This is an optimization exercise on Yosys and OpenROAD, whose aim is small area, not a production implementation.
In this exercise RTL edits were held to simulation tests only and were not proved equivalent to the original.
Some runs may be left out. An edit can pass the tests and still lose a function that they never use.
Power figures rest on the tool's default switching activity, not on a simulated workload.

**design/flow/config.mk**
```make
export PLATFORM = sky130hd
export DESIGN_NAME = P_HV_image
export DESIGN_NICKNAME = P_HV_image
export VERILOG_FILES = /design/flow/design.v
export SDC_FILE = /design/flow/constraint.sdc
export NUM_CORES = 4
export LEC_CHECK = 0
export CAP_MARGIN = 20
export CORE_AREA = 5 5 555 555
export DIE_AREA = 0 0 560 560
export SLEW_MARGIN = 20
```
**design/flow/constraint.sdc**
```tcl
create_clock -name core_clock -period 6.0 [get_ports {clk}]
set_input_delay 1.2000 -clock core_clock [delete_from_list [all_inputs] [get_ports {clk}]]
set_output_delay 1.2000 -clock core_clock [all_outputs]
set_load 0.01 [all_outputs]
```
**design/flow/design.v**
```verilog
module vdc10bit(clk, reset, scalar, bs);
input clk,reset;
input [9:0] scalar;
output bs;
reg [9:0] outcount;
wire [9:0] vdcout;
always@(posedge clk)
begin
    if(reset)
        outcount <= 0;
    else
        outcount <= outcount + 1;
end
assign vdcout [9:0] = {outcount[0],outcount[1],outcount[2],outcount[3],outcount[4],outcount[5],outcount[6],outcount[7],outcount[8],outcount[9]};
assign bs = (scalar > vdcout) ? 1'b1:1'b0;
endmodule
module jk_ff ( input j, input k, input clk, input reset, output reg q);  
   always @ (posedge clk) begin  
      if (reset)
         q <= 1'b0;
      else
      case ({j,k})  
         2'b00 :  q <= q;  
         2'b01 :  q <= 0;  
         2'b10 :  q <= 1;  
         2'b11 :  q <= ~q;  
      endcase 
	end	  
endmodule
module P_HV_image (clk, reset, scalar, out_p);
input clk, reset;
input [1439:0] scalar;
output [143:0] out_p;
wire bs_vdc [0:143], Q_T [0:143];
genvar i;
generate
for (i=0; i<144; i = i+1)begin
	vdc10bit vdc(clk, reset, scalar[10*i+9:10*i],bs_vdc[i]);
	jk_ff TFF(bs_vdc[i], bs_vdc[i], clk, reset, Q_T[i]);
	assign out_p[i] = bs_vdc[i] ^ Q_T[i];
end
endgenerate
endmodule
```
**design/flow/run.sh**
```bash
#!/bin/bash
# synth_recipe.tcl (not shown) runs the flow's synth.tcl, then flattens the netlist and writes it again
# the make line also repeats each setting of config.mk as NAME=value (left out here)
make -C /OpenROAD-flow-scripts/flow DESIGN_CONFIG=/design/flow/config.mk WORK_HOME=/design/flow/orfs CLKGATE_MAP_FILE= SYNTH_SCRIPT=/design/flow/synth_recipe.tcl finish
```
### Met3 routing, run 1

(1 px per µm)
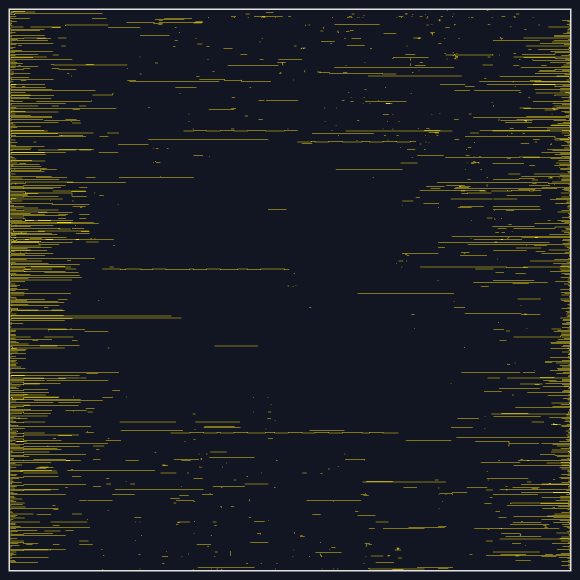
nets with wire on the layer = 1146
wire length on this layer = 24.8 mm
share of all routed wire = 7.9%
longest straight run = 171 µm
main direction = horizontal

### Static IR drop, run 1

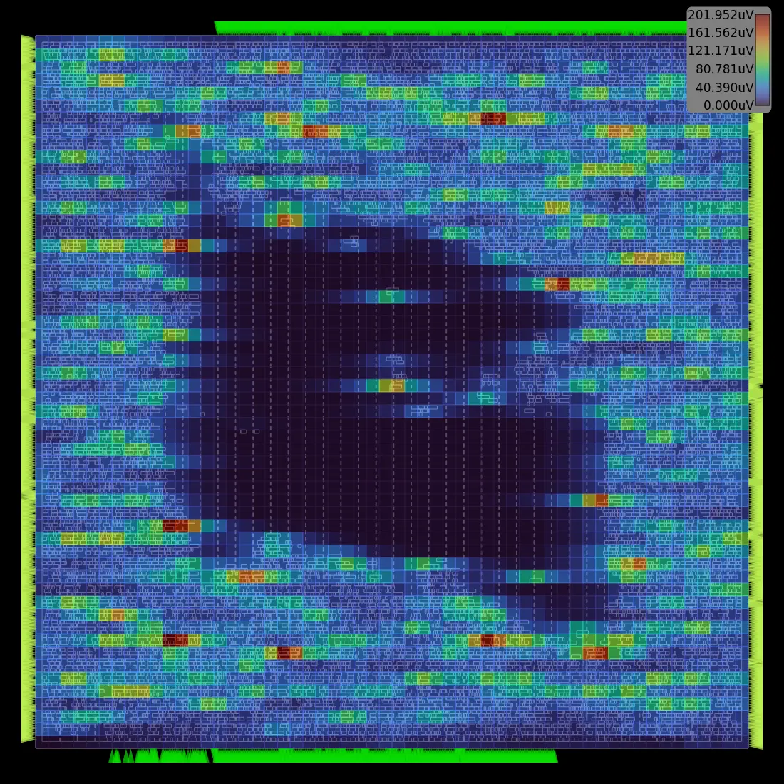
P_int: 21.1 mW
total power: 29.3 mW

### Placement density heat map, run 1

(0.5 px per µm) 28 x 28 tiles, from black (low) to pale yellow (high), 0 to 100% covered.
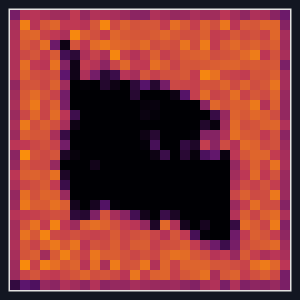
tiles over 75% full = 0.10%
nearly empty tiles = 22%
fullest tile = 75%
mean over tiles = 40%
densest ninth of the die = top right

==> impl_results.md, run 1 <==
- Largest family of logic cells by synthesized area: adder cells
- Most frequent cells in the layout: 1872 x inv_1, 1728 x ha_1, 1584 x dfxtp_1
- Required @ worst endpoint: 4.80 ns
- CP max FO: 4
- Post-synth ARST share: 0%
- Final hold viol count: 0
- CTS clk-pin slew, worst paths: 0.05 ns
- Final worst setup slack: 0.713 ns
- HP Class: reg -> reg
- Die width: 560 µm
- CTS buffer count: 195
- Avg Cell Area, Syn: 8.58 µm²
- Post-synth top cells: 1872 x inv_1, 1728 x ha_1, 1584 x dfxtp_1
- Core Rows: 202
- Slowest stage cell, crit path: a221oi_2
- Number of multi-input logic gates: 8235
- Slew Limit Fails: 0
- DP HPWL: 259000 µm
- CTS tree: built
- TNS Setup: 0 ns
- Grt ovf: 0
- Status: finished clean
- Clock buffer count: 279
- Number of flops mapped to enable cells by yosys: 0
- Worst-Margin Slew: 0.884 ns
- Number of global-route vias before repair: 82200
- Delay-heaviest family, CP: buffers and inverters
- Largest net degree at the start of global routing: 151
- CTS hold repair buffers: 0
- Clk Latency, worst-skew pair: 0.87 ns
- GPL Wtd Cong: 0.908
- Commonest non-fill, non-tap cell in the layout: inv_1
- Worst path max stage delay: 0.72 ns
- Area delta synth->final: 26.7%
- FF/Latch Area: 31700 µm²
- Avg WL per Cell: 17.6 µm
- Dpl cells: 17300
- Max Freq: 189 MHz
- Simple-gate area share of the yosys netlist: 19.8%
- Max Cap Viol: 0
- Ports: 1586
- Worst VDD drop: 0.219 mV
- Compound-Gate Fraction of Synth Area: 9.09%
- WP data arrival: 4.09 ns
- Area of the multi-input gates: 62300 µm²
- H-tree Lvls: 4
- Synth area leaders: dfxtp_1 31%, ha_1 21%, xnor2_1 9.6%
- Post-layout min period: 5.29 ns
- Post-placement cell area: 122000 µm²
- Post-CTS Setup Inserts: 0
- DR DRC count: 0
- Post-cts sizing count: 0
- Syn nets: 15100
- Worst reg-to-reg setup slack: 3.45 ns
[run 1: path summary, 6_finish.rpt]
check	from	to	depth (start not counted)
min reg2reg	genblk1[85].vdc.outcount[0]	genblk1[85].vdc.outcount[0]	1
max	scalar[959]	out_p[95]	9
max reg2reg	genblk1[95].vdc.outcount[2]	genblk1[95].TFF.q	9
min	genblk1[85].vdc.outcount[0]	genblk1[85].vdc.outcount[0]	1
[run 1: report_power, final]
| group | leakage [nW] | switching, mW | internal, mW | total [mW] |
|---|---|---|---|---|
| combinational | 35.5 | 3.04 | 3.14 | 6.17 |
| clock | 3.18 | 4.86 | 7.06 | 11.9 |
| sequential | 12.9 | 0.300 | 10.9 | 11.2 |
[run 1: routing by layer]
layer  up-vias  routed length [µm]  GRT usage (%)
met5         -                1080              0
met4       170               16300           9.71
met3       692               24800           6.38
met2      1841              148000           33.0
met1     37600              123000           20.9
li1      43200                   -              -
[run 1: registers in the layout, summed over array words and instances (netlist names)]
| name | flops |
|---|---|
| genblk1.TFF.q | 144 |
| genblk1.vdc.outcount | 1440 |
--- run 2 (diff from run 1) ---
==> design/flow/design.v (replaced) <==
module vdc_cmp (a, nv, gt);
input  [9:0] a;
input  [9:0] nv;
output gt;
wire [9:0] c;
assign c[0] = a[0] & nv[0];
genvar b;
generate
for (b = 1; b < 10; b = b + 1) begin : st
    vdc_maj m (.a(a[b]), .b(nv[b]), .c(c[b-1]), .y(c[b]));
end
endgenerate
assign gt = c[9];
endmodule
module vdc_maj (a, b, c, y);
input a, b, c;
output y;
assign y = (a & b) | (a & c) | (b & c);
endmodule
module P_HV_image (clk, reset, scalar, out_p);
input clk, reset;
input [1439:0] scalar;
output [143:0] out_p;
reg [9:0] n;
always @(posedge clk)
    if (reset) n <= 10'd0;
    else       n <= n + 10'd1;
wire [9:0] nv = ~{n[0],n[1],n[2],n[3],n[4],n[5],n[6],n[7],n[8],n[9]};
reg  [143:0] q;
wire [143:0] bs;
genvar i;
generate
for (i = 0; i < 144; i = i + 1) begin : ch
    vdc_cmp cmp (.a(scalar[10*i+9:10*i]), .nv(nv), .gt(bs[i]));
end
endgenerate
assign out_p = bs ^ q;
always @(posedge clk)
    if (reset) q <= 144'd0;
    else       q <= out_p;
endmodule
--- a/design/flow/config.mk
+++ b/design/flow/config.mk
@@ -6,6 +6,8 @@
 export NUM_CORES = 4
 export LEC_CHECK = 0
 export CAP_MARGIN = 20
-export CORE_AREA = 5 5 555 555
-export DIE_AREA = 0 0 560 560
+export CORE_AREA = 5 5 295 295
+export DIE_AREA = 0 0 300 300
 export SLEW_MARGIN = 20
+export SYNTH_HIERARCHICAL = 1
+export SYNTH_MINIMUM_KEEP_SIZE = 0
==> run 2 against run 1 <==
  * Area after synthesis fell by 79%
  * Synthesized cell count fell by 84%
  * The flow now stops in I/O pin placement
==> impl_results.md, run 2 <==
- Avg Cell Area, Syn: 10.8 µm²
- Synth area leaders: maj3_2 69%, dfxtp_1 15%, xor2_1 6.0%
- Core Rows: 106
- Synth Register Bits: 154
- Most common cell in the netlist: maj3_2
- Ys Warns: 7
- Starting Density: 25.2%
- Number of flops mapped to enable cells by yosys: 0
- Synth cell types: 22
- Share of the synthesized area in the top cell type: 69.3%
- Sequential area share after synthesis: 14.6%
- Die width: 300 µm
- Die Y: 300 µm
- Halt Stage: I/O pin placement
- Syn Inst Count: 1940
- Mapped cell area: 21000 µm²
- Syn nets: 3383
- Post-synth ARST share: 0%
- Err: [ERROR PPL-0024] Number of IO pins (1586) exceeds maximum number of available positions (1082). Increase the die perimeter from 1200.00um to 2156.96um.
- Cell taking the most area after synthesis: maj3_2
- Top_reg_cell synth: dfxtp_1
- Status: stopped before the end
- Post-synth top cells: 1296 x maj3_2, 154 x dfxtp_1, 145 x nor2b_1
==> run 2: modules after synthesis, one instance, submodules excluded <==
module,flip-flops and latches,area (µm²),cells inside,copies in the design
vdc_maj,0,11.3,1,1296
P_HV_image,154,5550,500,1
vdc_cmp,0,6.26,1,144
==> run 2: logic make-up after synthesis <==
family	share of synthesized area [%]
buffers and inverters	0.559
and+or+nand+nor	9.02
DFF	14.6
AOI/OAI and AO/OA	0.261
xor gates and xnor gates	6.12
adders and majority gates	69.4
--- run 3 (diff from run 2) ---
==> design/flow/flow/run.sh (new file) <==
#!/bin/bash
# Standard synthesis, then the standard layout with three changes:
# combinational cells start at their smallest drive strength (downsize.tcl,
# after floorplan), the port buffers are buf_1 cells, and repair_timing's power
# recovery downsizes cells on paths with positive slack after global routing.
set -euo pipefail
W=$(pwd)
bash standard.sh synth > "$W/synth.log" 2>&1
bash standard.sh \
  "POST_FLOORPLAN_TCL=$W/flow/downsize.tcl" \
  "BUFFER_PORTS_ARGS=-buffer_cell sky130_fd_sc_hd__buf_1" \
  "RECOVER_POWER=100" \
  finish > "$W/layout.log" 2>&1
==> design/flow/flow/downsize.tcl (new file) <==
# Swap every combinational cell that synthesis gave a drive strength above
# the smallest to the smallest cell of the same function; later repair steps
# size up again wherever timing, slew or capacitance needs it.
set n 0
foreach inst [get_cells *] {
  set m [get_property $inst ref_name]
  if {![regexp {^(sky130_fd_sc_hd__[a-z0-9]+)_([0-9]+)$} $m -> base drv]} { continue }
  if {[regexp {df|dl|sdf|edf|conb|tap|fill|decap} $base]} { continue }
  set cur [get_lib_cells */$m]
  set best ""
  set best_area [get_property $cur area]
  foreach d {0 1 2} {
    if {$d >= $drv} { break }
    set cand [get_lib_cells -quiet */${base}_$d]
    if {$cand eq ""} { continue }
    if {[get_property $cand dont_use]} { continue }
    set a [get_property $cand area]
    if {$a < $best_area} { set best $cand; set best_area $a }
  }
  if {$best ne ""} {
    replace_cell $inst $best
    incr n
  }
}
puts "downsize: swapped $n cells to a smaller drive strength"
==> design/flow/standard.sh (new file) <==
#!/bin/bash
# synth_recipe.tcl (not shown) runs the flow's synth.tcl, then flattens the netlist and writes it again
# the make line also repeats each setting of config.mk as NAME=value (left out here)
make -C /OpenROAD-flow-scripts/flow DESIGN_CONFIG=/design/flow/config.mk WORK_HOME=/design/flow/orfs CLKGATE_MAP_FILE= SYNTH_SCRIPT=/design/flow/synth_recipe.tcl "${@:-finish}"
removed: design/flow/run.sh
==> run 3 against run 2 <==
  * The flow again stops in I/O pin placement
  * Area after synthesis did not move
  * Synthesized cell count did not move
==> impl_results.md, run 3 <==
- Share of the synthesized area in the top cell type: 69.3%
- Starting Density: 25.2%
- Synth Register Bits: 154
- Most common cell in the netlist: maj3_2
- Status: stopped before the end
- Err: [ERROR PPL-0024] Number of IO pins (1586) exceeds maximum number of available positions (1082). Increase the die perimeter from 1200.00um to 2156.96um.
- Ys Warns: 7
- Post-synth ARST share: 0%
- Simple-gate area share of the yosys netlist: 9.02%
- Cell taking the most area after synthesis: maj3_2
- Syn Inst Count: 1940
- Halt Stage: I/O pin placement
- Sequential area share after synthesis: 14.6%
- Mux cell area share after synthesis: 0%
- Mapped cell area: 21000 µm²
- Avg Cell Area, Syn: 10.8 µm²
- Syn nets: 3383
- Die Y: 300 µm
- Largest family of logic cells by synthesized area: adder cells
- Xor/xnor cell area share of the yosys netlist: 6.12%
- Adder-Cell Fraction of Synth Area: 69.4%
- Top_reg_cell synth: dfxtp_1
- Number of flops mapped to enable cells by yosys: 0
- Synth area leaders: maj3_2 69%, dfxtp_1 15%, xor2_1 6.0%
- Synth cell types: 22
- Die width: 300 µm
- Compound-Gate Fraction of Synth Area: 0.262%
- Core Rows: 106
- Post-synth top cells: 1296 x maj3_2, 154 x dfxtp_1, 145 x nor2b_1
run 3: modules after synthesis, one instance, submodules excluded:
module	cells inside	cell area, µm²	flops+latches
P_HV_image	500	5550	154
vdc_maj	1	11.3	0
vdc_cmp	1	6.26	0
run 3: logic make-up after synthesis:
family	Yosys count
adder cells (fa/ha/maj)	1297
XOR/XNOR	147
flip-flops	154
AO/OA/AOI/OAI	10
buffers and inverters	27
AND/OR/NAND/NOR	305
--- run 4 (diff from run 3) ---
==> design/flow/design.v (replaced) <==
module vdc_cmp (a, nv, gt);
input  [9:0] a;
input  [9:0] nv;
output gt;
wire [9:0] c;    
vdc_nand2 s0 (.a(a[0]), .b(nv[0]), .y(c[0]));    
vdc_stb  s1 (.a(a[1]), .b(nv[1]), .cn(c[0]), .y(c[1]));    
vdc_maj  s2 (.a(a[2]), .b(nv[2]), .c(c[1]), .y(c[2]));    
vdc_maj  s3 (.a(a[3]), .b(nv[3]), .c(c[2]), .y(c[3]));    
vdc_maj  s4 (.a(a[4]), .b(nv[4]), .c(c[3]), .y(c[4]));    
vdc_maj  s5 (.a(a[5]), .b(nv[5]), .c(c[4]), .y(c[5]));    
vdc_maj  s6 (.a(a[6]), .b(nv[6]), .c(c[5]), .y(c[6]));    
vdc_maj  s7 (.a(a[7]), .b(nv[7]), .c(c[6]), .y(c[7]));    
vdc_sta  s8 (.a(a[8]), .b(nv[8]), .c(c[7]), .y(c[8]));    
vdc_stb  s9 (.a(a[9]), .b(nv[9]), .cn(c[8]), .y(c[9]));    
assign gt = c[9];
endmodule
module vdc_stb (a, b, cn, y);
input a, b, cn;
output y;
wire np, ng;
vdc_nor2  u0 (.a(a), .b(b), .y(np));
vdc_nand2 u1 (.a(a), .b(b), .y(ng));
vdc_oai21 u2 (.a1(np), .a2(cn), .b1(ng), .y(y));
endmodule
module vdc_sta (a, b, c, y);
input a, b, c;
output y;
wire g, p;
vdc_and2  u0 (.a(a), .b(b), .y(g));
vdc_or2   u1 (.a(a), .b(b), .y(p));
vdc_oai21 u2 (.a1(c), .a2(g), .b1(p), .y(y));
endmodule
module vdc_and2 (a, b, y);
input a, b;
output y;
assign y = a & b;
endmodule
module vdc_or2 (a, b, y);
input a, b;
output y;
assign y = a | b;
endmodule
module vdc_maj (a, b, c, y);
input a, b, c;
output y;
assign y = (a & b) | (a & c) | (b & c);
endmodule
module vdc_nmaj (a, b, c, y);
input a, b, c;
output y;
vdc_aoi222 u0 (.a1(a), .a2(b), .b1(a), .b2(c), .c1(b), .c2(c), .y(y));
endmodule
module vdc_aoi222 (a1, a2, b1, b2, c1, c2, y);
input a1, a2, b1, b2, c1, c2;
output y;
assign y = ~((a1 & a2) | (b1 & b2) | (c1 & c2));
endmodule
module vdc_nand2 (a, b, y);
input a, b;
output y;
assign y = ~(a & b);
endmodule
module vdc_nor2 (a, b, y);
input a, b;
output y;
assign y = ~(a | b);
endmodule
module vdc_oai21 (a1, a2, b1, y);
input a1, a2, b1;
output y;
assign y = ~((a1 | a2) & b1);
endmodule
module P_HV_image (clk, reset, scalar, out_p);
input clk, reset;
input [1439:0] scalar;
output [143:0] out_p;
reg  [9:0] nv;
wire [9:0] n      = ~{nv[0],nv[1],nv[2],nv[3],nv[4],nv[5],nv[6],nv[7],nv[8],nv[9]};
wire [9:0] n_next = n + 10'd1;
always @(posedge clk)
    if (reset) nv <= 10'h3ff;
    else       nv <= ~{n_next[0],n_next[1],n_next[2],n_next[3],n_next[4],
                       n_next[5],n_next[6],n_next[7],n_next[8],n_next[9]};
reg  [143:0] q;
wire [143:0] bs;
genvar i;
generate
for (i = 0; i < 144; i = i + 1) begin : ch
    vdc_cmp cmp (.a(scalar[10*i+9:10*i]), .nv(nv), .gt(bs[i]));
end
endgenerate
assign out_p = bs ^ q;
always @(posedge clk)
    if (reset) q <= 144'd0;
    else       q <= out_p;
endmodule
--- a/design/flow/flow/run.sh
+++ b/design/flow/flow/run.sh
@@ -10,4 +10,5 @@
   "POST_FLOORPLAN_TCL=$W/flow/downsize.tcl" \
   "BUFFER_PORTS_ARGS=-buffer_cell sky130_fd_sc_hd__buf_1" \
   "RECOVER_POWER=100" \
+  "PLACE_PINS_ARGS=-min_distance 1 -min_distance_in_tracks" \
   finish > "$W/layout.log" 2>&1
--- a/design/flow/config.mk
+++ b/design/flow/config.mk
@@ -6,8 +6,12 @@
 export NUM_CORES = 4
 export LEC_CHECK = 0
 export CAP_MARGIN = 20
-export CORE_AREA = 5 5 295 295
-export DIE_AREA = 0 0 300 300
+export CELL_PAD_IN_SITES_DETAIL_PLACEMENT = 1
+export CELL_PAD_IN_SITES_GLOBAL_PLACEMENT = 1
+export CORE_AREA = 5 5 315 315
+export CTS_BUF_LIST = sky130_fd_sc_hd__clkbuf_4 sky130_fd_sc_hd__clkbuf_8
+export DIE_AREA = 0 0 320 320
+export PLACE_DENSITY = 0.35
 export SLEW_MARGIN = 20
 export SYNTH_HIERARCHICAL = 1
 export SYNTH_MINIMUM_KEEP_SIZE = 0
### Placement density heat map, run 4

(1 px per µm) 32 x 32 tiles, from black (low) to pale yellow (high), 0 to 100% covered.
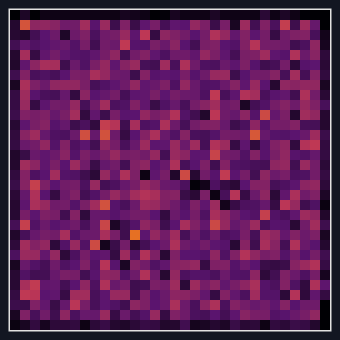
nearly empty tiles = 1.2%
mean over tiles = 27%
fullest tile = 67%

### Static IR drop, run 4

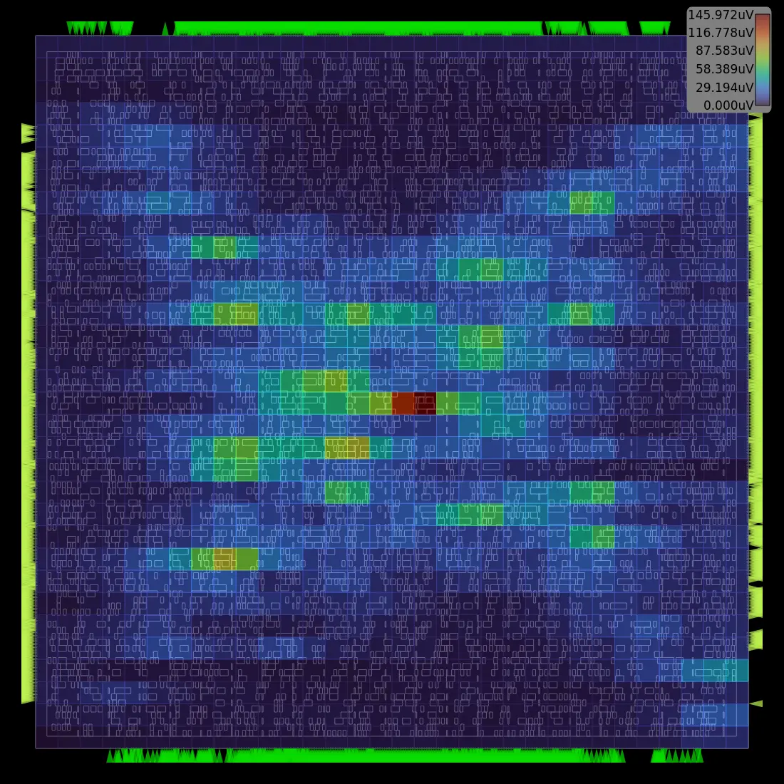
P_int: 2.38 mW
pwr/cell area: 137 nW/µm²
total power: 4.08 mW

### Met3 routing, run 4

(1 px per µm)
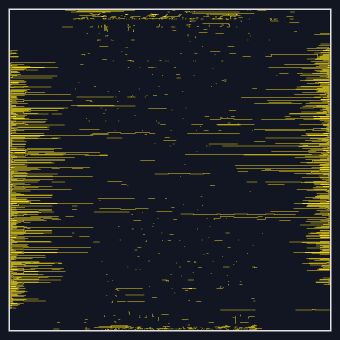
main direction = horizontal
nets with wire on the layer = 1017

==> run 4 against run 3 <==
  * Area after synthesis increased by 4.1%
  * Synthesized cell count rose by 44%
  * Now fails the layout checks on capacitance limit, slew limit
==> impl_results.md, run 4 <==
- Required @ worst endpoint: 4.80 ns
- Final worst setup slack: 0.155 ns
- SO Faults: capacitance limit, slew limit
- Post-synth ARST share: 0%
- Max Cap Viol: 1
- Slew Limit Fails: 66
- WL met3: 14800 µm
- Met2 Use GR: 41.3%
- WP data arrival: 4.64 ns
- FF-to-FF Start: nv[1]
- Reg2reg end: q[11]
- Highest routed layer: met5
- Area of the multi-input gates: 17700 µm²
- DR DRC count: 0
- Avg WL per Cell: 25.3 µm
- Clock buffer count: 20
- Most frequent cells in the layout: 1528 x buf_1, 864 x maj3_1, 436 x nand2_1
- Clk Latency, worst-skew pair: 0.54 ns
- Mux cell area share after synthesis: 0.0457%
- Simple-gate area share of the yosys netlist: 25.3%
- Largest family of logic cells by synthesized area: adder cells
- Share of the synthesized area in the top cell type: 44.4%
- Status: failed layout checks
- GRT busiest layer: met2
- Met3 Track Usage GR: 12.8%
- Final hold viol count: 0
run 4: cell types whose count changed after synthesis, sizes merged, moves of 7 or more:
cell   previous run  this run
or2               0       145
nor2b           145         1
and2            144       288
nand2             2       436
inv              10         3
o21ai             3       435
nor2              4       289
maj3           1296       864
run 4: critical path, stage by stage (launching register included):
cell and delay [ns]:
dfxtp_4 0.49, buf_12 0.26, nor2_1 0.15, o21ai_1 0.07, maj3_1 0.36, maj3_1 0.36
maj3_1 0.36, maj3_1 0.37, maj3_1 0.36, maj3_1 0.47, o21ai_0 0.20, o21ai_1 0.10
xor2_1 0.16, clkbuf_1 0.35
run 4: worst max path at each step:
stage / start / endpoint / slack, ns / depth (start not counted)
after floorplan: nv[7] / out_p[0] / 0.09 / 4
final: nv[1] / out_p[133] / 0.16 / 13
after global placement: scalar[50] / out_p[5] / 0.26 / 13
after detailed placement: scalar[50] / out_p[5] / 0.27 / 13
after global routing: nv[0] / out_p[138] / -0.009 / 13
after CTS: nv[1] / out_p[11] / 0.05 / 13
run 4: power breakdown:
group	internal (mW)	total (mW)	switching [mW]
logic	0.762	1.90	1.14
registers	1.18	1.28	0.101
clock network	0.434	0.893	0.459
total	2.38	4.08	1.70
--- run 5 (diff from run 4) ---
==> design/flow/flow/run.sh (replaced) <==
#!/bin/bash
# Standard synthesis, then the standard layout with two changes:
# combinational cells start at their smallest drive strength (downsize.tcl,
# after floorplan; later repair steps size up where timing, slew or
# capacitance need it), and the port buffers are buf_1 cells.
set -euo pipefail
W=$(pwd)
bash standard.sh synth > "$W/synth.log" 2>&1
bash standard.sh \
  "POST_FLOORPLAN_TCL=$W/flow/downsize.tcl" \
  "BUFFER_PORTS_ARGS=-buffer_cell sky130_fd_sc_hd__buf_1" \
  "PLACE_PINS_ARGS=-min_distance 1 -min_distance_in_tracks" \
  finish > "$W/layout.log" 2>&1
### Port wiring, run 5

(1 px per µm)
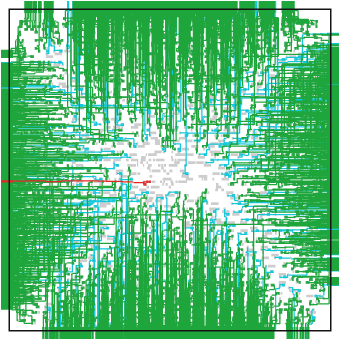
red -> `reset`  # direction input, edge left, end cells 3, buffers 1, wire 144 µm
green -> `scalar`  # direction input, edge 421 top, 389 bottom, 334 left, 296 right, end cells 1872, buffers 1440, wire 78.7 mm
cyan -> `out_p`  # direction output, edge 42 bottom, 39 top, 35 right, 28 left, end cells 144, buffers 144, wire 15900 µm

### Met3 routing, run 5

(1 px per µm)
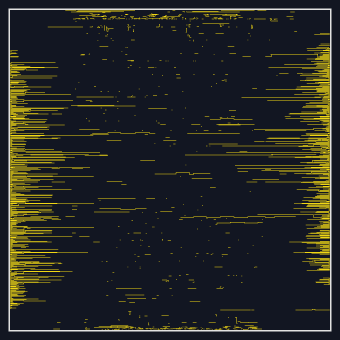
share of all routed wire = 9.9%
main direction = horizontal
wire length on this layer = 14700 µm
nets with wire on the layer = 1009

### Gate-type map, run 5

(1.5 px per µm)
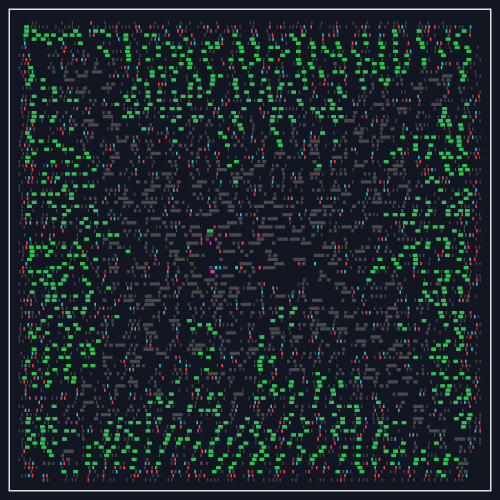
green -> adder and majority cells  # cells 865, most used maj3_1, where widely spread
red -> NAND gates  # cells 441, most used nand2_1, where widely spread
cyan -> NOR gates  # cells 292, most used nor2_1, where widely spread
magenta -> inverters  # cells 4, most used inv_1, where middle

==> run 5 against run 4 <==
  * Now clean on timing, DRC and antenna
  * Hold slack improved by 0.0013 ns
  * Flip-flop and latch count unchanged
  * Global-route usage unchanged
  * Via count about the same
  * Die area unchanged
  * Non-clock buffer count unchanged
  * Critical path depth unchanged
==> impl_results.md, run 5 <==
- Largest regs: q (144), nv (10)
- Status: finished clean
- Worst Path Buf+Inv: 2
- Worst-Margin Slew: 0.821 ns
- GRT busiest layer: met2
- Worst reg-to-reg setup slack: 1.93 ns
- CP max FO: 82
- Met1 Track Usage GR: 26.5%
- Hold Path Origin: q[73]
- WL met3: 14700 µm
- Slowest stage cell, crit path: dfxtp_4
- Avg Cell Area, Syn: 7.84 µm²
- Die Y: 320 µm
- Sequential area share after synthesis: 14.1%
- Hold depth: 2
- Met2 Use GR: 41.3%
- Worst path max stage delay: 0.48 ns
- Die width: 320 µm
- HP Class: reg -> reg
- Most common cell in the netlist: maj3_2
- Largest Register: q
- Cell taking the most area after synthesis: maj3_2
- Reg2Reg Depth: 13
- Post-layout min period: 5.81 ns
- Number of global-route vias before repair: 28500
- Syn Inst Count: 2797
- Delay-heaviest family, CP: adder cells
-- run 5: cell counts after synthesis --
No cell type changed its count.
-- run 5: worst max path at each step --
| stage | startpoint | end | slack, ns | cells past startpoint |
|---|---|---|---|---|
| 2_1_floorplan | nv[7] | out_p[0] | 0.09 | 4 |
| 3_3_place_gp | scalar[50] | out_p[5] | 0.26 | 13 |
| 3_5_place_dp | scalar[50] | out_p[5] | 0.27 | 13 |
| 4_1_cts | nv[1] | out_p[11] | 0.05 | 13 |
| 5_1_grt | nv[1] | out_p[11] | 0.002 | 13 |
| 6_report | nv[1] | out_p[133] | 0.19 | 13 |
-- run 5: per-stage QoR --
step | area [µm²] | cells
floorplan | 21900 | 2797
global placement | 28700 | 5667
detailed placement | 28700 | 5667
CTS | 29200 | 5700
global route | 29600 | 5844
finish | 29700 | 5872
-- run 5: where the power goes --
group / internal [mW] / switching, mW
registers: 1.18 / 0.101
clock network: 0.434 / 0.461
logic: 0.771 / 1.15
total: 2.38 / 1.71
-- run 5: repair_timing --
action                     4_1_cts  5_1_grt
cloned                           0        0
pin swaps                        0        0
resized for setup                0       13
setup endpoints to repair        4       38
buffers inserted                 2        1
--- run 6 (diff from run 5) ---
--- a/design/flow/design.v
+++ b/design/flow/design.v
@@ -11,8 +11,8 @@
 vdc_maj  s5 (.a(a[5]), .b(nv[5]), .c(c[4]), .y(c[5]));    
 vdc_maj  s6 (.a(a[6]), .b(nv[6]), .c(c[5]), .y(c[6]));    
 vdc_maj  s7 (.a(a[7]), .b(nv[7]), .c(c[6]), .y(c[7]));    
-vdc_sta  s8 (.a(a[8]), .b(nv[8]), .c(c[7]), .y(c[8]));    
-vdc_stb  s9 (.a(a[9]), .b(nv[9]), .cn(c[8]), .y(c[9]));    
+vdc_maj  s8 (.a(a[8]), .b(nv[8]), .c(c[7]), .y(c[8]));    
+vdc_maj  s9 (.a(a[9]), .b(nv[9]), .c(c[8]), .y(c[9]));    
 assign gt = c[9];
 endmodule
 module vdc_stb (a, b, cn, y);
--- a/design/flow/config.mk
+++ b/design/flow/config.mk
@@ -12,6 +12,7 @@
 export CTS_BUF_LIST = sky130_fd_sc_hd__clkbuf_4 sky130_fd_sc_hd__clkbuf_8
 export DIE_AREA = 0 0 320 320
 export PLACE_DENSITY = 0.35
+export SETUP_SLACK_MARGIN = -0.6
 export SLEW_MARGIN = 20
 export SYNTH_HIERARCHICAL = 1
 export SYNTH_MINIMUM_KEEP_SIZE = 0
### Placement density heat map, run 6

(1 px per µm) 32 x 32 tiles, from black (low) to pale yellow (high), 0 to 100% covered.
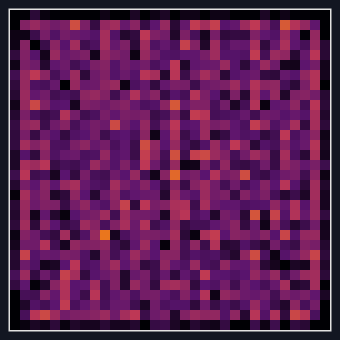
mean over tiles = 26%
densest ninth of the die = middle
fullest tile = 69%

### Static IR drop, run 6

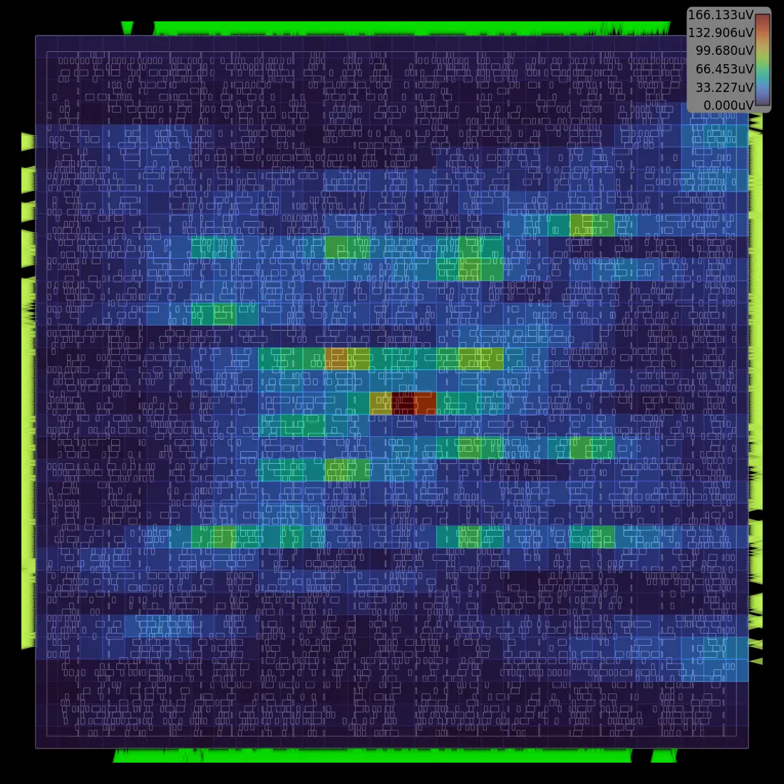
P_int: 2.44 mW
Net Sw Power: 1.71 mW
pwr/cell area: 145 nW/µm²

### Port wiring, run 6

(1 px per µm)
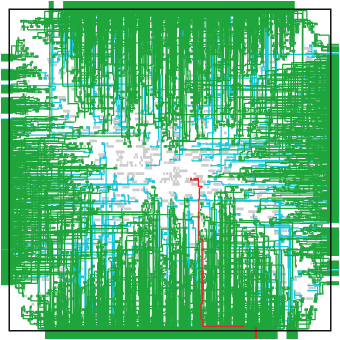
green -> `scalar`  # direction input, edge 464 bottom, 437 top, 271 left, 268 right, end cells 1584, buffers 1440, wire 89.9 mm
red -> `reset`  # direction input, edge bottom, end cells 3, buffers 1, wire 228 µm
cyan -> `out_p`  # direction output, edge 46 top, 44 bottom, 32 right, 22 left, end cells 144, buffers 144, wire 17200 µm

==> run 6 against run 5 <==
  * The layout now fails its checks (setup timing)
  * Non-clock buffer count grew 6
  * Critical path type unchanged
  * Flip-flop and latch count did not move
  * Setup slack worse by 0.49 ns
  * Critical endpoint is now out_p[9]
  * Cell area down 3.4%
  * Wire length grew 9.0%
  * Cell count decreased by 8.7%
  * Global-route usage increased by 2.6 points
==> impl_results.md, run 6 <==
- CTS clk-pin slew, worst paths: 0.10 ns
- Post-CTS Setup Inserts: 0
- H-tree Lvls: 4
- Min-Delay Endpoint: q[55]
- Most frequent cells in the layout: 1503 x buf_1, 1152 x maj3_1, 292 x nand2_1
- Number of flops mapped to enable cells by yosys: 0
- Slew Limit Fails: 0
- Comb power: 1.98 mW
- Commonest non-fill, non-tap cell in the layout: buf_1
- Pwr top: combinational cells
- Largest Register: q
- Simple-gate area share of the yosys netlist: 12.7%
- Total power: 4.15 mW
- Share of the synthesized area in the top cell type: 62.3%
- Core Rows: 113
- Synth area leaders: maj3_2 62%, dfxtp_1 15%, xor2_1 6.1%
- Final worst setup slack: -0.304 ns
- Top_reg_cell synth: dfxtp_1
- CTS buffer count: 17
- Reg2Reg Depth: 14
- Largest regs: q (144), nv (10)
- Clk Latency, worst-skew pair: 0.54 ns
- Power share of the clock group: 21.3%
- Ys Warns: 7
- Final count of negative-setup-slack endpoints: 141
- CTS hold repair buffers: 0
- Worst path max stage delay: 0.49 ns
- Starting Density: 21.9%
- Mux cell area share after synthesis: 0.0480%
- SO Faults: setup timing
- Syn nets: 3664
- Required @ worst endpoint: 4.80 ns
- Max Cap Viol: 0
- Cell depth of the worst setup path: 13
- Most common cell in the netlist: maj3_2
- Synth Register Bits: 154
- Synth cell types: 24
- Slowest stage cell, crit path: dfxtp_4
- Status: failed layout checks
- Hold Path Origin: q[55]
- CP max FO: 86
- Adder-Cell Fraction of Synth Area: 62.3%
- Reg2reg end: q[11]
- Largest net degree at the start of global routing: 108
- Area delta synth->final: 37.6%
- Post-synth top cells: 1152 x maj3_2, 292 x nand2_1, 154 x dfxtp_1
- Final hold viol count: 0
- Compound-Gate Fraction of Synth Area: 3.60%
- GPL Wtd Cong: 0.971
-- run 6: metrics by stage --
step | instance area, µm² | std cells | util [%]
6_report | 28700 | 5361 | 30.1
5_1_grt | 28600 | 5322 | 30.0
4_1_cts | 28100 | 5132 | 29.5
3_5_place_dp | 27700 | 5100 | 29.1
3_3_place_gp | 27700 | 5099 | 29.1
2_1_floorplan | 20800 | 2221 | -
-- run 6: final cells by class --
class	instances	area [µm²]
fillers	12100	66500
multi-input cells	2047	16200
repair buffers	1630	6760
clock buffers	22	278
flip-flops and latches	154	3120
diodes	229	573
well taps	1265	1580
inverters	4	17.5
clock inverters	10	118
-- run 6: per-layer routing --
metal	GRT usage [%]	up-vias	wire length (µm)
met5	1.57	-	621
met4	36.7	74	20300
met3	14.7	766	15300
met2	44.0	1576	72400
met1	27.1	12300	53100
li1	-	11600	-
-- run 6: per-module statistics from Yosys, one instance, submodules excluded, a selection --
module | flip-flops and latches | cells | area (µm²)
P_HV_image | 154 | 493 | 5520
vdc_maj | 0 | 1 | 11.3
vdc_oai21 | 0 | 1 | 5.00
vdc_nand2 | 0 | 1 | 3.75
vdc_nor2 | 0 | 1 | 3.75
--- run 7 (diff from run 6) ---
--- a/design/flow/design.v
+++ b/design/flow/design.v
@@ -1,7 +1,8 @@
-module vdc_cmp (a, nv, gt);
+module vdc_cmp (a, nv, q, y);
 input  [9:0] a;
 input  [9:0] nv;
-output gt;
+input  q;
+output y;
 wire [9:0] c;    
 vdc_nand2 s0 (.a(a[0]), .b(nv[0]), .y(c[0]));    
 vdc_stb  s1 (.a(a[1]), .b(nv[1]), .cn(c[0]), .y(c[1]));    
@@ -11,9 +12,9 @@
 vdc_maj  s5 (.a(a[5]), .b(nv[5]), .c(c[4]), .y(c[5]));    
 vdc_maj  s6 (.a(a[6]), .b(nv[6]), .c(c[5]), .y(c[6]));    
 vdc_maj  s7 (.a(a[7]), .b(nv[7]), .c(c[6]), .y(c[7]));    
-vdc_maj  s8 (.a(a[8]), .b(nv[8]), .c(c[7]), .y(c[8]));    
-vdc_maj  s9 (.a(a[9]), .b(nv[9]), .c(c[8]), .y(c[9]));    
-assign gt = c[9];
+vdc_stc  s8 (.a(a[8]), .b(nv[8]), .c(c[7]), .y(c[8]));    
+vdc_stb  s9 (.a(a[9]), .b(nv[9]), .cn(c[8]), .y(c[9]));    
+assign y = c[9] ^ q;
 endmodule
 module vdc_stb (a, b, cn, y);
 input a, b, cn;
@@ -40,6 +41,18 @@
 input a, b;
 output y;
 assign y = a | b;
+endmodule
+module vdc_stc (a, b, c, y);
+input a, b, c;
+output y;
+wire g;
+vdc_and2  u0 (.a(a), .b(b), .y(g));
+vdc_oai22 u1 (.a1(c), .a2(g), .b1(a), .b2(b), .y(y));
+endmodule
+module vdc_oai22 (a1, a2, b1, b2, y);
+input a1, a2, b1, b2;
+output y;
+assign y = ~((a1 | a2) & (b1 | b2));
 endmodule
 module vdc_maj (a, b, c, y);
 input a, b, c;
@@ -83,14 +96,12 @@
     else       nv <= ~{n_next[0],n_next[1],n_next[2],n_next[3],n_next[4],
                        n_next[5],n_next[6],n_next[7],n_next[8],n_next[9]};
 reg  [143:0] q;
-wire [143:0] bs;
 genvar i;
 generate
 for (i = 0; i < 144; i = i + 1) begin : ch
-    vdc_cmp cmp (.a(scalar[10*i+9:10*i]), .nv(nv), .gt(bs[i]));
+    vdc_cmp cmp (.a(scalar[10*i+9:10*i]), .nv(nv), .q(q[i]), .y(out_p[i]));
 end
 endgenerate
-assign out_p = bs ^ q;
 always @(posedge clk)
     if (reset) q <= 144'd0;
     else       q <= out_p;
--- a/design/flow/config.mk
+++ b/design/flow/config.mk
@@ -12,7 +12,6 @@
 export CTS_BUF_LIST = sky130_fd_sc_hd__clkbuf_4 sky130_fd_sc_hd__clkbuf_8
 export DIE_AREA = 0 0 320 320
 export PLACE_DENSITY = 0.35
-export SETUP_SLACK_MARGIN = -0.6
 export SLEW_MARGIN = 20
 export SYNTH_HIERARCHICAL = 1
 export SYNTH_MINIMUM_KEEP_SIZE = 0
### Met3 routing, run 7

(1 px per µm)
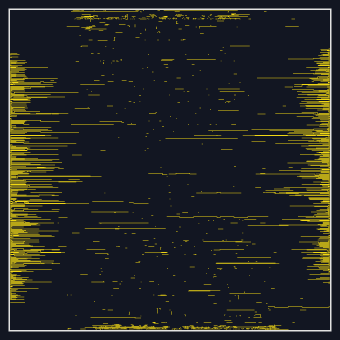
share of all routed wire = 9.3%
nets with wire on the layer = 1030
longest straight run = 82.8 µm
wire length on this layer = 13900 µm
main direction = horizontal

### Gate-type map, run 7

(1.5 px per µm)
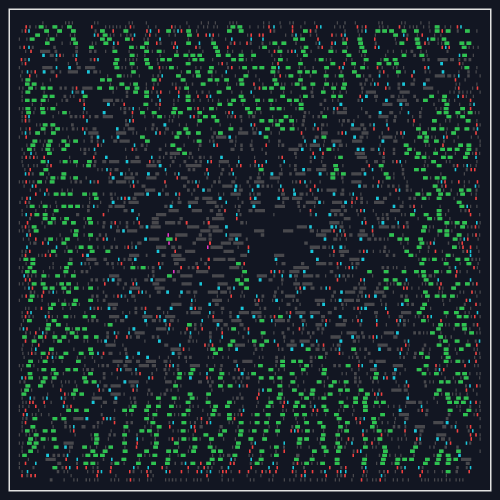
cyan -> NOR gates  # cells 435, most used nor2_1, where widely spread
red -> NAND gates  # cells 441, most used nand2_1, where widely spread
green -> adder and majority cells  # cells 865, most used maj3_1, where widely spread
magenta -> inverters  # cells 4, most used inv_1

### Placement density heat map, run 7

(1 px per µm) 32 x 32 tiles, from black (low) to pale yellow (high), 0 to 100% covered.
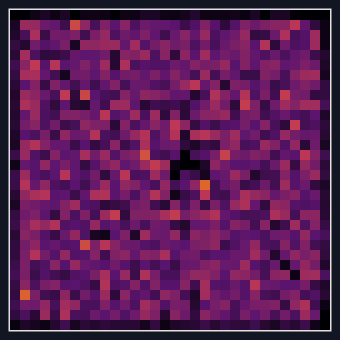
nearly empty tiles = 1.5%
fullest tile = 64%
mean over tiles = 26%

==> run 7 against run 6 <==
  * Now clean on timing, DRC and antenna
  * Largest power group unchanged
  * Sequential power is essentially flat
  * Largest cell class unchanged
  * Global-route usage fell by 2.4 points
  * Setup slack better by 0.48 ns
  * Critical path type unchanged
==> impl_results.md, run 7 <==
- FF/Latch Area: 3120 µm²
- CTS hold repair buffers: 0
- Sequential area share after synthesis: 14.6%
- Cell taking the most area after synthesis: maj3_2
- Number of global-route vias before repair: 28000
- Pwr/cell area: 141 nW/µm²
- GPL Wtd Cong: 0.952
- Fin util: 30.5%
- Seq area share: 10.8%
- CTS buffer count: 17
- Largest Register: q
- CP most frequent cell: maj3_1
- Post-synth ARST share: 0%
- Seq cells: 154
- Max Freq: 172 MHz
- Fillcell total: 12600
- DP HPWL: 122000 µm
- Dpl cells: 5524
- NonClk Buf Share: 22.4%
- Final instance area: 29000 µm²
- Total power: 4.10 mW
- Worst Path Buf+Inv: 2
- Syn Inst Count: 2651
- Layout Cells excl Fill: 5742
- Status: finished clean
- Slew Limit Fails: 0
- HP Class: reg -> reg
- Avg Cell Area, Syn: 7.99 µm²
- Die Y: 320 µm
- Clock buffer count: 22
- Delay-heaviest family, CP: adder cells
- Slowest stage cell, crit path: dfxtp_4
- H-tree Lvls: 4
- Worst-Margin Slew: 1.00 ns
- Required @ worst endpoint: 4.80 ns
- Post-layout min period: 5.82 ns
- Final hold viol count: 0
- Clock-cell share: 1.38%
- Largest class: multi-input gates
- Avg WL per Cell: 26.1 µm
- Synth area leaders: maj3_2 46%, dfxtp_1 15%, nand2_1 7.7%
- WP data arrival: 4.62 ns
- Final worst setup slack: 0.179 ns
- CP max FO: 74
- Grt ovf: 0
- Post-synth top cells: 864 x maj3_2, 435 x nand2_1, 289 x nor2_1
- Final count of negative-setup-slack endpoints: 0
- Number of multi-input logic gates: 2477
- Synth Register Bits: 154
- CTS tree: built
- Mapped cell area: 21200 µm²
- Cell Chain, Critical Path: buf_12, nor2_1, o21ai_1, maj3_1, maj3_1, maj3_1, maj3_1, maj3_1, maj3_1, o22ai_1, o21ai_1, xor2_1, buf_1
run 7: power breakdown:
part           internal [mW]  switching [mW]
Clock                  0.406           0.469
Sequential              1.18          0.0930
Combinational          0.783            1.17
Total                   2.37            1.74
run 7: metal layers:
metal / up-vias / wire length, µm / track usage (%)
met5: - / 322 / 0
met4: 46 / 17900 / 30.5
met3: 613 / 13900 / 11.4
met2: 1463 / 64500 / 40.5
met1: 12500 / 53100 / 27.4
li1: 13000 / - / -
run 7: final timing paths:
kind	startpoint	end	slack, ns	cells after the start
setup / recovery	nv[1]	out_p[101]	0.18	13
hold / removal	q[39]	q[39]	0.56	2
hold reg to reg	q[39]	q[39]	0.56	2
setup reg to reg	nv[1]	q[10]	2.01	13
run 7: cells by family (layout without fill, tap and decap cells):
kind of cell | after synthesis | after routing | share of synthesized area, %
compound gates | 438 | 438 | 11.2
other cells | 0 | 182 | 0
buf+inv | 20 | 1664 | 0.354
xor+xnor | 145 | 145 | 6.00
fa+ha+maj | 865 | 865 | 46.0
simple gates | 1028 | 1028 | 21.8
flops | 154 | 154 | 14.6
mux | 1 | 1 | 0.0473
run 7: timing repair:
item,CTS,global route
setup endpoints to repair,13,44
resized for setup,2,12
pin swaps,0,0
setup buffers,1,2
--- run 8 (diff from run 7) ---
--- a/design/flow/design.v
+++ b/design/flow/design.v
@@ -11,10 +11,10 @@
 vdc_maj  s4 (.a(a[4]), .b(nv[4]), .c(c[3]), .y(c[4]));    
 vdc_maj  s5 (.a(a[5]), .b(nv[5]), .c(c[4]), .y(c[5]));    
 vdc_maj  s6 (.a(a[6]), .b(nv[6]), .c(c[5]), .y(c[6]));    
-vdc_maj  s7 (.a(a[7]), .b(nv[7]), .c(c[6]), .y(c[7]));    
-vdc_stc  s8 (.a(a[8]), .b(nv[8]), .c(c[7]), .y(c[8]));    
-vdc_stb  s9 (.a(a[9]), .b(nv[9]), .cn(c[8]), .y(c[9]));    
-assign y = c[9] ^ q;
+vdc_stc  s7 (.a(a[7]), .b(nv[7]), .c(c[6]), .y(c[7]));    
+vdc_stb  s8 (.a(a[8]), .b(nv[8]), .cn(c[7]), .y(c[8]));    
+vdc_stc  s9 (.a(a[9]), .b(nv[9]), .c(c[8]), .y(c[9]));    
+assign y = ~(c[9] ^ q);    
 endmodule
 module vdc_stb (a, b, cn, y);
 input a, b, cn;
### Met3 routing, run 8

(1 px per µm)
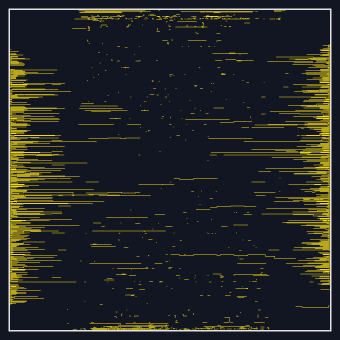
wire length on this layer = 15100 µm
longest straight run = 118 µm
main direction = horizontal
share of all routed wire = 10%
nets with wire on the layer = 1029

### Port wiring, run 8

(1 px per µm)
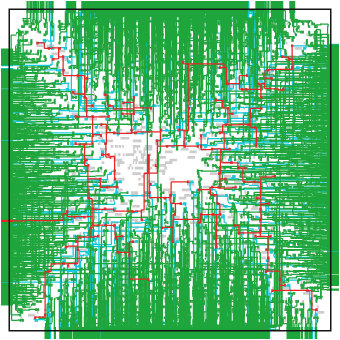
cyan -> `out_p`  # direction output, edge 43 bottom, 37 top, 36 right, 28 left, end cells 144, buffers 144, wire 15800 µm
green -> `scalar`  # direction input, edge 408 bottom, 390 top, 330 left, 312 right, end cells 2016, buffers 1440, wire 81.1 mm
red -> `reset`  # direction input, edge left, end cells 147, buffers 3, wire 2530 µm

### Static IR drop, run 8

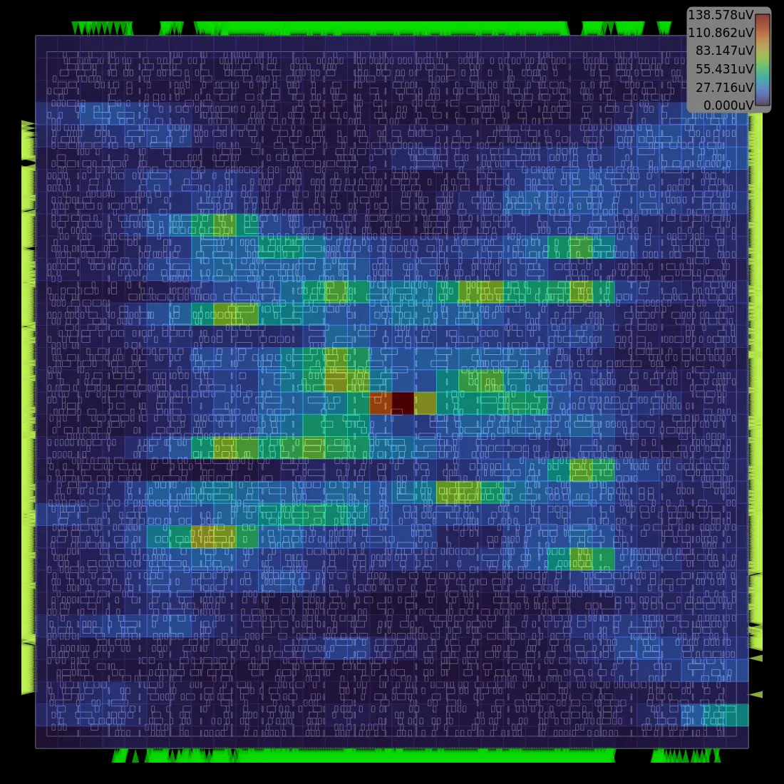
total power: 4.14 mW
P_int: 2.37 mW
Net Sw Power: 1.77 mW

==> run 8 against run 7 <==
  * First-iteration DRC count rose by 2.4%
  * Synthesized cell count rose by 5.4%
  * Hold slack improved by 0.0090 ns
  * Power rose by 0.85%
  * Flip-flop and latch count did not move
  * Still clean
  * Critical path depth did not move
  * Count of clock-buffer cells in the layout fell by 4
  * Largest power group unchanged
==> impl_results.md, run 8 <==
- Syn Inst Count: 2795
- Clk power: 0.856 mW
- Status: finished clean
- Die Y: 320 µm
- Multi-input gate share of total cell area: 59.2%
- Post-layout min period: 5.73 ns
- Largest class: multi-input gates
- Mapped cell area: 21400 µm²
- Pwr top: combinational cells
- Pwr/cell area: 142 nW/µm²
- Post-synth ARST share: 0%
- Number of global-route vias before repair: 29100
- Most common cell in the netlist: maj3_2
- Fillcell total: 12600
- Post-placement cell area: 28400 µm²
- Switching part of the total: 42.8%
- TNS Setup: 0 ns
- Comb power: 2.01 mW
- Met2 Use GR: 41.5%
- Sequential area share after synthesis: 14.4%
- Clock buffer count: 18
- Number of multi-input logic gates: 2621
- H-tree Lvls: 4
- Ant. Diodes: 175
- Ports: 1586
- Layout Cells excl Fill: 5872
- Fin util: 30.7%
- Worst-Margin Slew: 1.07 ns
- CTS clk-pin slew, worst paths: 0.10 ns
- Power share of the clock group: 20.7%
- HP Class: reg -> reg
- DP HPWL: 123000 µm
## run 8: changes by cell type in the layout (fill, tap and decap cells not counted), sizes merged, moves of 7 or more
| cell | change |
|---|---|
| o22ai | +144 |
| xnor2 | +144 |
| maj3 | -144 |
| diode | -7 |
| xor2 | -144 |
| and2 | +144 |
## run 8: logic make-up after synthesis
family	synth area share [%]
AO/OA/AOI/OAI	15.4
XOR/XNOR	5.94
adder cells (fa/ha/maj)	38.0
buffers and inverters	0.351
flip-flops	14.4
multiplexers	0.0469
AND/OR/NAND/NOR	25.9
## run 8: what timing repair did
action                                  CTS  global route
endpoints found under the hold margin     0             0
endpoints found under the setup margin    4            26
resized for setup                         1             6
setup buffers                             0             1
## run 8: metal layers
metal | up-vias | wire length, µm
met5 | - | 489
met4 | 72 | 16800
met3 | 608 | 15100
met2 | 1464 | 65500
met1 | 13200 | 52800
li1 | 13600 | -
## run 8: worst paths after layout
path / from / to / slack, ns / cells past startpoint
min reg2reg: q[55] / q[55] / 0.57 / 2
max reg2reg: nv[1] / q[111] / 2.07 / 14
max: nv[1] / out_p[35] / 0.27 / 13
min: q[55] / q[55] / 0.57 / 2
--- run 9 (diff from run 8) ---
--- a/design/flow/design.v
+++ b/design/flow/design.v
@@ -1,7 +1,7 @@
-module vdc_cmp (a, nv, q, y);
+module vdc_cmp (a, nv, qn, y);
 input  [9:0] a;
 input  [9:0] nv;
-input  q;
+input  qn;
 output y;
 wire [9:0] c;    
 vdc_nand2 s0 (.a(a[0]), .b(nv[0]), .y(c[0]));    
@@ -11,10 +11,10 @@
 vdc_maj  s4 (.a(a[4]), .b(nv[4]), .c(c[3]), .y(c[4]));    
 vdc_maj  s5 (.a(a[5]), .b(nv[5]), .c(c[4]), .y(c[5]));    
 vdc_maj  s6 (.a(a[6]), .b(nv[6]), .c(c[5]), .y(c[6]));    
-vdc_stc  s7 (.a(a[7]), .b(nv[7]), .c(c[6]), .y(c[7]));    
-vdc_stb  s8 (.a(a[8]), .b(nv[8]), .cn(c[7]), .y(c[8]));    
-vdc_stc  s9 (.a(a[9]), .b(nv[9]), .c(c[8]), .y(c[9]));    
-assign y = ~(c[9] ^ q);    
+vdc_maj  s7 (.a(a[7]), .b(nv[7]), .c(c[6]), .y(c[7]));    
+vdc_stc  s8 (.a(a[8]), .b(nv[8]), .c(c[7]), .y(c[8]));    
+vdc_stb  s9 (.a(a[9]), .b(nv[9]), .cn(c[8]), .y(c[9]));    
+assign y = ~(c[9] ^ qn);
 endmodule
 module vdc_stb (a, b, cn, y);
 input a, b, cn;
@@ -95,14 +95,13 @@
     if (reset) nv <= 10'h3ff;
     else       nv <= ~{n_next[0],n_next[1],n_next[2],n_next[3],n_next[4],
                        n_next[5],n_next[6],n_next[7],n_next[8],n_next[9]};
-reg  [143:0] q;
+reg  [143:0] qn;
 genvar i;
 generate
 for (i = 0; i < 144; i = i + 1) begin : ch
-    vdc_cmp cmp (.a(scalar[10*i+9:10*i]), .nv(nv), .q(q[i]), .y(out_p[i]));
+    vdc_cmp   cmp (.a(scalar[10*i+9:10*i]), .nv(nv), .qn(qn[i]), .y(out_p[i]));
 end
 endgenerate
 always @(posedge clk)
-    if (reset) q <= 144'd0;
-    else       q <= out_p;
+    qn <= ~(out_p & {144{~reset}});
 endmodule
==> design/flow/flow/run.sh (replaced) <==
#!/bin/bash
# Standard synthesis, then the standard layout with two changes:
# combinational cells start at their smallest drive strength (downsize.tcl,
# after floorplan; later repair steps size up where timing, slew or
# capacitance need it), the port buffers are buf_1 cells, and each channel's
# pins are kept together (io.tcl).
set -euo pipefail
W=$(pwd)
bash standard.sh synth > "$W/synth.log" 2>&1
bash standard.sh \
  "POST_FLOORPLAN_TCL=$W/flow/downsize.tcl" \
  "BUFFER_PORTS_ARGS=-buffer_cell sky130_fd_sc_hd__buf_1" \
  "PLACE_PINS_ARGS=-min_distance 1 -min_distance_in_tracks" \
  "PRE_IO_PLACEMENT_TCL=$W/flow/io.tcl" \
  finish > "$W/layout.log" 2>&1
==> design/flow/flow/io.tcl (new file) <==
# Keep each channel's pins together, in the order its logic uses them:
# scalar[10*i] .. scalar[10*i+9], then out_p[i].
for {set i 0} {$i < 144} {incr i} {
  set pins {}
  for {set b 0} {$b < 10} {incr b} {
    lappend pins "scalar\[[expr {10 * $i + $b}]\]"
  }
  lappend pins "out_p\[$i\]"
  set_io_pin_constraint -group -order -pin_names $pins
}
### Placement density heat map, run 9

(1 px per µm) 32 x 32 tiles, from black (low) to pale yellow (high), 0 to 100% covered.
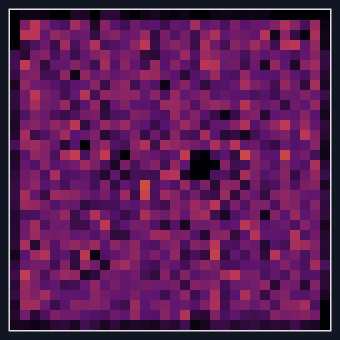
fullest tile = 57%
nearly empty tiles = 2.7%
mean over tiles = 26%

### Gate-type map, run 9

(1.5 px per µm)
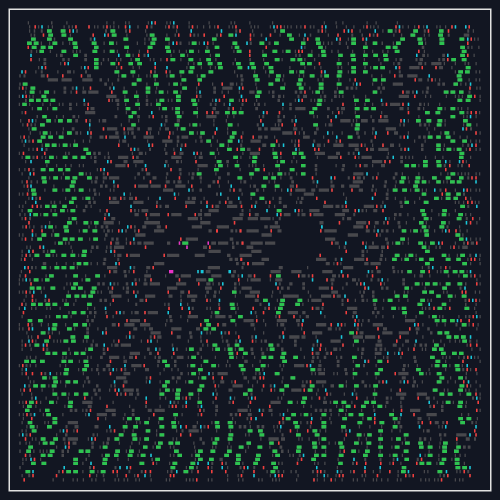
cyan -> NOR gates  # cells 292, most used nor2_1, where widely spread
green -> adder and majority cells  # cells 865, most used maj3_1, where widely spread
red -> NAND gates  # cells 585, most used nand2_1, where widely spread
magenta -> inverters  # cells 4, most used inv_1

### Met3 routing, run 9

(1 px per µm)
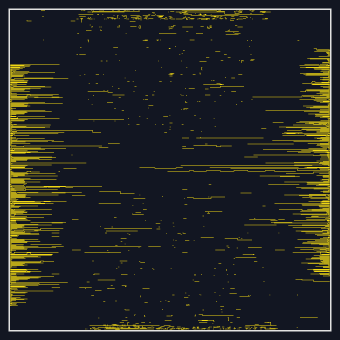
wire length on this layer = 14100 µm
longest straight run = 131 µm

==> run 9 against run 8 <==
  * Cell area shrank 1.8%
  * Area after synthesis shrank 2.5%
  * Hold slack lost 0.073 ns
  * Sequential share of layout area grew 0.20 points
  * First-iteration DRC count shrank 7.4%
  * Cell count shrank 2.1%
  * Wire length shrank 4.4%
  * Critical endpoint is now out_p[75]
  * Largest cell class unchanged
  * Highest routed layer unchanged
==> impl_results.md, run 9 <==
- Largest regs: qn (144), nv (10)
- Starting Density: 21.9%
- Total power: 4.09 mW
- Dpl cells: 5522
- Cell Chain, Critical Path: buf_1, nor2_1, o21ai_1, maj3_1, maj3_1, maj3_1, maj3_1, maj3_1, maj3_1, o22ai_1, o21ai_1, xnor2_1, buf_1
- Area delta synth->final: 37.6%
- Hold Path Origin: qn[53]
- Pwr/cell area: 142 nW/µm²
- Number of global-route vias before repair: 28300
- Net Sw Power: 1.73 mW
- Slew Limit Fails: 0
- Syn nets: 4096
- Reg2reg end: qn[6]
- CTS clk-pin slew, worst paths: 0.10 ns
- Status: finished clean
- Most frequent cells in the layout: 1557 x buf_1, 864 x maj3_1, 580 x nand2_1
- Pwr top: combinational cells
- Met2 wire len: 61500 µm
- Ys Warns: 7
- TNS Setup: 0 ns
- CP endpoint: out_p[75]
- CP startpoint: scalar[751]
- GPL Wtd Cong: 0.934
- Most common cell in the netlist: maj3_2
- Cell depth of the worst setup path: 13
- Worst reg-to-reg setup slack: 1.87 ns
- Highest routed layer: met5
- Reg2Reg Depth: 15
- Largest Register: qn
- Comb power: 1.93 mW
- Final count of negative-setup-slack endpoints: 0
- Metal-1 WL: 50000 µm
- Worst path max stage delay: 0.38 ns
- CP most frequent cell: maj3_1
[run 9: changes by cell type in the layout (fill, tap and decap cells not counted), sizes merged, moves of 5 or more]
cell,before,now
and2,288,144
buf,1614,1606
clkbuf,25,43
diode,175,185
inv,10,5
maj3,720,864
nand2,435,580
nor2b,145,1
o22ai,288,144
[run 9: what timing repair did]
action	CTS	global route
endpoints found under the hold margin	0	0
pin swaps	0	3
hold buffers	0	0
gates resized for setup	4	32
setup buffers	2	7
setup endpoints to repair	31	64
[run 9: area by class of cell]
class | count | area [µm²]
sequential | 154 | 3120
clock buffer | 20 | 263
fill | 12500 | 66500
inverter | 4 | 20.0
tap | 1265 | 1580
multi-input combinational | 2479 | 16600
antenna | 185 | 463
clock inverter | 12 | 124
timing repair buffer | 1629 | 6510
[run 9: cell families after synthesis]
group                      count (synthesis)  share of synthesized area (%)
and+or+nand+nor                         1030                           20.5
adders and majority gates                865                           46.8
AOI/OAI and AO/OA                        437                           11.4
DFF                                      154                           14.8
xor gates and xnor gates                 146                           6.14
buffers and inverters                     20                          0.360
muxes                                      1                         0.0480
--- run 10 (diff from run 9) ---
--- a/design/flow/config.mk
+++ b/design/flow/config.mk
@@ -10,6 +10,8 @@
 export CELL_PAD_IN_SITES_GLOBAL_PLACEMENT = 1
 export CORE_AREA = 5 5 315 315
 export CTS_BUF_LIST = sky130_fd_sc_hd__clkbuf_4 sky130_fd_sc_hd__clkbuf_8
+export CTS_CLUSTER_DIAMETER = 120
+export CTS_CLUSTER_SIZE = 30
 export DIE_AREA = 0 0 320 320
 export PLACE_DENSITY = 0.35
 export SLEW_MARGIN = 20
### Static IR drop, run 10

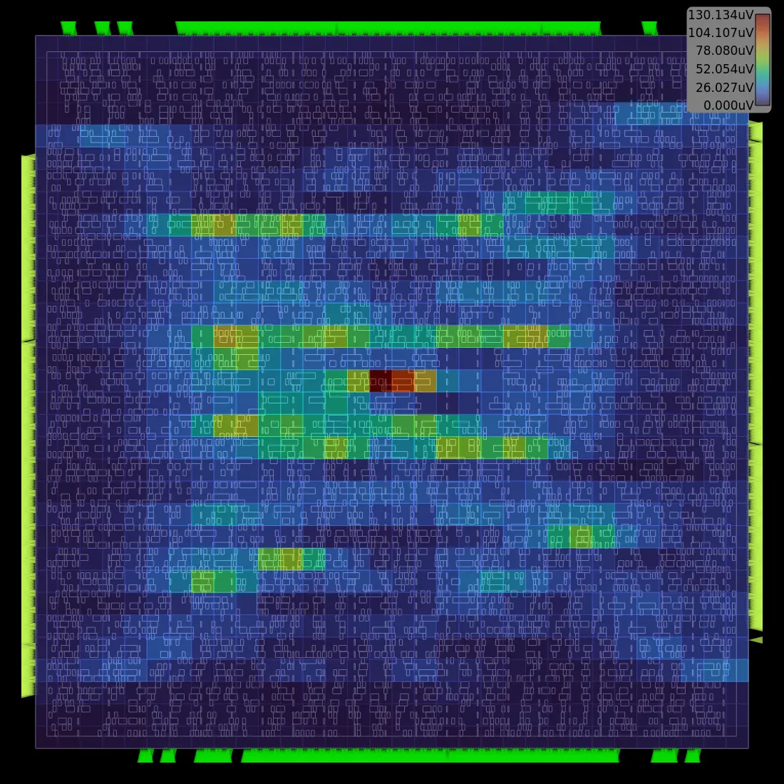
Net Sw Power: 1.73 mW
total power: 4.09 mW
P_int: 2.35 mW
pwr/cell area: 142 nW/µm²

### Port wiring, run 10

(1 px per µm)
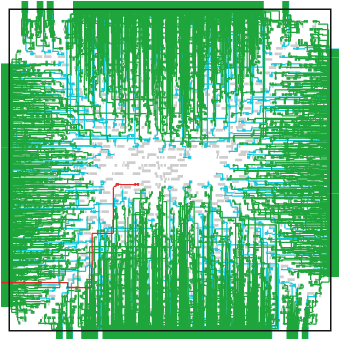
red -> `reset`  # direction input, edge left, end cells 3, buffers 1, wire 232 µm
cyan -> `out_p`  # direction output, edge 41 bottom, 41 top, 32 left, 30 right, end cells 144, buffers 144, wire 15600 µm
green -> `scalar`  # direction input, edge 410 bottom, 410 top, 320 left, 300 right, end cells 1872, buffers 1440, wire 77.3 mm

==> run 10 against run 9 <==
  * Combinational power is essentially flat
  * Clock skew stayed put
  * Clock power hardly changed
==> impl_results.md, run 10 <==
- CP endpoint: out_p[75]
- CTS hold repair buffers: 0
- Post-synth top cells: 864 x maj3_2, 580 x nand2_1, 289 x nor2_1
- Grt ovf: 0
- Syn Inst Count: 2653
- CTS clk-pin slew, worst paths: 0.10 ns
- CTS buffer count: 17
- HP Class: reg -> reg
- Post-synth ARST share: 0%
- DR DRC count: 0
- Post-placement cell area: 27700 µm²
- Met3 Track Usage GR: 11.7%
- Final worst setup slack: 0.190 ns
- Worst path max stage delay: 0.38 ns
- H-tree Lvls: 4
- Max Cap Viol: 0
- Met2 wire len: 61500 µm
- Commonest non-fill, non-tap cell in the layout: buf_1
- WL met3: 14100 µm
- Top_reg_cell synth: dfxtp_1
- Clk Latency, worst-skew pair: 0.55 ns
- Largest net degree at the start of global routing: 112
- Avg WL per Cell: 25.0 µm
- Synth area leaders: maj3_2 47%, dfxtp_1 15%, nand2_1 10%
- CTS tree: built
- Worst VDD drop: 0.157 mV
- Post-cts sizing count: 4
- Min-Delay Endpoint: qn[53]
- GRT busiest layer: met2
- CP startpoint: scalar[751]
- Largest register FFs: 144
- GPL Wtd Cong: 0.934
- Post-CTS Setup Inserts: 2
- Met2 Use GR: 38.8%
- Layout Cells excl Fill: 5748
- Most common cell in the netlist: maj3_2
- Largest regs: qn (144), nv (10)
- Sequential area share after synthesis: 14.8%
- Cell Chain, Critical Path: buf_1, nor2_1, o21ai_1, maj3_1, maj3_1, maj3_1, maj3_1, maj3_1, maj3_1, o22ai_1, o21ai_1, xnor2_1, buf_1
- Status: finished clean
- Synth cell types: 24
- Slew Limit Fails: 0
- DP HPWL: 116000 µm
- Final count of negative-setup-slack endpoints: 0
- Syn nets: 4096
- Final hold viol count: 0
- Ports: 1586
- Cell taking the most area after synthesis: maj3_2
- Slowest stage cell, crit path: maj3_1
- Number of flops mapped to enable cells by yosys: 0
- Dpl cells: 5522
- Hold Path Origin: qn[53]
- Worst reg-to-reg setup slack: 1.87 ns
- Post-layout min period: 5.81 ns
- Core Rows: 113
- Avg Cell Area, Syn: 7.85 µm²
[run 10: cell counts in the layout (fill, tap and decap cells not counted)]
No cell type changed its count.
[run 10: where the power goes]
part	internal, mW	total [mW]	switching, mW
Sequential	1.18	1.29	0.110
Combinational	0.788	1.93	1.14
Clock	0.386	0.869	0.482
Total	2.35	4.09	1.73
[run 10: logic make-up (layout without fill, tap and decap cells)]
kind of cell / after synthesis / after routing / synth area share (%)
buffers and inverters: 20 / 1665 / 0.360
AOI/OAI and AO/OA: 437 / 437 / 11.4
adders and majority gates: 865 / 865 / 46.8
muxes: 1 / 1 / 0.0480
other: 0 / 185 / 0
and+or+nand+nor: 1030 / 1030 / 20.5
xor gates and xnor gates: 146 / 146 / 6.14
DFF: 154 / 154 / 14.8
[run 10: area by class of cell]
type	instances	area, µm²
multi-input combinational	2479	16600
fill	12500	66500
clock inverter	12	124
antenna	185	463
clock buffer	20	263
timing repair buffer	1629	6510
inverter	4	20.0
tap	1265	1580
sequential	154	3120
[run 10: worst max-delay path, delay by kind of cell]
family          cells  cell delay (ns)
xor+xnor            1             0.26
fa+ha+maj           6             2.18
simple gates        1             0.09
buf+inv             2             0.47
compound gates      3             0.41
--- run 11 (diff from run 10) ---
==> design/flow/flow/run.sh (replaced) <==
#!/bin/bash
# Standard synthesis, then the standard layout with two changes:
# combinational cells start at their smallest drive strength (downsize.tcl,
# after floorplan; later repair steps size up where timing, slew or
# capacitance need it), the port buffers are buf_1 cells, each channel's
# pins are kept together (io.tcl), and clock tree synthesis adds no dummy
# loads.
set -euo pipefail
W=$(pwd)
bash standard.sh synth > "$W/synth.log" 2>&1
bash standard.sh \
  "POST_FLOORPLAN_TCL=$W/flow/downsize.tcl" \
  "BUFFER_PORTS_ARGS=-buffer_cell sky130_fd_sc_hd__buf_1" \
  "PLACE_PINS_ARGS=-min_distance 1 -min_distance_in_tracks" \
  "PRE_IO_PLACEMENT_TCL=$W/flow/io.tcl" \
  "CTS_ARGS=-sink_clustering_enable -repair_clock_nets -dont_use_dummy_load -buf_list {sky130_fd_sc_hd__clkbuf_4 sky130_fd_sc_hd__clkbuf_8}" \
  finish > "$W/layout.log" 2>&1
--- a/design/flow/config.mk
+++ b/design/flow/config.mk
@@ -10,8 +10,6 @@
 export CELL_PAD_IN_SITES_GLOBAL_PLACEMENT = 1
 export CORE_AREA = 5 5 315 315
 export CTS_BUF_LIST = sky130_fd_sc_hd__clkbuf_4 sky130_fd_sc_hd__clkbuf_8
-export CTS_CLUSTER_DIAMETER = 120
-export CTS_CLUSTER_SIZE = 30
 export DIE_AREA = 0 0 320 320
 export PLACE_DENSITY = 0.35
 export SLEW_MARGIN = 20
### Placement density heat map, run 11

(1 px per µm) 32 x 32 tiles, from black (low) to pale yellow (high), 0 to 100% covered.
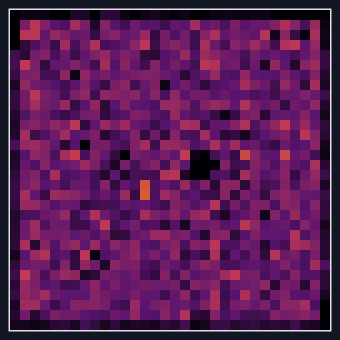
mean over tiles = 26%
fullest tile = 61%
nearly empty tiles = 2.7%

### Static IR drop, run 11

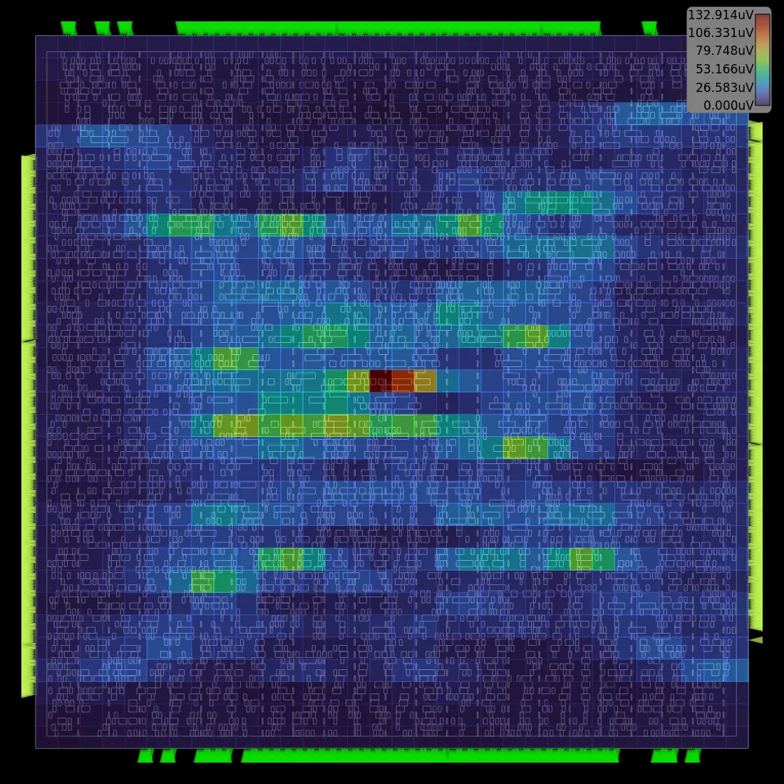
pwr/cell area: 137 nW/µm²
P_int: 2.21 mW

### Gate-type map, run 11

(1.5 px per µm)
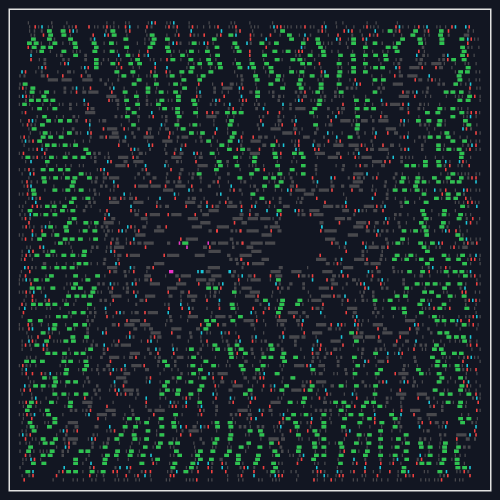
magenta -> inverters  # cells 4, most used inv_1
cyan -> NOR gates  # cells 292, most used nor2_1, where widely spread
red -> NAND gates  # cells 585, most used nand2_1, where widely spread
green -> adder and majority cells  # cells 865, most used maj3_1, where widely spread

==> run 11 against run 10 <==
  * Non-clock buffer count fell by 2
  * Cell area fell by 0.55%
  * Power fell by 4.7%
  * Core utilization fell by 0.16 points
  * Die area did not move
  * Critical path depth did not move
  * Setup slack improved by 0.017 ns
  * Count of clock-buffer cells in the layout fell by 3
  * Hold slack got worse by 0.0023 ns
  * Largest cell class unchanged
  * Clock power fell by 22%
==> impl_results.md, run 11 <==
- Synth cell types: 24
- Min-Delay Endpoint: qn[9]
- Inverter count: 4
- Clk Latency, worst-skew pair: 0.55 ns
- Worst reg-to-reg setup slack: 1.90 ns
- Starting Density: 21.9%
- DR DRC count: 0
- Total power: 3.90 mW
- Most common cell in the netlist: maj3_2
- Largest net degree at the start of global routing: 112
- Syn Inst Count: 2653
- Max Freq: 173 MHz
- Final count of negative-setup-slack endpoints: 0
- Switching part of the total: 43.2%
- Synth area leaders: maj3_2 47%, dfxtp_1 15%, nand2_1 10%
- Reg2reg end: qn[48]
- Metal-1 WL: 50300 µm
- Max Cap Viol: 0
- CP max FO: 2
- Sequential area share after synthesis: 14.8%
- FF/Latch Area: 3120 µm²
- Mapped cell area: 20800 µm²
- Hold Path Origin: qn[9]
- Multi-input gate share of total cell area: 58.2%
- Ant. Diodes: 190
- Clock buffer count: 17
- WP data arrival: 4.59 ns
- Largest Register: qn
- Slowest stage cell, crit path: maj3_1
- Status: finished clean
- Clock-cell share: 0.820%
- Highest routed layer: met5
- Top_reg_cell synth: dfxtp_1
- Core Rows: 113
- HP Class: reg -> reg
- Final hold viol count: 0
- GRT busiest layer: met2
- Avg WL per Cell: 25.1 µm
- Fillcell total: 12500
- Largest register FFs: 144
- Grt ovf: 0
- Met2 wire len: 61500 µm
- Ys Warns: 7
- Fin util: 30.0%
- DP HPWL: 116000 µm
- Area delta synth->final: 36.9%
- Die width: 320 µm
- Met3 Track Usage GR: 11.6%
- Share of the synthesized area in the top cell type: 46.7%
- Comb power: 1.93 mW
- CP most frequent cell: maj3_1
- Required @ worst endpoint: 4.80 ns
- Post-synth top cells: 864 x maj3_2, 580 x nand2_1, 289 x nor2_1
- Final instance area: 28500 µm²
- Post-placement cell area: 27700 µm²
- CTS tree: built
- Met1 Track Usage GR: 26.1%
- TNS Setup: 0 ns
- Hold depth: 2
run 11: per-module statistics from Yosys (local to each module, per instance), excerpt:
module	flops+latches	times used
vdc_oai22	0	144
vdc_maj	0	864
vdc_oai21	0	288
vdc_and2	0	144
vdc_nor2	0	288
P_HV_image	154	1
vdc_nand2	0	432
vdc_cmp	0	144
run 11: logic make-up (layout without fill, tap and decap cells):
group | Yosys count | after routing | synth area share (%)
xor+xnor | 146 | 146 | 6.14
simple gates | 1030 | 1030 | 20.5
fa+ha+maj | 865 | 865 | 46.8
other cells | 0 | 190 | 0
flops | 154 | 154 | 14.8
mux | 1 | 1 | 0.0480
compound gates | 437 | 437 | 11.4
buf+inv | 20 | 1648 | 0.360
run 11: what timing repair did:
item / in CTS / in global routing
hold buffers: 0 / 0
buffers inserted: 2 / 5
setup endpoints to repair: 27 / 61
pin swaps: 0 / 1
gates resized for setup: 3 / 33
run 11: critical path, delay by kind of cell:
family / cells / cell delay (ns)
AO/OA/AOI/OAI: 3 / 0.40
buffers and inverters: 2 / 0.46
adder cells (fa/ha/maj): 6 / 2.18
AND/OR/NAND/NOR: 1 / 0.09
XOR/XNOR: 1 / 0.25
--- run 12 (diff from run 11) ---
--- a/design/flow/design.v
+++ b/design/flow/design.v
@@ -12,9 +12,9 @@
 vdc_maj  s5 (.a(a[5]), .b(nv[5]), .c(c[4]), .y(c[5]));    
 vdc_maj  s6 (.a(a[6]), .b(nv[6]), .c(c[5]), .y(c[6]));    
 vdc_maj  s7 (.a(a[7]), .b(nv[7]), .c(c[6]), .y(c[7]));    
-vdc_stc  s8 (.a(a[8]), .b(nv[8]), .c(c[7]), .y(c[8]));    
-vdc_stb  s9 (.a(a[9]), .b(nv[9]), .cn(c[8]), .y(c[9]));    
-assign y = ~(c[9] ^ qn);
+vdc_maj  s8 (.a(a[8]), .b(nv[8]), .c(c[7]), .y(c[8]));    
+vdc_stc  s9 (.a(a[9]), .b(nv[9]), .c(c[8]), .y(c[9]));    
+assign y = c[9] ^ qn;    
 endmodule
 module vdc_stb (a, b, cn, y);
 input a, b, cn;
==> design/flow/flow/run.sh (replaced) <==
#!/bin/bash
# Standard synthesis, then the standard layout with two changes:
# combinational cells start at their smallest drive strength (downsize.tcl,
# after floorplan; later repair steps size up where timing, slew or
# capacitance need it), the input port buffers are buf_1 cells and the output
# ones buf_2 (outbuf.tcl), each channel's
# pins are kept together (io.tcl), and clock tree synthesis adds no dummy
# loads.
set -euo pipefail
W=$(pwd)
bash standard.sh synth > "$W/synth.log" 2>&1
bash standard.sh \
  "POST_FLOORPLAN_TCL=$W/flow/downsize.tcl" \
  "PRE_GLOBAL_PLACE_TCL=$W/flow/outbuf.tcl" \
  "BUFFER_PORTS_ARGS=-inputs -buffer_cell sky130_fd_sc_hd__buf_1" \
  "PLACE_PINS_ARGS=-min_distance 1 -min_distance_in_tracks" \
  "PRE_IO_PLACEMENT_TCL=$W/flow/io.tcl" \
  "CTS_ARGS=-sink_clustering_enable -repair_clock_nets -dont_use_dummy_load -buf_list {sky130_fd_sc_hd__clkbuf_4 sky130_fd_sc_hd__clkbuf_8}" \
  finish > "$W/layout.log" 2>&1
==> design/flow/flow/outbuf.tcl (new file) <==
# Buffer the outputs with buf_2 cells; the inputs get buf_1 cells from the
# standard buffer_ports call that follows (BUFFER_PORTS_ARGS -inputs).
buffer_ports -outputs -buffer_cell sky130_fd_sc_hd__buf_2
--- a/design/flow/config.mk
+++ b/design/flow/config.mk
@@ -11,7 +11,7 @@
 export CORE_AREA = 5 5 315 315
 export CTS_BUF_LIST = sky130_fd_sc_hd__clkbuf_4 sky130_fd_sc_hd__clkbuf_8
 export DIE_AREA = 0 0 320 320
-export PLACE_DENSITY = 0.35
+export PLACE_DENSITY = 0.5
 export SLEW_MARGIN = 20
 export SYNTH_HIERARCHICAL = 1
 export SYNTH_MINIMUM_KEEP_SIZE = 0
### Met3 routing, run 12

(1 px per µm)
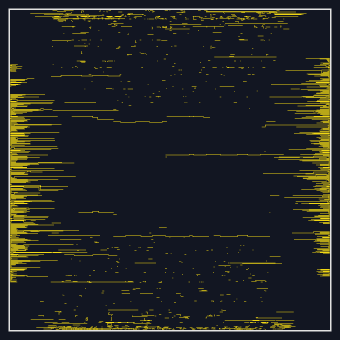
main direction = horizontal
longest straight run = 82.6 µm

### Placement density heat map, run 12

(1 px per µm) 32 x 32 tiles, from black (low) to pale yellow (high), 0 to 100% covered.
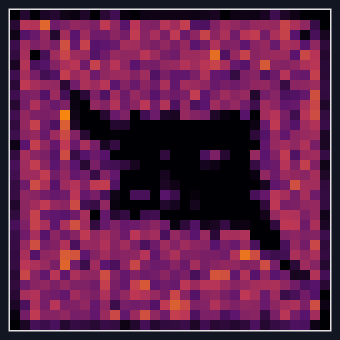
mean over tiles = 27%
fullest tile = 73%
emptiest ninth of the die = middle
nearly empty tiles = 14%

### Port wiring, run 12

(1 px per µm)
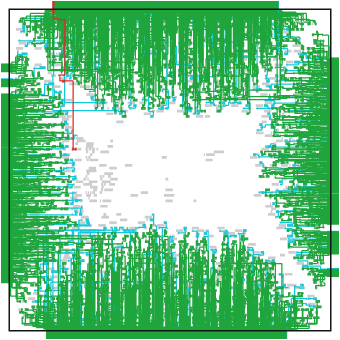
green -> `scalar`  # direction input, edge 470 bottom, 440 top, 270 left, 260 right, end cells 1728, buffers 1440, wire 69.4 mm
red -> `reset`  # direction input, edge top, end cells 3, buffers 1, wire 169 µm
cyan -> `out_p`  # direction output, edge 47 bottom, 44 top, 27 left, 26 right, end cells 144, buffers 105, wire 11800 µm

==> run 12 against run 11 <==
  * Via count fell by 3.6%
  * Core utilization rose by 1.4 points
  * Hold slack got worse by 0.013 ns
  * First-iteration DRC count fell by 22%
  * Critical path type is now reg -> out
  * Critical endpoint is now out_p[36]
==> impl_results.md, run 12 <==
- Status: finished clean
- Worst-Margin Slew: 1.06 ns
- H-tree Lvls: 4
- Seq area share: 10.4%
- Comb pwr share: 50.1%
- Post-synth top cells: 1008 x maj3_2, 436 x nand2_1, 154 x dfxtp_1
- CP most frequent cell: maj3_1
- Ports: 1586
- Synth area leaders: maj3_2 55%, dfxtp_1 15%, nand2_1 7.9%
- Seq pwr share: 32.3%
- Delay-heaviest family, CP: adder cells
- Pwr/cell area: 133 nW/µm²
- Min-Delay Endpoint: qn[41]
- Switching part of the total: 41.0%
- Final worst setup slack: 0.140 ns
- Final hold viol count: 0
- Reg2Reg Depth: 14
- Met1 Track Usage GR: 22.2%
- Number of flops mapped to enable cells by yosys: 0
- Number of multi-input logic gates: 2191
- Clock buffer count: 17
- Layout Cells excl Fill: 5438
- Mapped cell area: 20700 µm²
- Avg Cell Area, Syn: 8.73 µm²
- Top_reg_cell synth: dfxtp_1
- Number of global-route vias before repair: 26600
- Largest family of logic cells by synthesized area: adder cells
- DR DRC count: 0
- Grt ovf: 0
- Net Sw Power: 1.63 mW
- Simple-gate area share of the yosys netlist: 15.5%
- GPL Wtd Cong: 0.917
- Power share of the clock group: 17.6%
- Adder-Cell Fraction of Synth Area: 55.0%
- FF/Latch Area: 3120 µm²
- DP HPWL: 98800 µm
- Hold depth: 2
- Cell Chain, Critical Path: buf_12, buf_16, nor2_1, o21ai_1, maj3_1, maj3_1, maj3_1, maj3_1, maj3_1, maj3_1, maj3_1, o22ai_2, xor2_1, buf_4
- Area delta synth->final: 44.6%
- Met3 Track Usage GR: 10.1%
- FF-to-FF Start: nv[1]
- Post-layout min period: 5.86 ns
- CTS clk-pin slew, worst paths: 0.08 ns
- Avg WL per Cell: 24.7 µm
- Total power: 3.97 mW
- Slew Limit Fails: 0
- CTS hold repair buffers: 0
- Worst Path Buf+Inv: 3
- Highest routed layer: met5
- Xor/xnor cell area share of the yosys netlist: 6.19%
- Worst VDD drop: 0.178 mV
- Worst reg-to-reg setup slack: 1.71 ns
- Met2 Use GR: 35.2%
- Tap cells: 1265
- Die Y: 320 µm
- Clock-cell share: 0.783%
- Number of signal-net buffers in the layout: 1607
- CTS tree: built
- Mux cell area share after synthesis: 0.0485%
-- run 12: how the worst max path moves through the flow --
stage,to,depth (start not counted),slack [ns],start
after global routing,out_p[48],13,-0.09,nv[1]
after floorplan,out_p[0],11,0.14,nv[0]
after detailed placement,out_p[34],12,0.17,scalar[341]
final,out_p[36],14,0.14,nv[1]
after CTS,out_p[112],13,-0.04,nv[1]
after global placement,out_p[55],12,0.22,scalar[551]
-- run 12: what timing repair did --
item / CTS / global route
cloned: 0 / 12
setup endpoints to repair: 123 / 123
setup buffers: 5 / 17
resized for setup: 7 / 185
pin swaps: 0 / 65
-- run 12: power by group through the flow --
stage                     clock network (mW)  logic [mW]  registers [mW]
after floorplan                            0       0.880            1.33
after CTS                              0.771        1.84            1.28
final                                  0.699        1.99            1.28
after global placement                     0        1.80            1.30
after detailed placement                   0        1.83            1.30
after global routing                   0.802        2.16            1.30
-- run 12: cell families after synthesis --
| group | after synthesis |
|---|---|
| multiplexers | 1 |
| flip-flops | 154 |
| adder cells (fa/ha/maj) | 1009 |
| AND/OR/NAND/NOR | 742 |
| buffers and inverters | 20 |
| AO/OA/AOI/OAI | 293 |
| XOR/XNOR | 146 |
--- run 13 (diff from run 12) ---
--- a/design/flow/design.v
+++ b/design/flow/design.v
@@ -6,15 +6,15 @@
 wire [9:0] c;    
 vdc_nand2 s0 (.a(a[0]), .b(nv[0]), .y(c[0]));    
 vdc_stb  s1 (.a(a[1]), .b(nv[1]), .cn(c[0]), .y(c[1]));    
-vdc_maj  s2 (.a(a[2]), .b(nv[2]), .c(c[1]), .y(c[2]));    
-vdc_maj  s3 (.a(a[3]), .b(nv[3]), .c(c[2]), .y(c[3]));    
-vdc_maj  s4 (.a(a[4]), .b(nv[4]), .c(c[3]), .y(c[4]));    
-vdc_maj  s5 (.a(a[5]), .b(nv[5]), .c(c[4]), .y(c[5]));    
-vdc_maj  s6 (.a(a[6]), .b(nv[6]), .c(c[5]), .y(c[6]));    
-vdc_maj  s7 (.a(a[7]), .b(nv[7]), .c(c[6]), .y(c[7]));    
-vdc_maj  s8 (.a(a[8]), .b(nv[8]), .c(c[7]), .y(c[8]));    
-vdc_stc  s9 (.a(a[9]), .b(nv[9]), .c(c[8]), .y(c[9]));    
-assign y = c[9] ^ qn;    
+vdc_maj  s2 (.a(c[1]), .b(a[2]), .c(nv[2]), .y(c[2]));    
+vdc_maj  s3 (.a(c[2]), .b(a[3]), .c(nv[3]), .y(c[3]));    
+vdc_maj  s4 (.a(c[3]), .b(a[4]), .c(nv[4]), .y(c[4]));    
+vdc_maj  s5 (.a(c[4]), .b(a[5]), .c(nv[5]), .y(c[5]));    
+vdc_maj  s6 (.a(c[5]), .b(a[6]), .c(nv[6]), .y(c[6]));    
+vdc_maj  s7 (.a(c[6]), .b(a[7]), .c(nv[7]), .y(c[7]));    
+vdc_stc  s8 (.a(a[8]), .b(nv[8]), .c(c[7]), .y(c[8]));    
+vdc_stb  s9 (.a(a[9]), .b(nv[9]), .cn(c[8]), .y(c[9]));    
+assign y = ~(c[9] ^ qn);
 endmodule
 module vdc_stb (a, b, cn, y);
 input a, b, cn;
@@ -22,7 +22,7 @@
 wire np, ng;
 vdc_nor2  u0 (.a(a), .b(b), .y(np));
 vdc_nand2 u1 (.a(a), .b(b), .y(ng));
-vdc_oai21 u2 (.a1(np), .a2(cn), .b1(ng), .y(y));
+vdc_oai21 u2 (.a1(cn), .a2(np), .b1(ng), .y(y));
 endmodule
 module vdc_sta (a, b, c, y);
 input a, b, c;
@@ -47,7 +47,7 @@
 output y;
 wire g;
 vdc_and2  u0 (.a(a), .b(b), .y(g));
-vdc_oai22 u1 (.a1(c), .a2(g), .b1(a), .b2(b), .y(y));
+vdc_oai22 u1 (.a1(a), .a2(b), .b1(c), .b2(g), .y(y));
 endmodule
 module vdc_oai22 (a1, a2, b1, b2, y);
 input a1, a2, b1, b2;
==> design/flow/flow/run.sh (replaced) <==
#!/bin/bash
# Standard synthesis, then the standard layout with these changes:
# combinational cells start at their smallest drive strength (downsize.tcl,
# after floorplan; later repair steps size up where timing, slew or
# capacitance need it), the port buffers are buf_1 cells, each channel's
# pins are kept together (io.tcl), and clock tree synthesis adds no dummy
# loads.
set -euo pipefail
W=$(pwd)
bash standard.sh synth > "$W/synth.log" 2>&1
bash standard.sh \
  "POST_FLOORPLAN_TCL=$W/flow/downsize.tcl" \
  "BUFFER_PORTS_ARGS=-buffer_cell sky130_fd_sc_hd__buf_1" \
  "PLACE_PINS_ARGS=-min_distance 1 -min_distance_in_tracks" \
  "PRE_IO_PLACEMENT_TCL=$W/flow/io.tcl" \
  "CTS_ARGS=-sink_clustering_enable -repair_clock_nets -dont_use_dummy_load -buf_list {sky130_fd_sc_hd__clkbuf_4 sky130_fd_sc_hd__clkbuf_8}" \
  finish > "$W/layout.log" 2>&1
--- a/design/flow/config.mk
+++ b/design/flow/config.mk
@@ -11,7 +11,7 @@
 export CORE_AREA = 5 5 315 315
 export CTS_BUF_LIST = sky130_fd_sc_hd__clkbuf_4 sky130_fd_sc_hd__clkbuf_8
 export DIE_AREA = 0 0 320 320
-export PLACE_DENSITY = 0.5
+export PLACE_DENSITY = 0.35
 export SLEW_MARGIN = 20
 export SYNTH_HIERARCHICAL = 1
 export SYNTH_MINIMUM_KEEP_SIZE = 0
removed: design/flow/flow/outbuf.tcl
### Gate-type map, run 13

(1.5 px per µm)
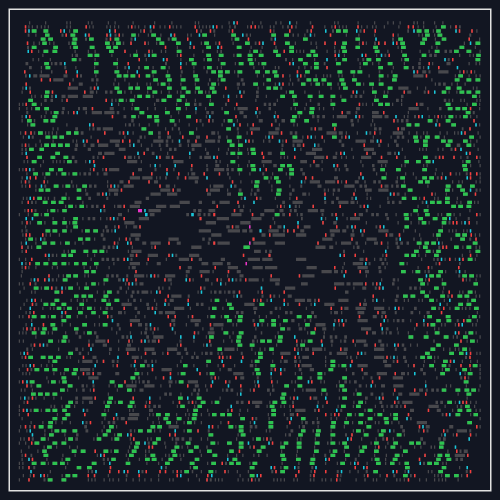
magenta -> inverters  # cells 4, most used inv_1, where middle
green -> adder and majority cells  # cells 865, most used maj3_1, where widely spread
cyan -> NOR gates  # cells 292, most used nor2_1, where widely spread
red -> NAND gates  # cells 585, most used nand2_1, where widely spread

### Static IR drop, run 13

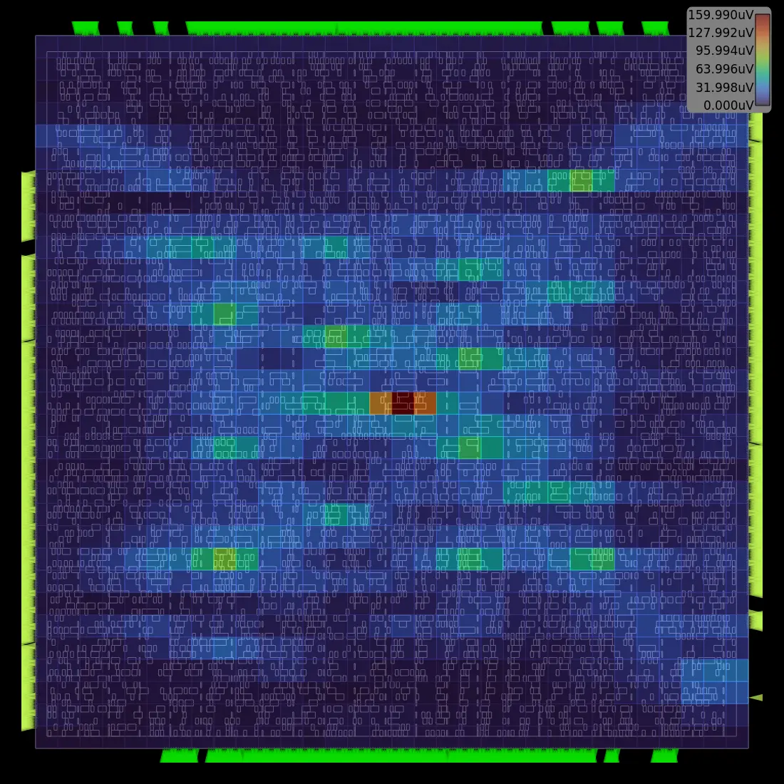
P_int: 2.20 mW
pwr/cell area: 137 nW/µm²

### Met3 routing, run 13

(1 px per µm)
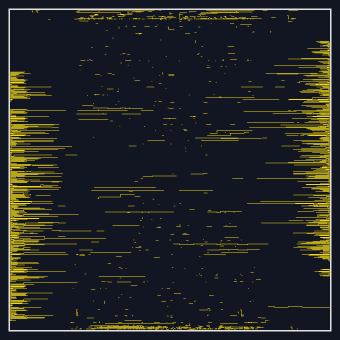
share of all routed wire = 9.7%
wire length on this layer = 14200 µm

==> run 13 against run 12 <==
  * Clock power shrank 4.4%
  * Still clean on timing, DRC and antenna
  * Critical path depth shrank 1
  * First-iteration DRC count grew 13%
  * Highest routed layer unchanged
  * Sequential share of layout area grew 0.52 points
  * Critical path type unchanged
  * Synthesized cell count grew 12%
  * Clock skew grew 0.014 ns
  * Power shrank 2.2%
  * Count of clock-buffer cells in the layout is the same
  * Setup slack gained 0.11 ns
  * Sequential power is essentially flat
  * Wire length grew 8.4%
==> impl_results.md, run 13 <==
- Status: finished clean
- Top_reg_cell synth: dfxtp_1
- CTS buffer count: 17
- Final hold viol count: 0
- Area delta synth->final: 36.5%
- Cell Chain, Critical Path: buf_12, nand2_1, o21ai_1, maj3_1, maj3_1, maj3_1, maj3_1, maj3_1, maj3_1, o22ai_1, o21ai_1, xnor2_1, buf_1
- Dpl cells: 5523
- Share of the synthesized area in the top cell type: 46.7%
- Synth Register Bits: 154
- Slowest stage cell, crit path: dfxtp_4
- Final worst setup slack: 0.246 ns
- Clk power: 0.668 mW
- Commonest non-fill, non-tap cell in the layout: buf_1
- Number of global-route vias before repair: 27800
- Post-placement cell area: 27700 µm²
- Highest routed layer: met5
- Grt ovf: 0
- Comb pwr share: 49.7%
- Number of flops mapped to enable cells by yosys: 0
- Fin util: 29.9%
- WL met3: 14200 µm
- Syn Inst Count: 2653
- Sequential area share after synthesis: 14.8%
- Synth area leaders: maj3_2 47%, dfxtp_1 15%, nand2_1 10%
- H-tree Lvls: 4
- TNS Setup: 0 ns
- Avg Cell Area, Syn: 7.85 µm²
- Core Rows: 113
- Area of the multi-input gates: 16600 µm²
- Adder-Cell Fraction of Synth Area: 46.8%
- HP Class: reg -> reg
- Compound-Gate Fraction of Synth Area: 11.4%
- Layout Cells excl Fill: 5739
- Most common cell in the netlist: maj3_2
- Worst path max stage delay: 0.45 ns
- FF/Latch Area: 3120 µm²
- Fillcell total: 12600
- Worst VDD drop: 0.114 mV
- Metal-1 WL: 50300 µm
- Max Cap Viol: 0
- Post-synth ARST share: 0%
- CP max FO: 76
- Met2 wire len: 62700 µm
- GPL Wtd Cong: 0.943
- Total power: 3.88 mW
- Net Sw Power: 1.69 mW
- Syn nets: 4096
- Ports: 1586
- Largest net degree at the start of global routing: 149
- CTS hold repair buffers: 0
- Post-layout min period: 5.75 ns
-- run 13: routing by layer --
metal | global-route usage, % | vias up
met2 | 39.5 | 1452
li1 | - | 12900
met5 | 0 | -
met3 | 11.9 | 614
met4 | 30.5 | 36
met1 | 25.8 | 12500
-- run 13: path summary, 6_finish.rpt --
kind / from / endpoint / slack, ns / cells past startpoint
worst min-delay path: qn[27] / qn[27] / 0.49 / 2
worst min register to register: qn[27] / qn[27] / 0.49 / 2
worst max-delay path: nv[0] / out_p[31] / 0.25 / 13
worst max register to register: nv[0] / qn[9] / 2.02 / 13
-- run 13: repair_timing --
item,in CTS,in global routing
setup buffers,0,0
endpoints found under the setup margin,0,8
resized for setup,0,8
-- run 13: area by class of cell --
type | count | share of cell area (%)
Tap cell | 1265 | 5.56
Inverter | 4 | 0.0704
Clock buffer | 17 | 0.822
Multi-Input combinational cell | 2479 | 58.3
Antenna cell | 199 | 1.75
Timing Repair Buffer | 1621 | 22.5
Sequential cell | 154 | 11.0
--- run 14 (diff from run 13) ---
--- a/design/flow/design.v
+++ b/design/flow/design.v
@@ -12,9 +12,9 @@
 vdc_maj  s5 (.a(c[4]), .b(a[5]), .c(nv[5]), .y(c[5]));    
 vdc_maj  s6 (.a(c[5]), .b(a[6]), .c(nv[6]), .y(c[6]));    
 vdc_maj  s7 (.a(c[6]), .b(a[7]), .c(nv[7]), .y(c[7]));    
-vdc_stc  s8 (.a(a[8]), .b(nv[8]), .c(c[7]), .y(c[8]));    
-vdc_stb  s9 (.a(a[9]), .b(nv[9]), .cn(c[8]), .y(c[9]));    
-assign y = ~(c[9] ^ qn);
+vdc_maj  s8 (.a(c[7]), .b(a[8]), .c(nv[8]), .y(c[8]));    
+vdc_stc  s9 (.a(a[9]), .b(nv[9]), .c(c[8]), .y(c[9]));    
+assign y = c[9] ^ qn;    
 endmodule
 module vdc_stb (a, b, cn, y);
 input a, b, cn;
### Static IR drop, run 14

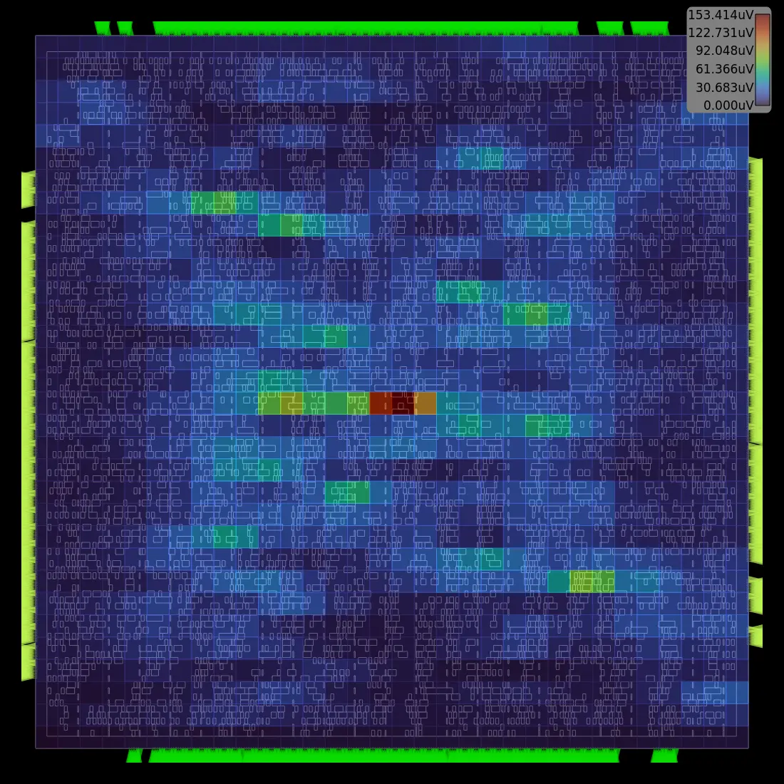
total power: 3.94 mW
P_int: 2.21 mW
pwr/cell area: 138 nW/µm²
Net Sw Power: 1.72 mW

### Placement density heat map, run 14

(1 px per µm) 32 x 32 tiles, from black (low) to pale yellow (high), 0 to 100% covered.
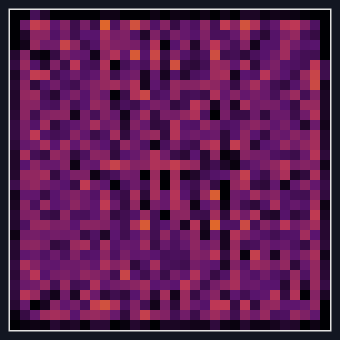
nearly empty tiles = 4.6%
mean over tiles = 26%
fullest tile = 64%

### Port wiring, run 14

(1 px per µm)
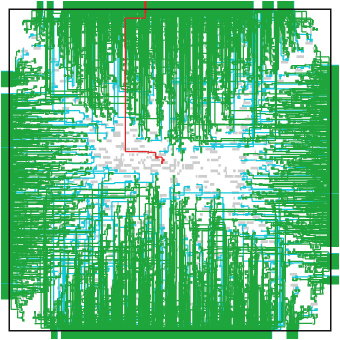
cyan -> `out_p`  # direction output, edge 44 top, 44 bottom, 29 left, 27 right, end cells 144, buffers 144, wire 16600 µm
green -> `scalar`  # direction input, edge 440 top, 440 bottom, 290 left, 270 right, end cells 1728, buffers 1440, wire 86.4 mm
red -> `reset`  # direction input, edge top, end cells 3, buffers 1, wire 209 µm

==> run 14 against run 13 <==
  * Die area unchanged
  * Critical path depth is 1 higher
  * Sequential power about the same
  * Clock skew down 0.0046 ns
  * Hold slack got worse by 0.014 ns
  * Global-route usage is 2.5 points higher
  * Sequential share of layout area barely moved
  * Largest power group unchanged
==> impl_results.md, run 14 <==
- Synth cell types: 25
- Final hold viol count: 0
- Avg WL per Cell: 29.0 µm
- Reg2Reg Depth: 15
- Seq pwr share: 32.6%
- Dpl cells: 5235
- Post-synth ARST share: 0%
- CTS clk-pin slew, worst paths: 0.10 ns
- CTS tree: built
- Post-CTS Setup Inserts: 5
- CTS buffer count: 17
- Cell Chain, Critical Path: buf_16, buf_6, nor2_1, o21ai_1, maj3_1, maj3_1, maj3_1, maj3_1, maj3_1, maj3_1, maj3_1, o22ai_1, xor2_1, buf_4
- Syn nets: 3808
- Synth Register Bits: 154
- Comb power: 1.97 mW
- H-tree Lvls: 4
- Core Rows: 113
- Clk Latency, worst-skew pair: 0.56 ns
- Number of flops mapped to enable cells by yosys: 0
- Most frequent cells in the layout: 1508 x buf_1, 1008 x maj3_1, 436 x nand2_1
- Worst VDD drop: 0.147 mV
- Hold Path Origin: qn[87]
- Max Freq: 170 MHz
- Status: finished clean
- Seq area share: 10.9%
- HP Class: reg -> reg
- CP most frequent cell: maj3_1
- Largest register FFs: 144
- Area of the multi-input gates: 16300 µm²
- Sequential area share after synthesis: 14.9%
- Slowest stage cell, crit path: dfxtp_4
- Final instance area: 28600 µm²
- Fillcell total: 12200
- Hold depth: 2
- Max Cap Viol: 0
- Xor/xnor cell area share of the yosys netlist: 6.19%
- Ys Warns: 7
- Worst path max stage delay: 0.44 ns
- Mapped cell area: 20700 µm²
- Simple-gate area share of the yosys netlist: 15.5%
- Syn Inst Count: 2365
- Cell taking the most area after synthesis: maj3_2
- Clock-cell share: 0.819%
==> run 14: cell count changes in the layout (fill, tap and decap cells not counted), sizes merged, moves of 15 or more <==
| cell | previous run | this run |
|---|---|---|
| nor2 | 289 | 145 |
| xnor2 | 146 | 2 |
| maj3 | 864 | 1008 |
| o21ai | 291 | 147 |
| xor2 | 0 | 144 |
| buf | 1613 | 1598 |
| nand2 | 580 | 436 |
| clkbuf | 25 | 65 |
==> run 14: per-layer routing <==
| metal | track usage (%) | share of wire [%] | wire (µm) |
|---|---|---|---|
| met1 | 27.5 | 34 | 53400 |
| met2 | 43.8 | 44 | 70000 |
| met3 | 13.7 | 9.5 | 15000 |
| met4 | 33.0 | 13 | 20100 |
| met5 | 0.787 | 0.32 | 506 |
==> run 14: stage by stage <==
stage / utilization (%) / hold slack (ns)
after floorplan: - / 0.507
after global placement: 28.7 / 0.464
after detailed placement: 28.7 / 0.467
after CTS: 29.1 / 0.487
after global routing: 29.9 / 0.505
final: 30.0 / 0.480
--- run 15 (diff from run 14) ---
--- a/design/flow/config.mk
+++ b/design/flow/config.mk
@@ -11,7 +11,7 @@
 export CORE_AREA = 5 5 315 315
 export CTS_BUF_LIST = sky130_fd_sc_hd__clkbuf_4 sky130_fd_sc_hd__clkbuf_8
 export DIE_AREA = 0 0 320 320
-export PLACE_DENSITY = 0.35
+export PLACE_DENSITY = 0.55
 export SLEW_MARGIN = 20
 export SYNTH_HIERARCHICAL = 1
 export SYNTH_MINIMUM_KEEP_SIZE = 0
### Port wiring, run 15

(1 px per µm)
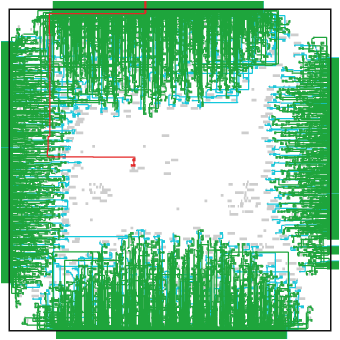
cyan -> `out_p`  # direction output, edge 45 bottom, 41 top, 32 left, 26 right, end cells 144, buffers 144, wire 12100 µm
red -> `reset`  # direction input, edge top, end cells 3, buffers 1, wire 344 µm
green -> `scalar`  # direction input, edge 450 bottom, 410 top, 320 left, 260 right, end cells 1728, buffers 1440, wire 64.3 mm

### Static IR drop, run 15

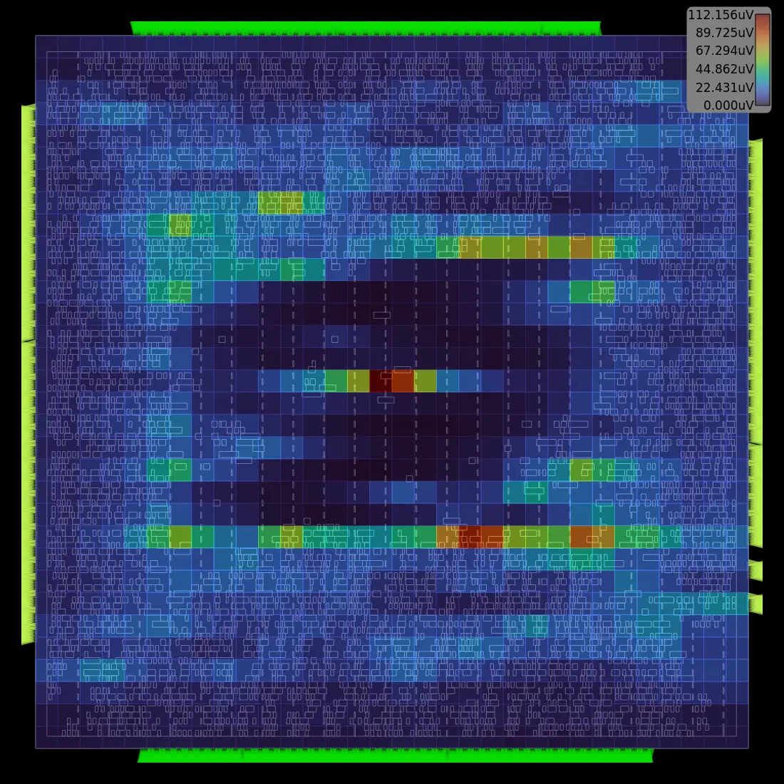
pwr/cell area: 132 nW/µm²
total power: 3.70 mW
P_int: 2.14 mW

### Met3 routing, run 15

(1 px per µm)
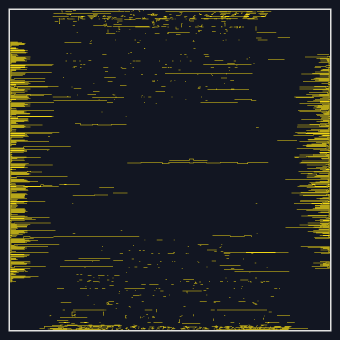
wire length on this layer = 11700 µm
main direction = horizontal
share of all routed wire = 9.4%
longest straight run = 87.2 µm

==> run 15 against run 14 <==
  * Cell count down 1.2%
  * Wire length down 22%
  * Critical path depth down 1
  * Count of clock-buffer cells in the layout unchanged
  * Sequential power about the same
  * Clock power down 2%
  * First-iteration DRC count down 21%
  * Global-route usage down 6.7 points
  * Core utilization down 0.62 points
  * Highest routed layer unchanged
  * Flip-flop and latch count unchanged
  * Setup slack worse by 0.024 ns
==> impl_results.md, run 15 <==
- CTS hold repair buffers: 0
- Slew Limit Fails: 0
- Grt ovf: 0
- Cell taking the most area after synthesis: maj3_2
- Power share of the clock group: 18.2%
- FF-to-FF Start: nv[1]
- CTS tree: built
- Share of the synthesized area in the top cell type: 55.0%
- Avg Cell Area, Syn: 8.73 µm²
- Xor/xnor cell area share of the yosys netlist: 6.19%
- Most frequent cells in the layout: 1563 x buf_1, 1008 x maj3_1, 436 x nand2_1
- Final hold viol count: 0
- DR DRC count: 0
- CTS clk-pin slew, worst paths: 0.07 ns
- Post-CTS Setup Inserts: 1
- Cell Chain, Critical Path: buf_12, nor2_1, o21ai_1, maj3_1, maj3_1, maj3_1, maj3_1, maj3_1, maj3_1, maj3_1, o22ai_1, xor2_1, buf_1
- Die Y: 320 µm
- Starting Density: 21.7%
- Worst path max stage delay: 0.37 ns
- Worst VDD drop: 0.139 mV
- Largest register FFs: 144
- Dpl cells: 5229
- Status: finished clean
- Core Rows: 113
- Required @ worst endpoint: 4.80 ns
- Worst-Margin Slew: 1.12 ns
- Avg WL per Cell: 23.0 µm
- Slowest stage cell, crit path: dfxtp_4
- Seq pwr share: 34.6%
- Top_reg_cell synth: dfxtp_1
- TNS Setup: 0 ns
- Syn nets: 3808
run 15: power groups by stage:
stage | clock (mW) | combinational, mW | sequential (mW)
2_1_floorplan | 0 | 0.850 | 1.34
3_3_place_gp | 0 | 1.66 | 1.31
3_5_place_dp | 0 | 1.69 | 1.31
4_1_cts | 0.745 | 1.70 | 1.29
5_1_grt | 0.764 | 1.92 | 1.30
6_report | 0.671 | 1.74 | 1.28
run 15: layout make-up:
class	count	area [µm²]	area share, %
multi-input cells	2191	16200	58.0
repair buffers	1618	6380	22.8
flip-flops and latches	154	3120	11.2
well taps	1265	1580	5.66
diodes	161	403	1.44
clock buffers	17	234	0.837
inverters	4	20.0	0.0716
run 15: critical path: cells and delay by family (launching register included):
kind | cells | cell delay (ns)
DFF | 1 | 0.37
AOI/OAI and AO/OA | 2 | 0.23
xor gates and xnor gates | 1 | 0.23
adders and majority gates | 7 | 2.38
buffers and inverters | 2 | 0.53
and+or+nand+nor | 1 | 0.23
run 15: metal layers:
layer  part of all wire (%)  global-route usage, %
met5                  0.096                  0.602
met4                     12                   24.5
met3                    9.4                   9.56
met2                     43                   32.9
met1                     36                   22.6
--- run 16 (diff from run 15) ---
--- a/design/flow/config.mk
+++ b/design/flow/config.mk
@@ -8,10 +8,10 @@
 export CAP_MARGIN = 20
 export CELL_PAD_IN_SITES_DETAIL_PLACEMENT = 1
 export CELL_PAD_IN_SITES_GLOBAL_PLACEMENT = 1
-export CORE_AREA = 5 5 315 315
+export CORE_AREA = 5 5 295 295
 export CTS_BUF_LIST = sky130_fd_sc_hd__clkbuf_4 sky130_fd_sc_hd__clkbuf_8
-export DIE_AREA = 0 0 320 320
-export PLACE_DENSITY = 0.55
+export DIE_AREA = 0 0 300 300
+export PLACE_DENSITY = 0.6
 export SLEW_MARGIN = 20
 export SYNTH_HIERARCHICAL = 1
 export SYNTH_MINIMUM_KEEP_SIZE = 0
### Met3 routing, run 16

(1 px per µm)
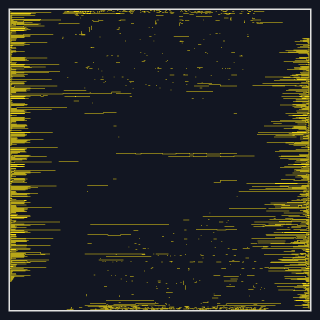
nets with wire on the layer = 1114
longest straight run = 78.4 µm
main direction = horizontal

### Placement density heat map, run 16

(1 px per µm) 30 x 30 tiles, from black (low) to pale yellow (high), 0 to 100% covered.
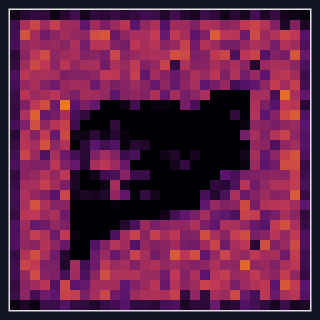
emptiest ninth of the die = middle
mean over tiles = 29%
nearly empty tiles = 15%

### Gate-type map, run 16

(1.5 px per µm)
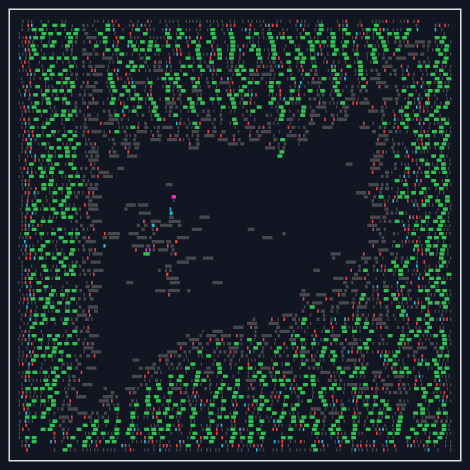
magenta -> inverters  # cells 4, most used inv_1
red -> NAND gates  # cells 441, most used nand2_1, where widely spread
cyan -> NOR gates  # cells 148, most used nor2_1, where widely spread
green -> adder and majority cells  # cells 1009, most used maj3_1, where widely spread

==> run 16 against run 15 <==
  * Combinational power grew 2%
  * Flip-flop and latch count did not move
  * Largest cell class unchanged
  * Maximum frequency increased by 0.19%
  * Core utilization up 3.8 points
  * Synthesized cell count is the same
  * Non-clock buffer count is 4 lower
  * Die area fell by 12%
  * Power is 0.56% higher
==> impl_results.md, run 16 <==
- Hold WS: 0.480 ns
- DP HPWL: 91000 µm
- CTS hold repair buffers: 0
- Synth Register Bits: 154
- Slew Limit Fails: 0
- Dpl cells: 5042
- Largest net degree at the start of global routing: 137
- Post-synth top cells: 1008 x maj3_2, 436 x nand2_1, 154 x dfxtp_1
- Comb power: 1.78 mW
- Inverter count: 4
- Post-layout min period: 5.88 ns
- Ys Warns: 7
- Status: finished clean
- Die Y: 300 µm
- Die width: 300 µm
- Grt ovf: 0
- Number of signal-net buffers in the layout: 1614
- Comb pwr share: 47.9%
- Reg2reg end: qn[128]
- CTS tree: built
- Ports: 1586
- Seq cells: 154
- Commonest non-fill, non-tap cell in the layout: buf_1
- WP data arrival: 4.68 ns
- Syn nets: 3808
- FF-to-FF Start: nv[0]
- CP endpoint: out_p[135]
- Worst Path Buf+Inv: 2
- Layout Cells excl Fill: 5186
- CTS buffer count: 17
- Worst-Margin Slew: 0.996 ns
- Number of global-route vias before repair: 26000
- Pwr top: combinational cells
- Most common cell in the netlist: maj3_2
## run 16: cell counts after synthesis
No cell type changed its count.
## run 16: worst min path at each step
stage / to / start / cells past startpoint
final: qn[33] / qn[33] / 2
after global routing: qn[46] / qn[46] / 2
after CTS: qn[33] / qn[33] / 2
after detailed placement: qn[36] / qn[36] / 2
after global placement: qn[28] / qn[28] / 2
after floorplan: qn[0] / qn[0] / 2
## run 16: what timing repair did
item                       4_1_cts  5_1_grt
resized for setup                0       38
setup endpoints to repair        0       31
buffers inserted                 0        1
## run 16: per-module statistics from Yosys (local to each module, per instance), a selection
module      area (µm²)  cells  copies in the design  flip-flops and latches
vdc_oai21         5.00      1                   144                       0
P_HV_image        3900    349                     1                     154
vdc_cmp           8.76      1                   144                       0
vdc_maj           11.3      1                  1008                       0
vdc_and2          6.26      1                   144                       0
vdc_nor2          3.75      1                   144                       0
vdc_oai22         6.26      1                   144                       0
vdc_nand2         3.75      1                   288                       0
## run 16: layer usage
layer  vias up  routed length, µm  track usage, %
li1      11900                  -               -
met1     11800              45300            26.9
met2      1576              48100            35.1
met3       552              12700            10.9
met4        14              12500            22.2
met5         -                 92               0

==> gallery <==
Placement density heat map.
(1 px per µm) 32 x 32 tiles, from black (low) to pale yellow (high), 0 to 100% covered.
(a)
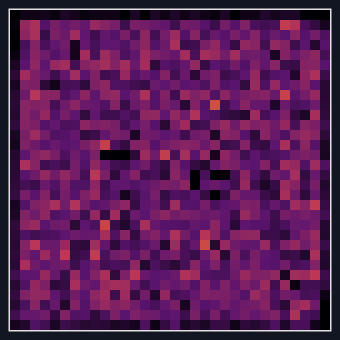
(b)
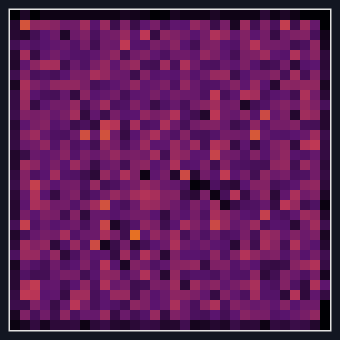
(c)
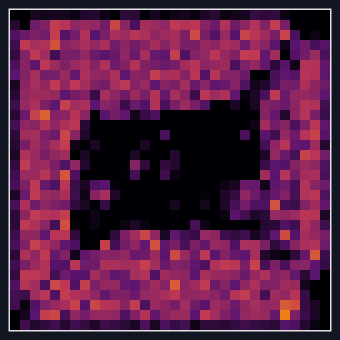
(d)
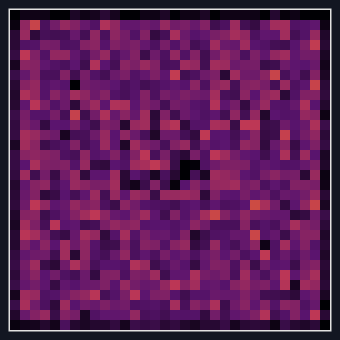
| from | picture |
|---|---|
| run 5 | (b) |
| run 15 | (c) |
| run 13 | (a) |
| run 8 | (d) |

Key to (b):
nearly empty tiles = 1.2%
fullest tile = 67%
mean over tiles = 27%


==> layout pictures side by side <==
Port wiring.
(1 px per µm)
image #1
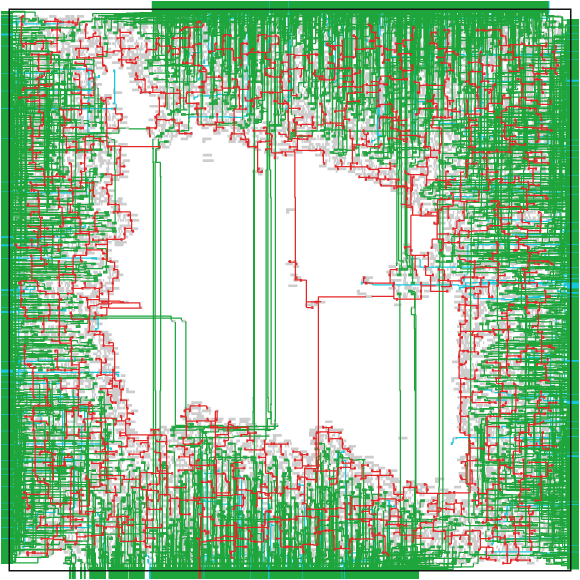
image #2
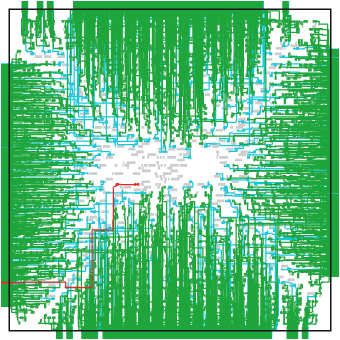
image #3
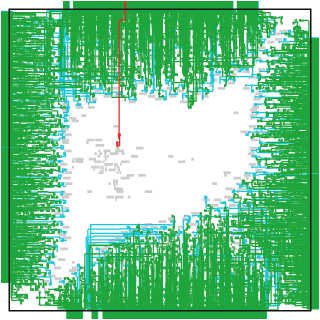
image #4
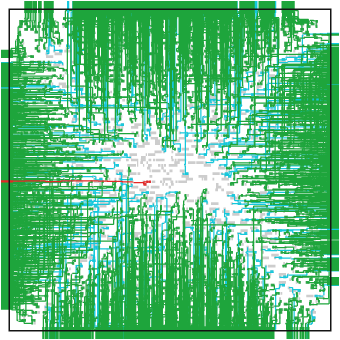
- image #3 = run 16
- image #2 = run 11
- image #1 = run 1
- image #4 = run 4
Of these, most cells: image #1
Of these, largest die: image #1

Key to image #4:
cyan -> `out_p`  # direction output, edge 42 bottom, 39 top, 35 right, 28 left, end cells 144, buffers 144, wire 15800 µm
red -> `reset`  # direction input, edge left, end cells 3, buffers 1, wire 144 µm
green -> `scalar`  # direction input, edge 421 top, 389 bottom, 334 left, 296 right, end cells 1872, buffers 1440, wire 78.7 mm

[what the ideal ports hide]
No port has a modelled driver above. Below, the same layouts with a new extraction and two added sets of constraints.
Step 1 assumes that a clkbuf_16 drives the clock port and a buf_2 every other input.
Step 2 adds t to the input delays and takes it off the output delays; t is the mean of the earliest and latest rising clock arrival at the registers after step 1. Input paths then give back, and output paths get back, about the clock's delay inside the block.
Slacks: ideal / step 1 / step 2; pairs: ideal / step 1.
run | t, ns | setup WS [ns] | latest minus earliest clock arrival (ns) | slew at the worst register clock pin (ns)
run 1 | 0.931 | 0.713 / 0.540 / 0.540 | 0.085 / 0.084 | 0.07 / 0.07
run 4 | 0.591 | 0.155 / 0.091 / 0.217 | 0.030 / 0.030 | 0.11 / 0.11
run 5 | 0.595 | 0.186 / 0.122 / 0.256 | 0.031 / 0.031 | 0.12 / 0.12
run 6 | 0.604 | -0.304 / -0.374 / -0.257 | 0.026 / 0.026 | 0.11 / 0.11
run 7 | 0.601 | 0.179 / 0.110 / 0.173 | 0.025 / 0.025 | 0.10 / 0.10
run 8 | 0.595 | 0.267 / 0.201 / 0.312 | 0.035 / 0.035 | 0.12 / 0.12
run 9 | 0.601 | 0.190 / 0.147 / 0.147 | 0.023 / 0.023 | 0.11 / 0.11
run 10 | 0.601 | 0.190 / 0.147 / 0.147 | 0.023 / 0.023 | 0.11 / 0.11
run 11 | 0.599 | 0.207 / 0.148 / 0.148 | 0.027 / 0.027 | 0.09 / 0.09
run 12 | 0.638 | 0.140 / 0.081 / 0.142 | 0.026 / 0.026 | 0.10 / 0.10
run 13 | 0.606 | 0.246 / 0.179 / 0.258 | 0.040 / 0.040 | 0.11 / 0.11
run 14 | 0.597 | 0.132 / 0.068 / 0.068 | 0.035 / 0.035 | 0.10 / 0.10
run 15 | 0.576 | 0.109 / 0.052 / 0.183 | 0.052 / 0.052 | 0.12 / 0.12
run 16 | 0.574 | 0.120 / 0.064 / 0.183 | 0.051 / 0.052 | 0.11 / 0.11
The setup slack of run 1, which loses most, moves by -0.173 ns with the drivers and by -0.173 ns with both steps.
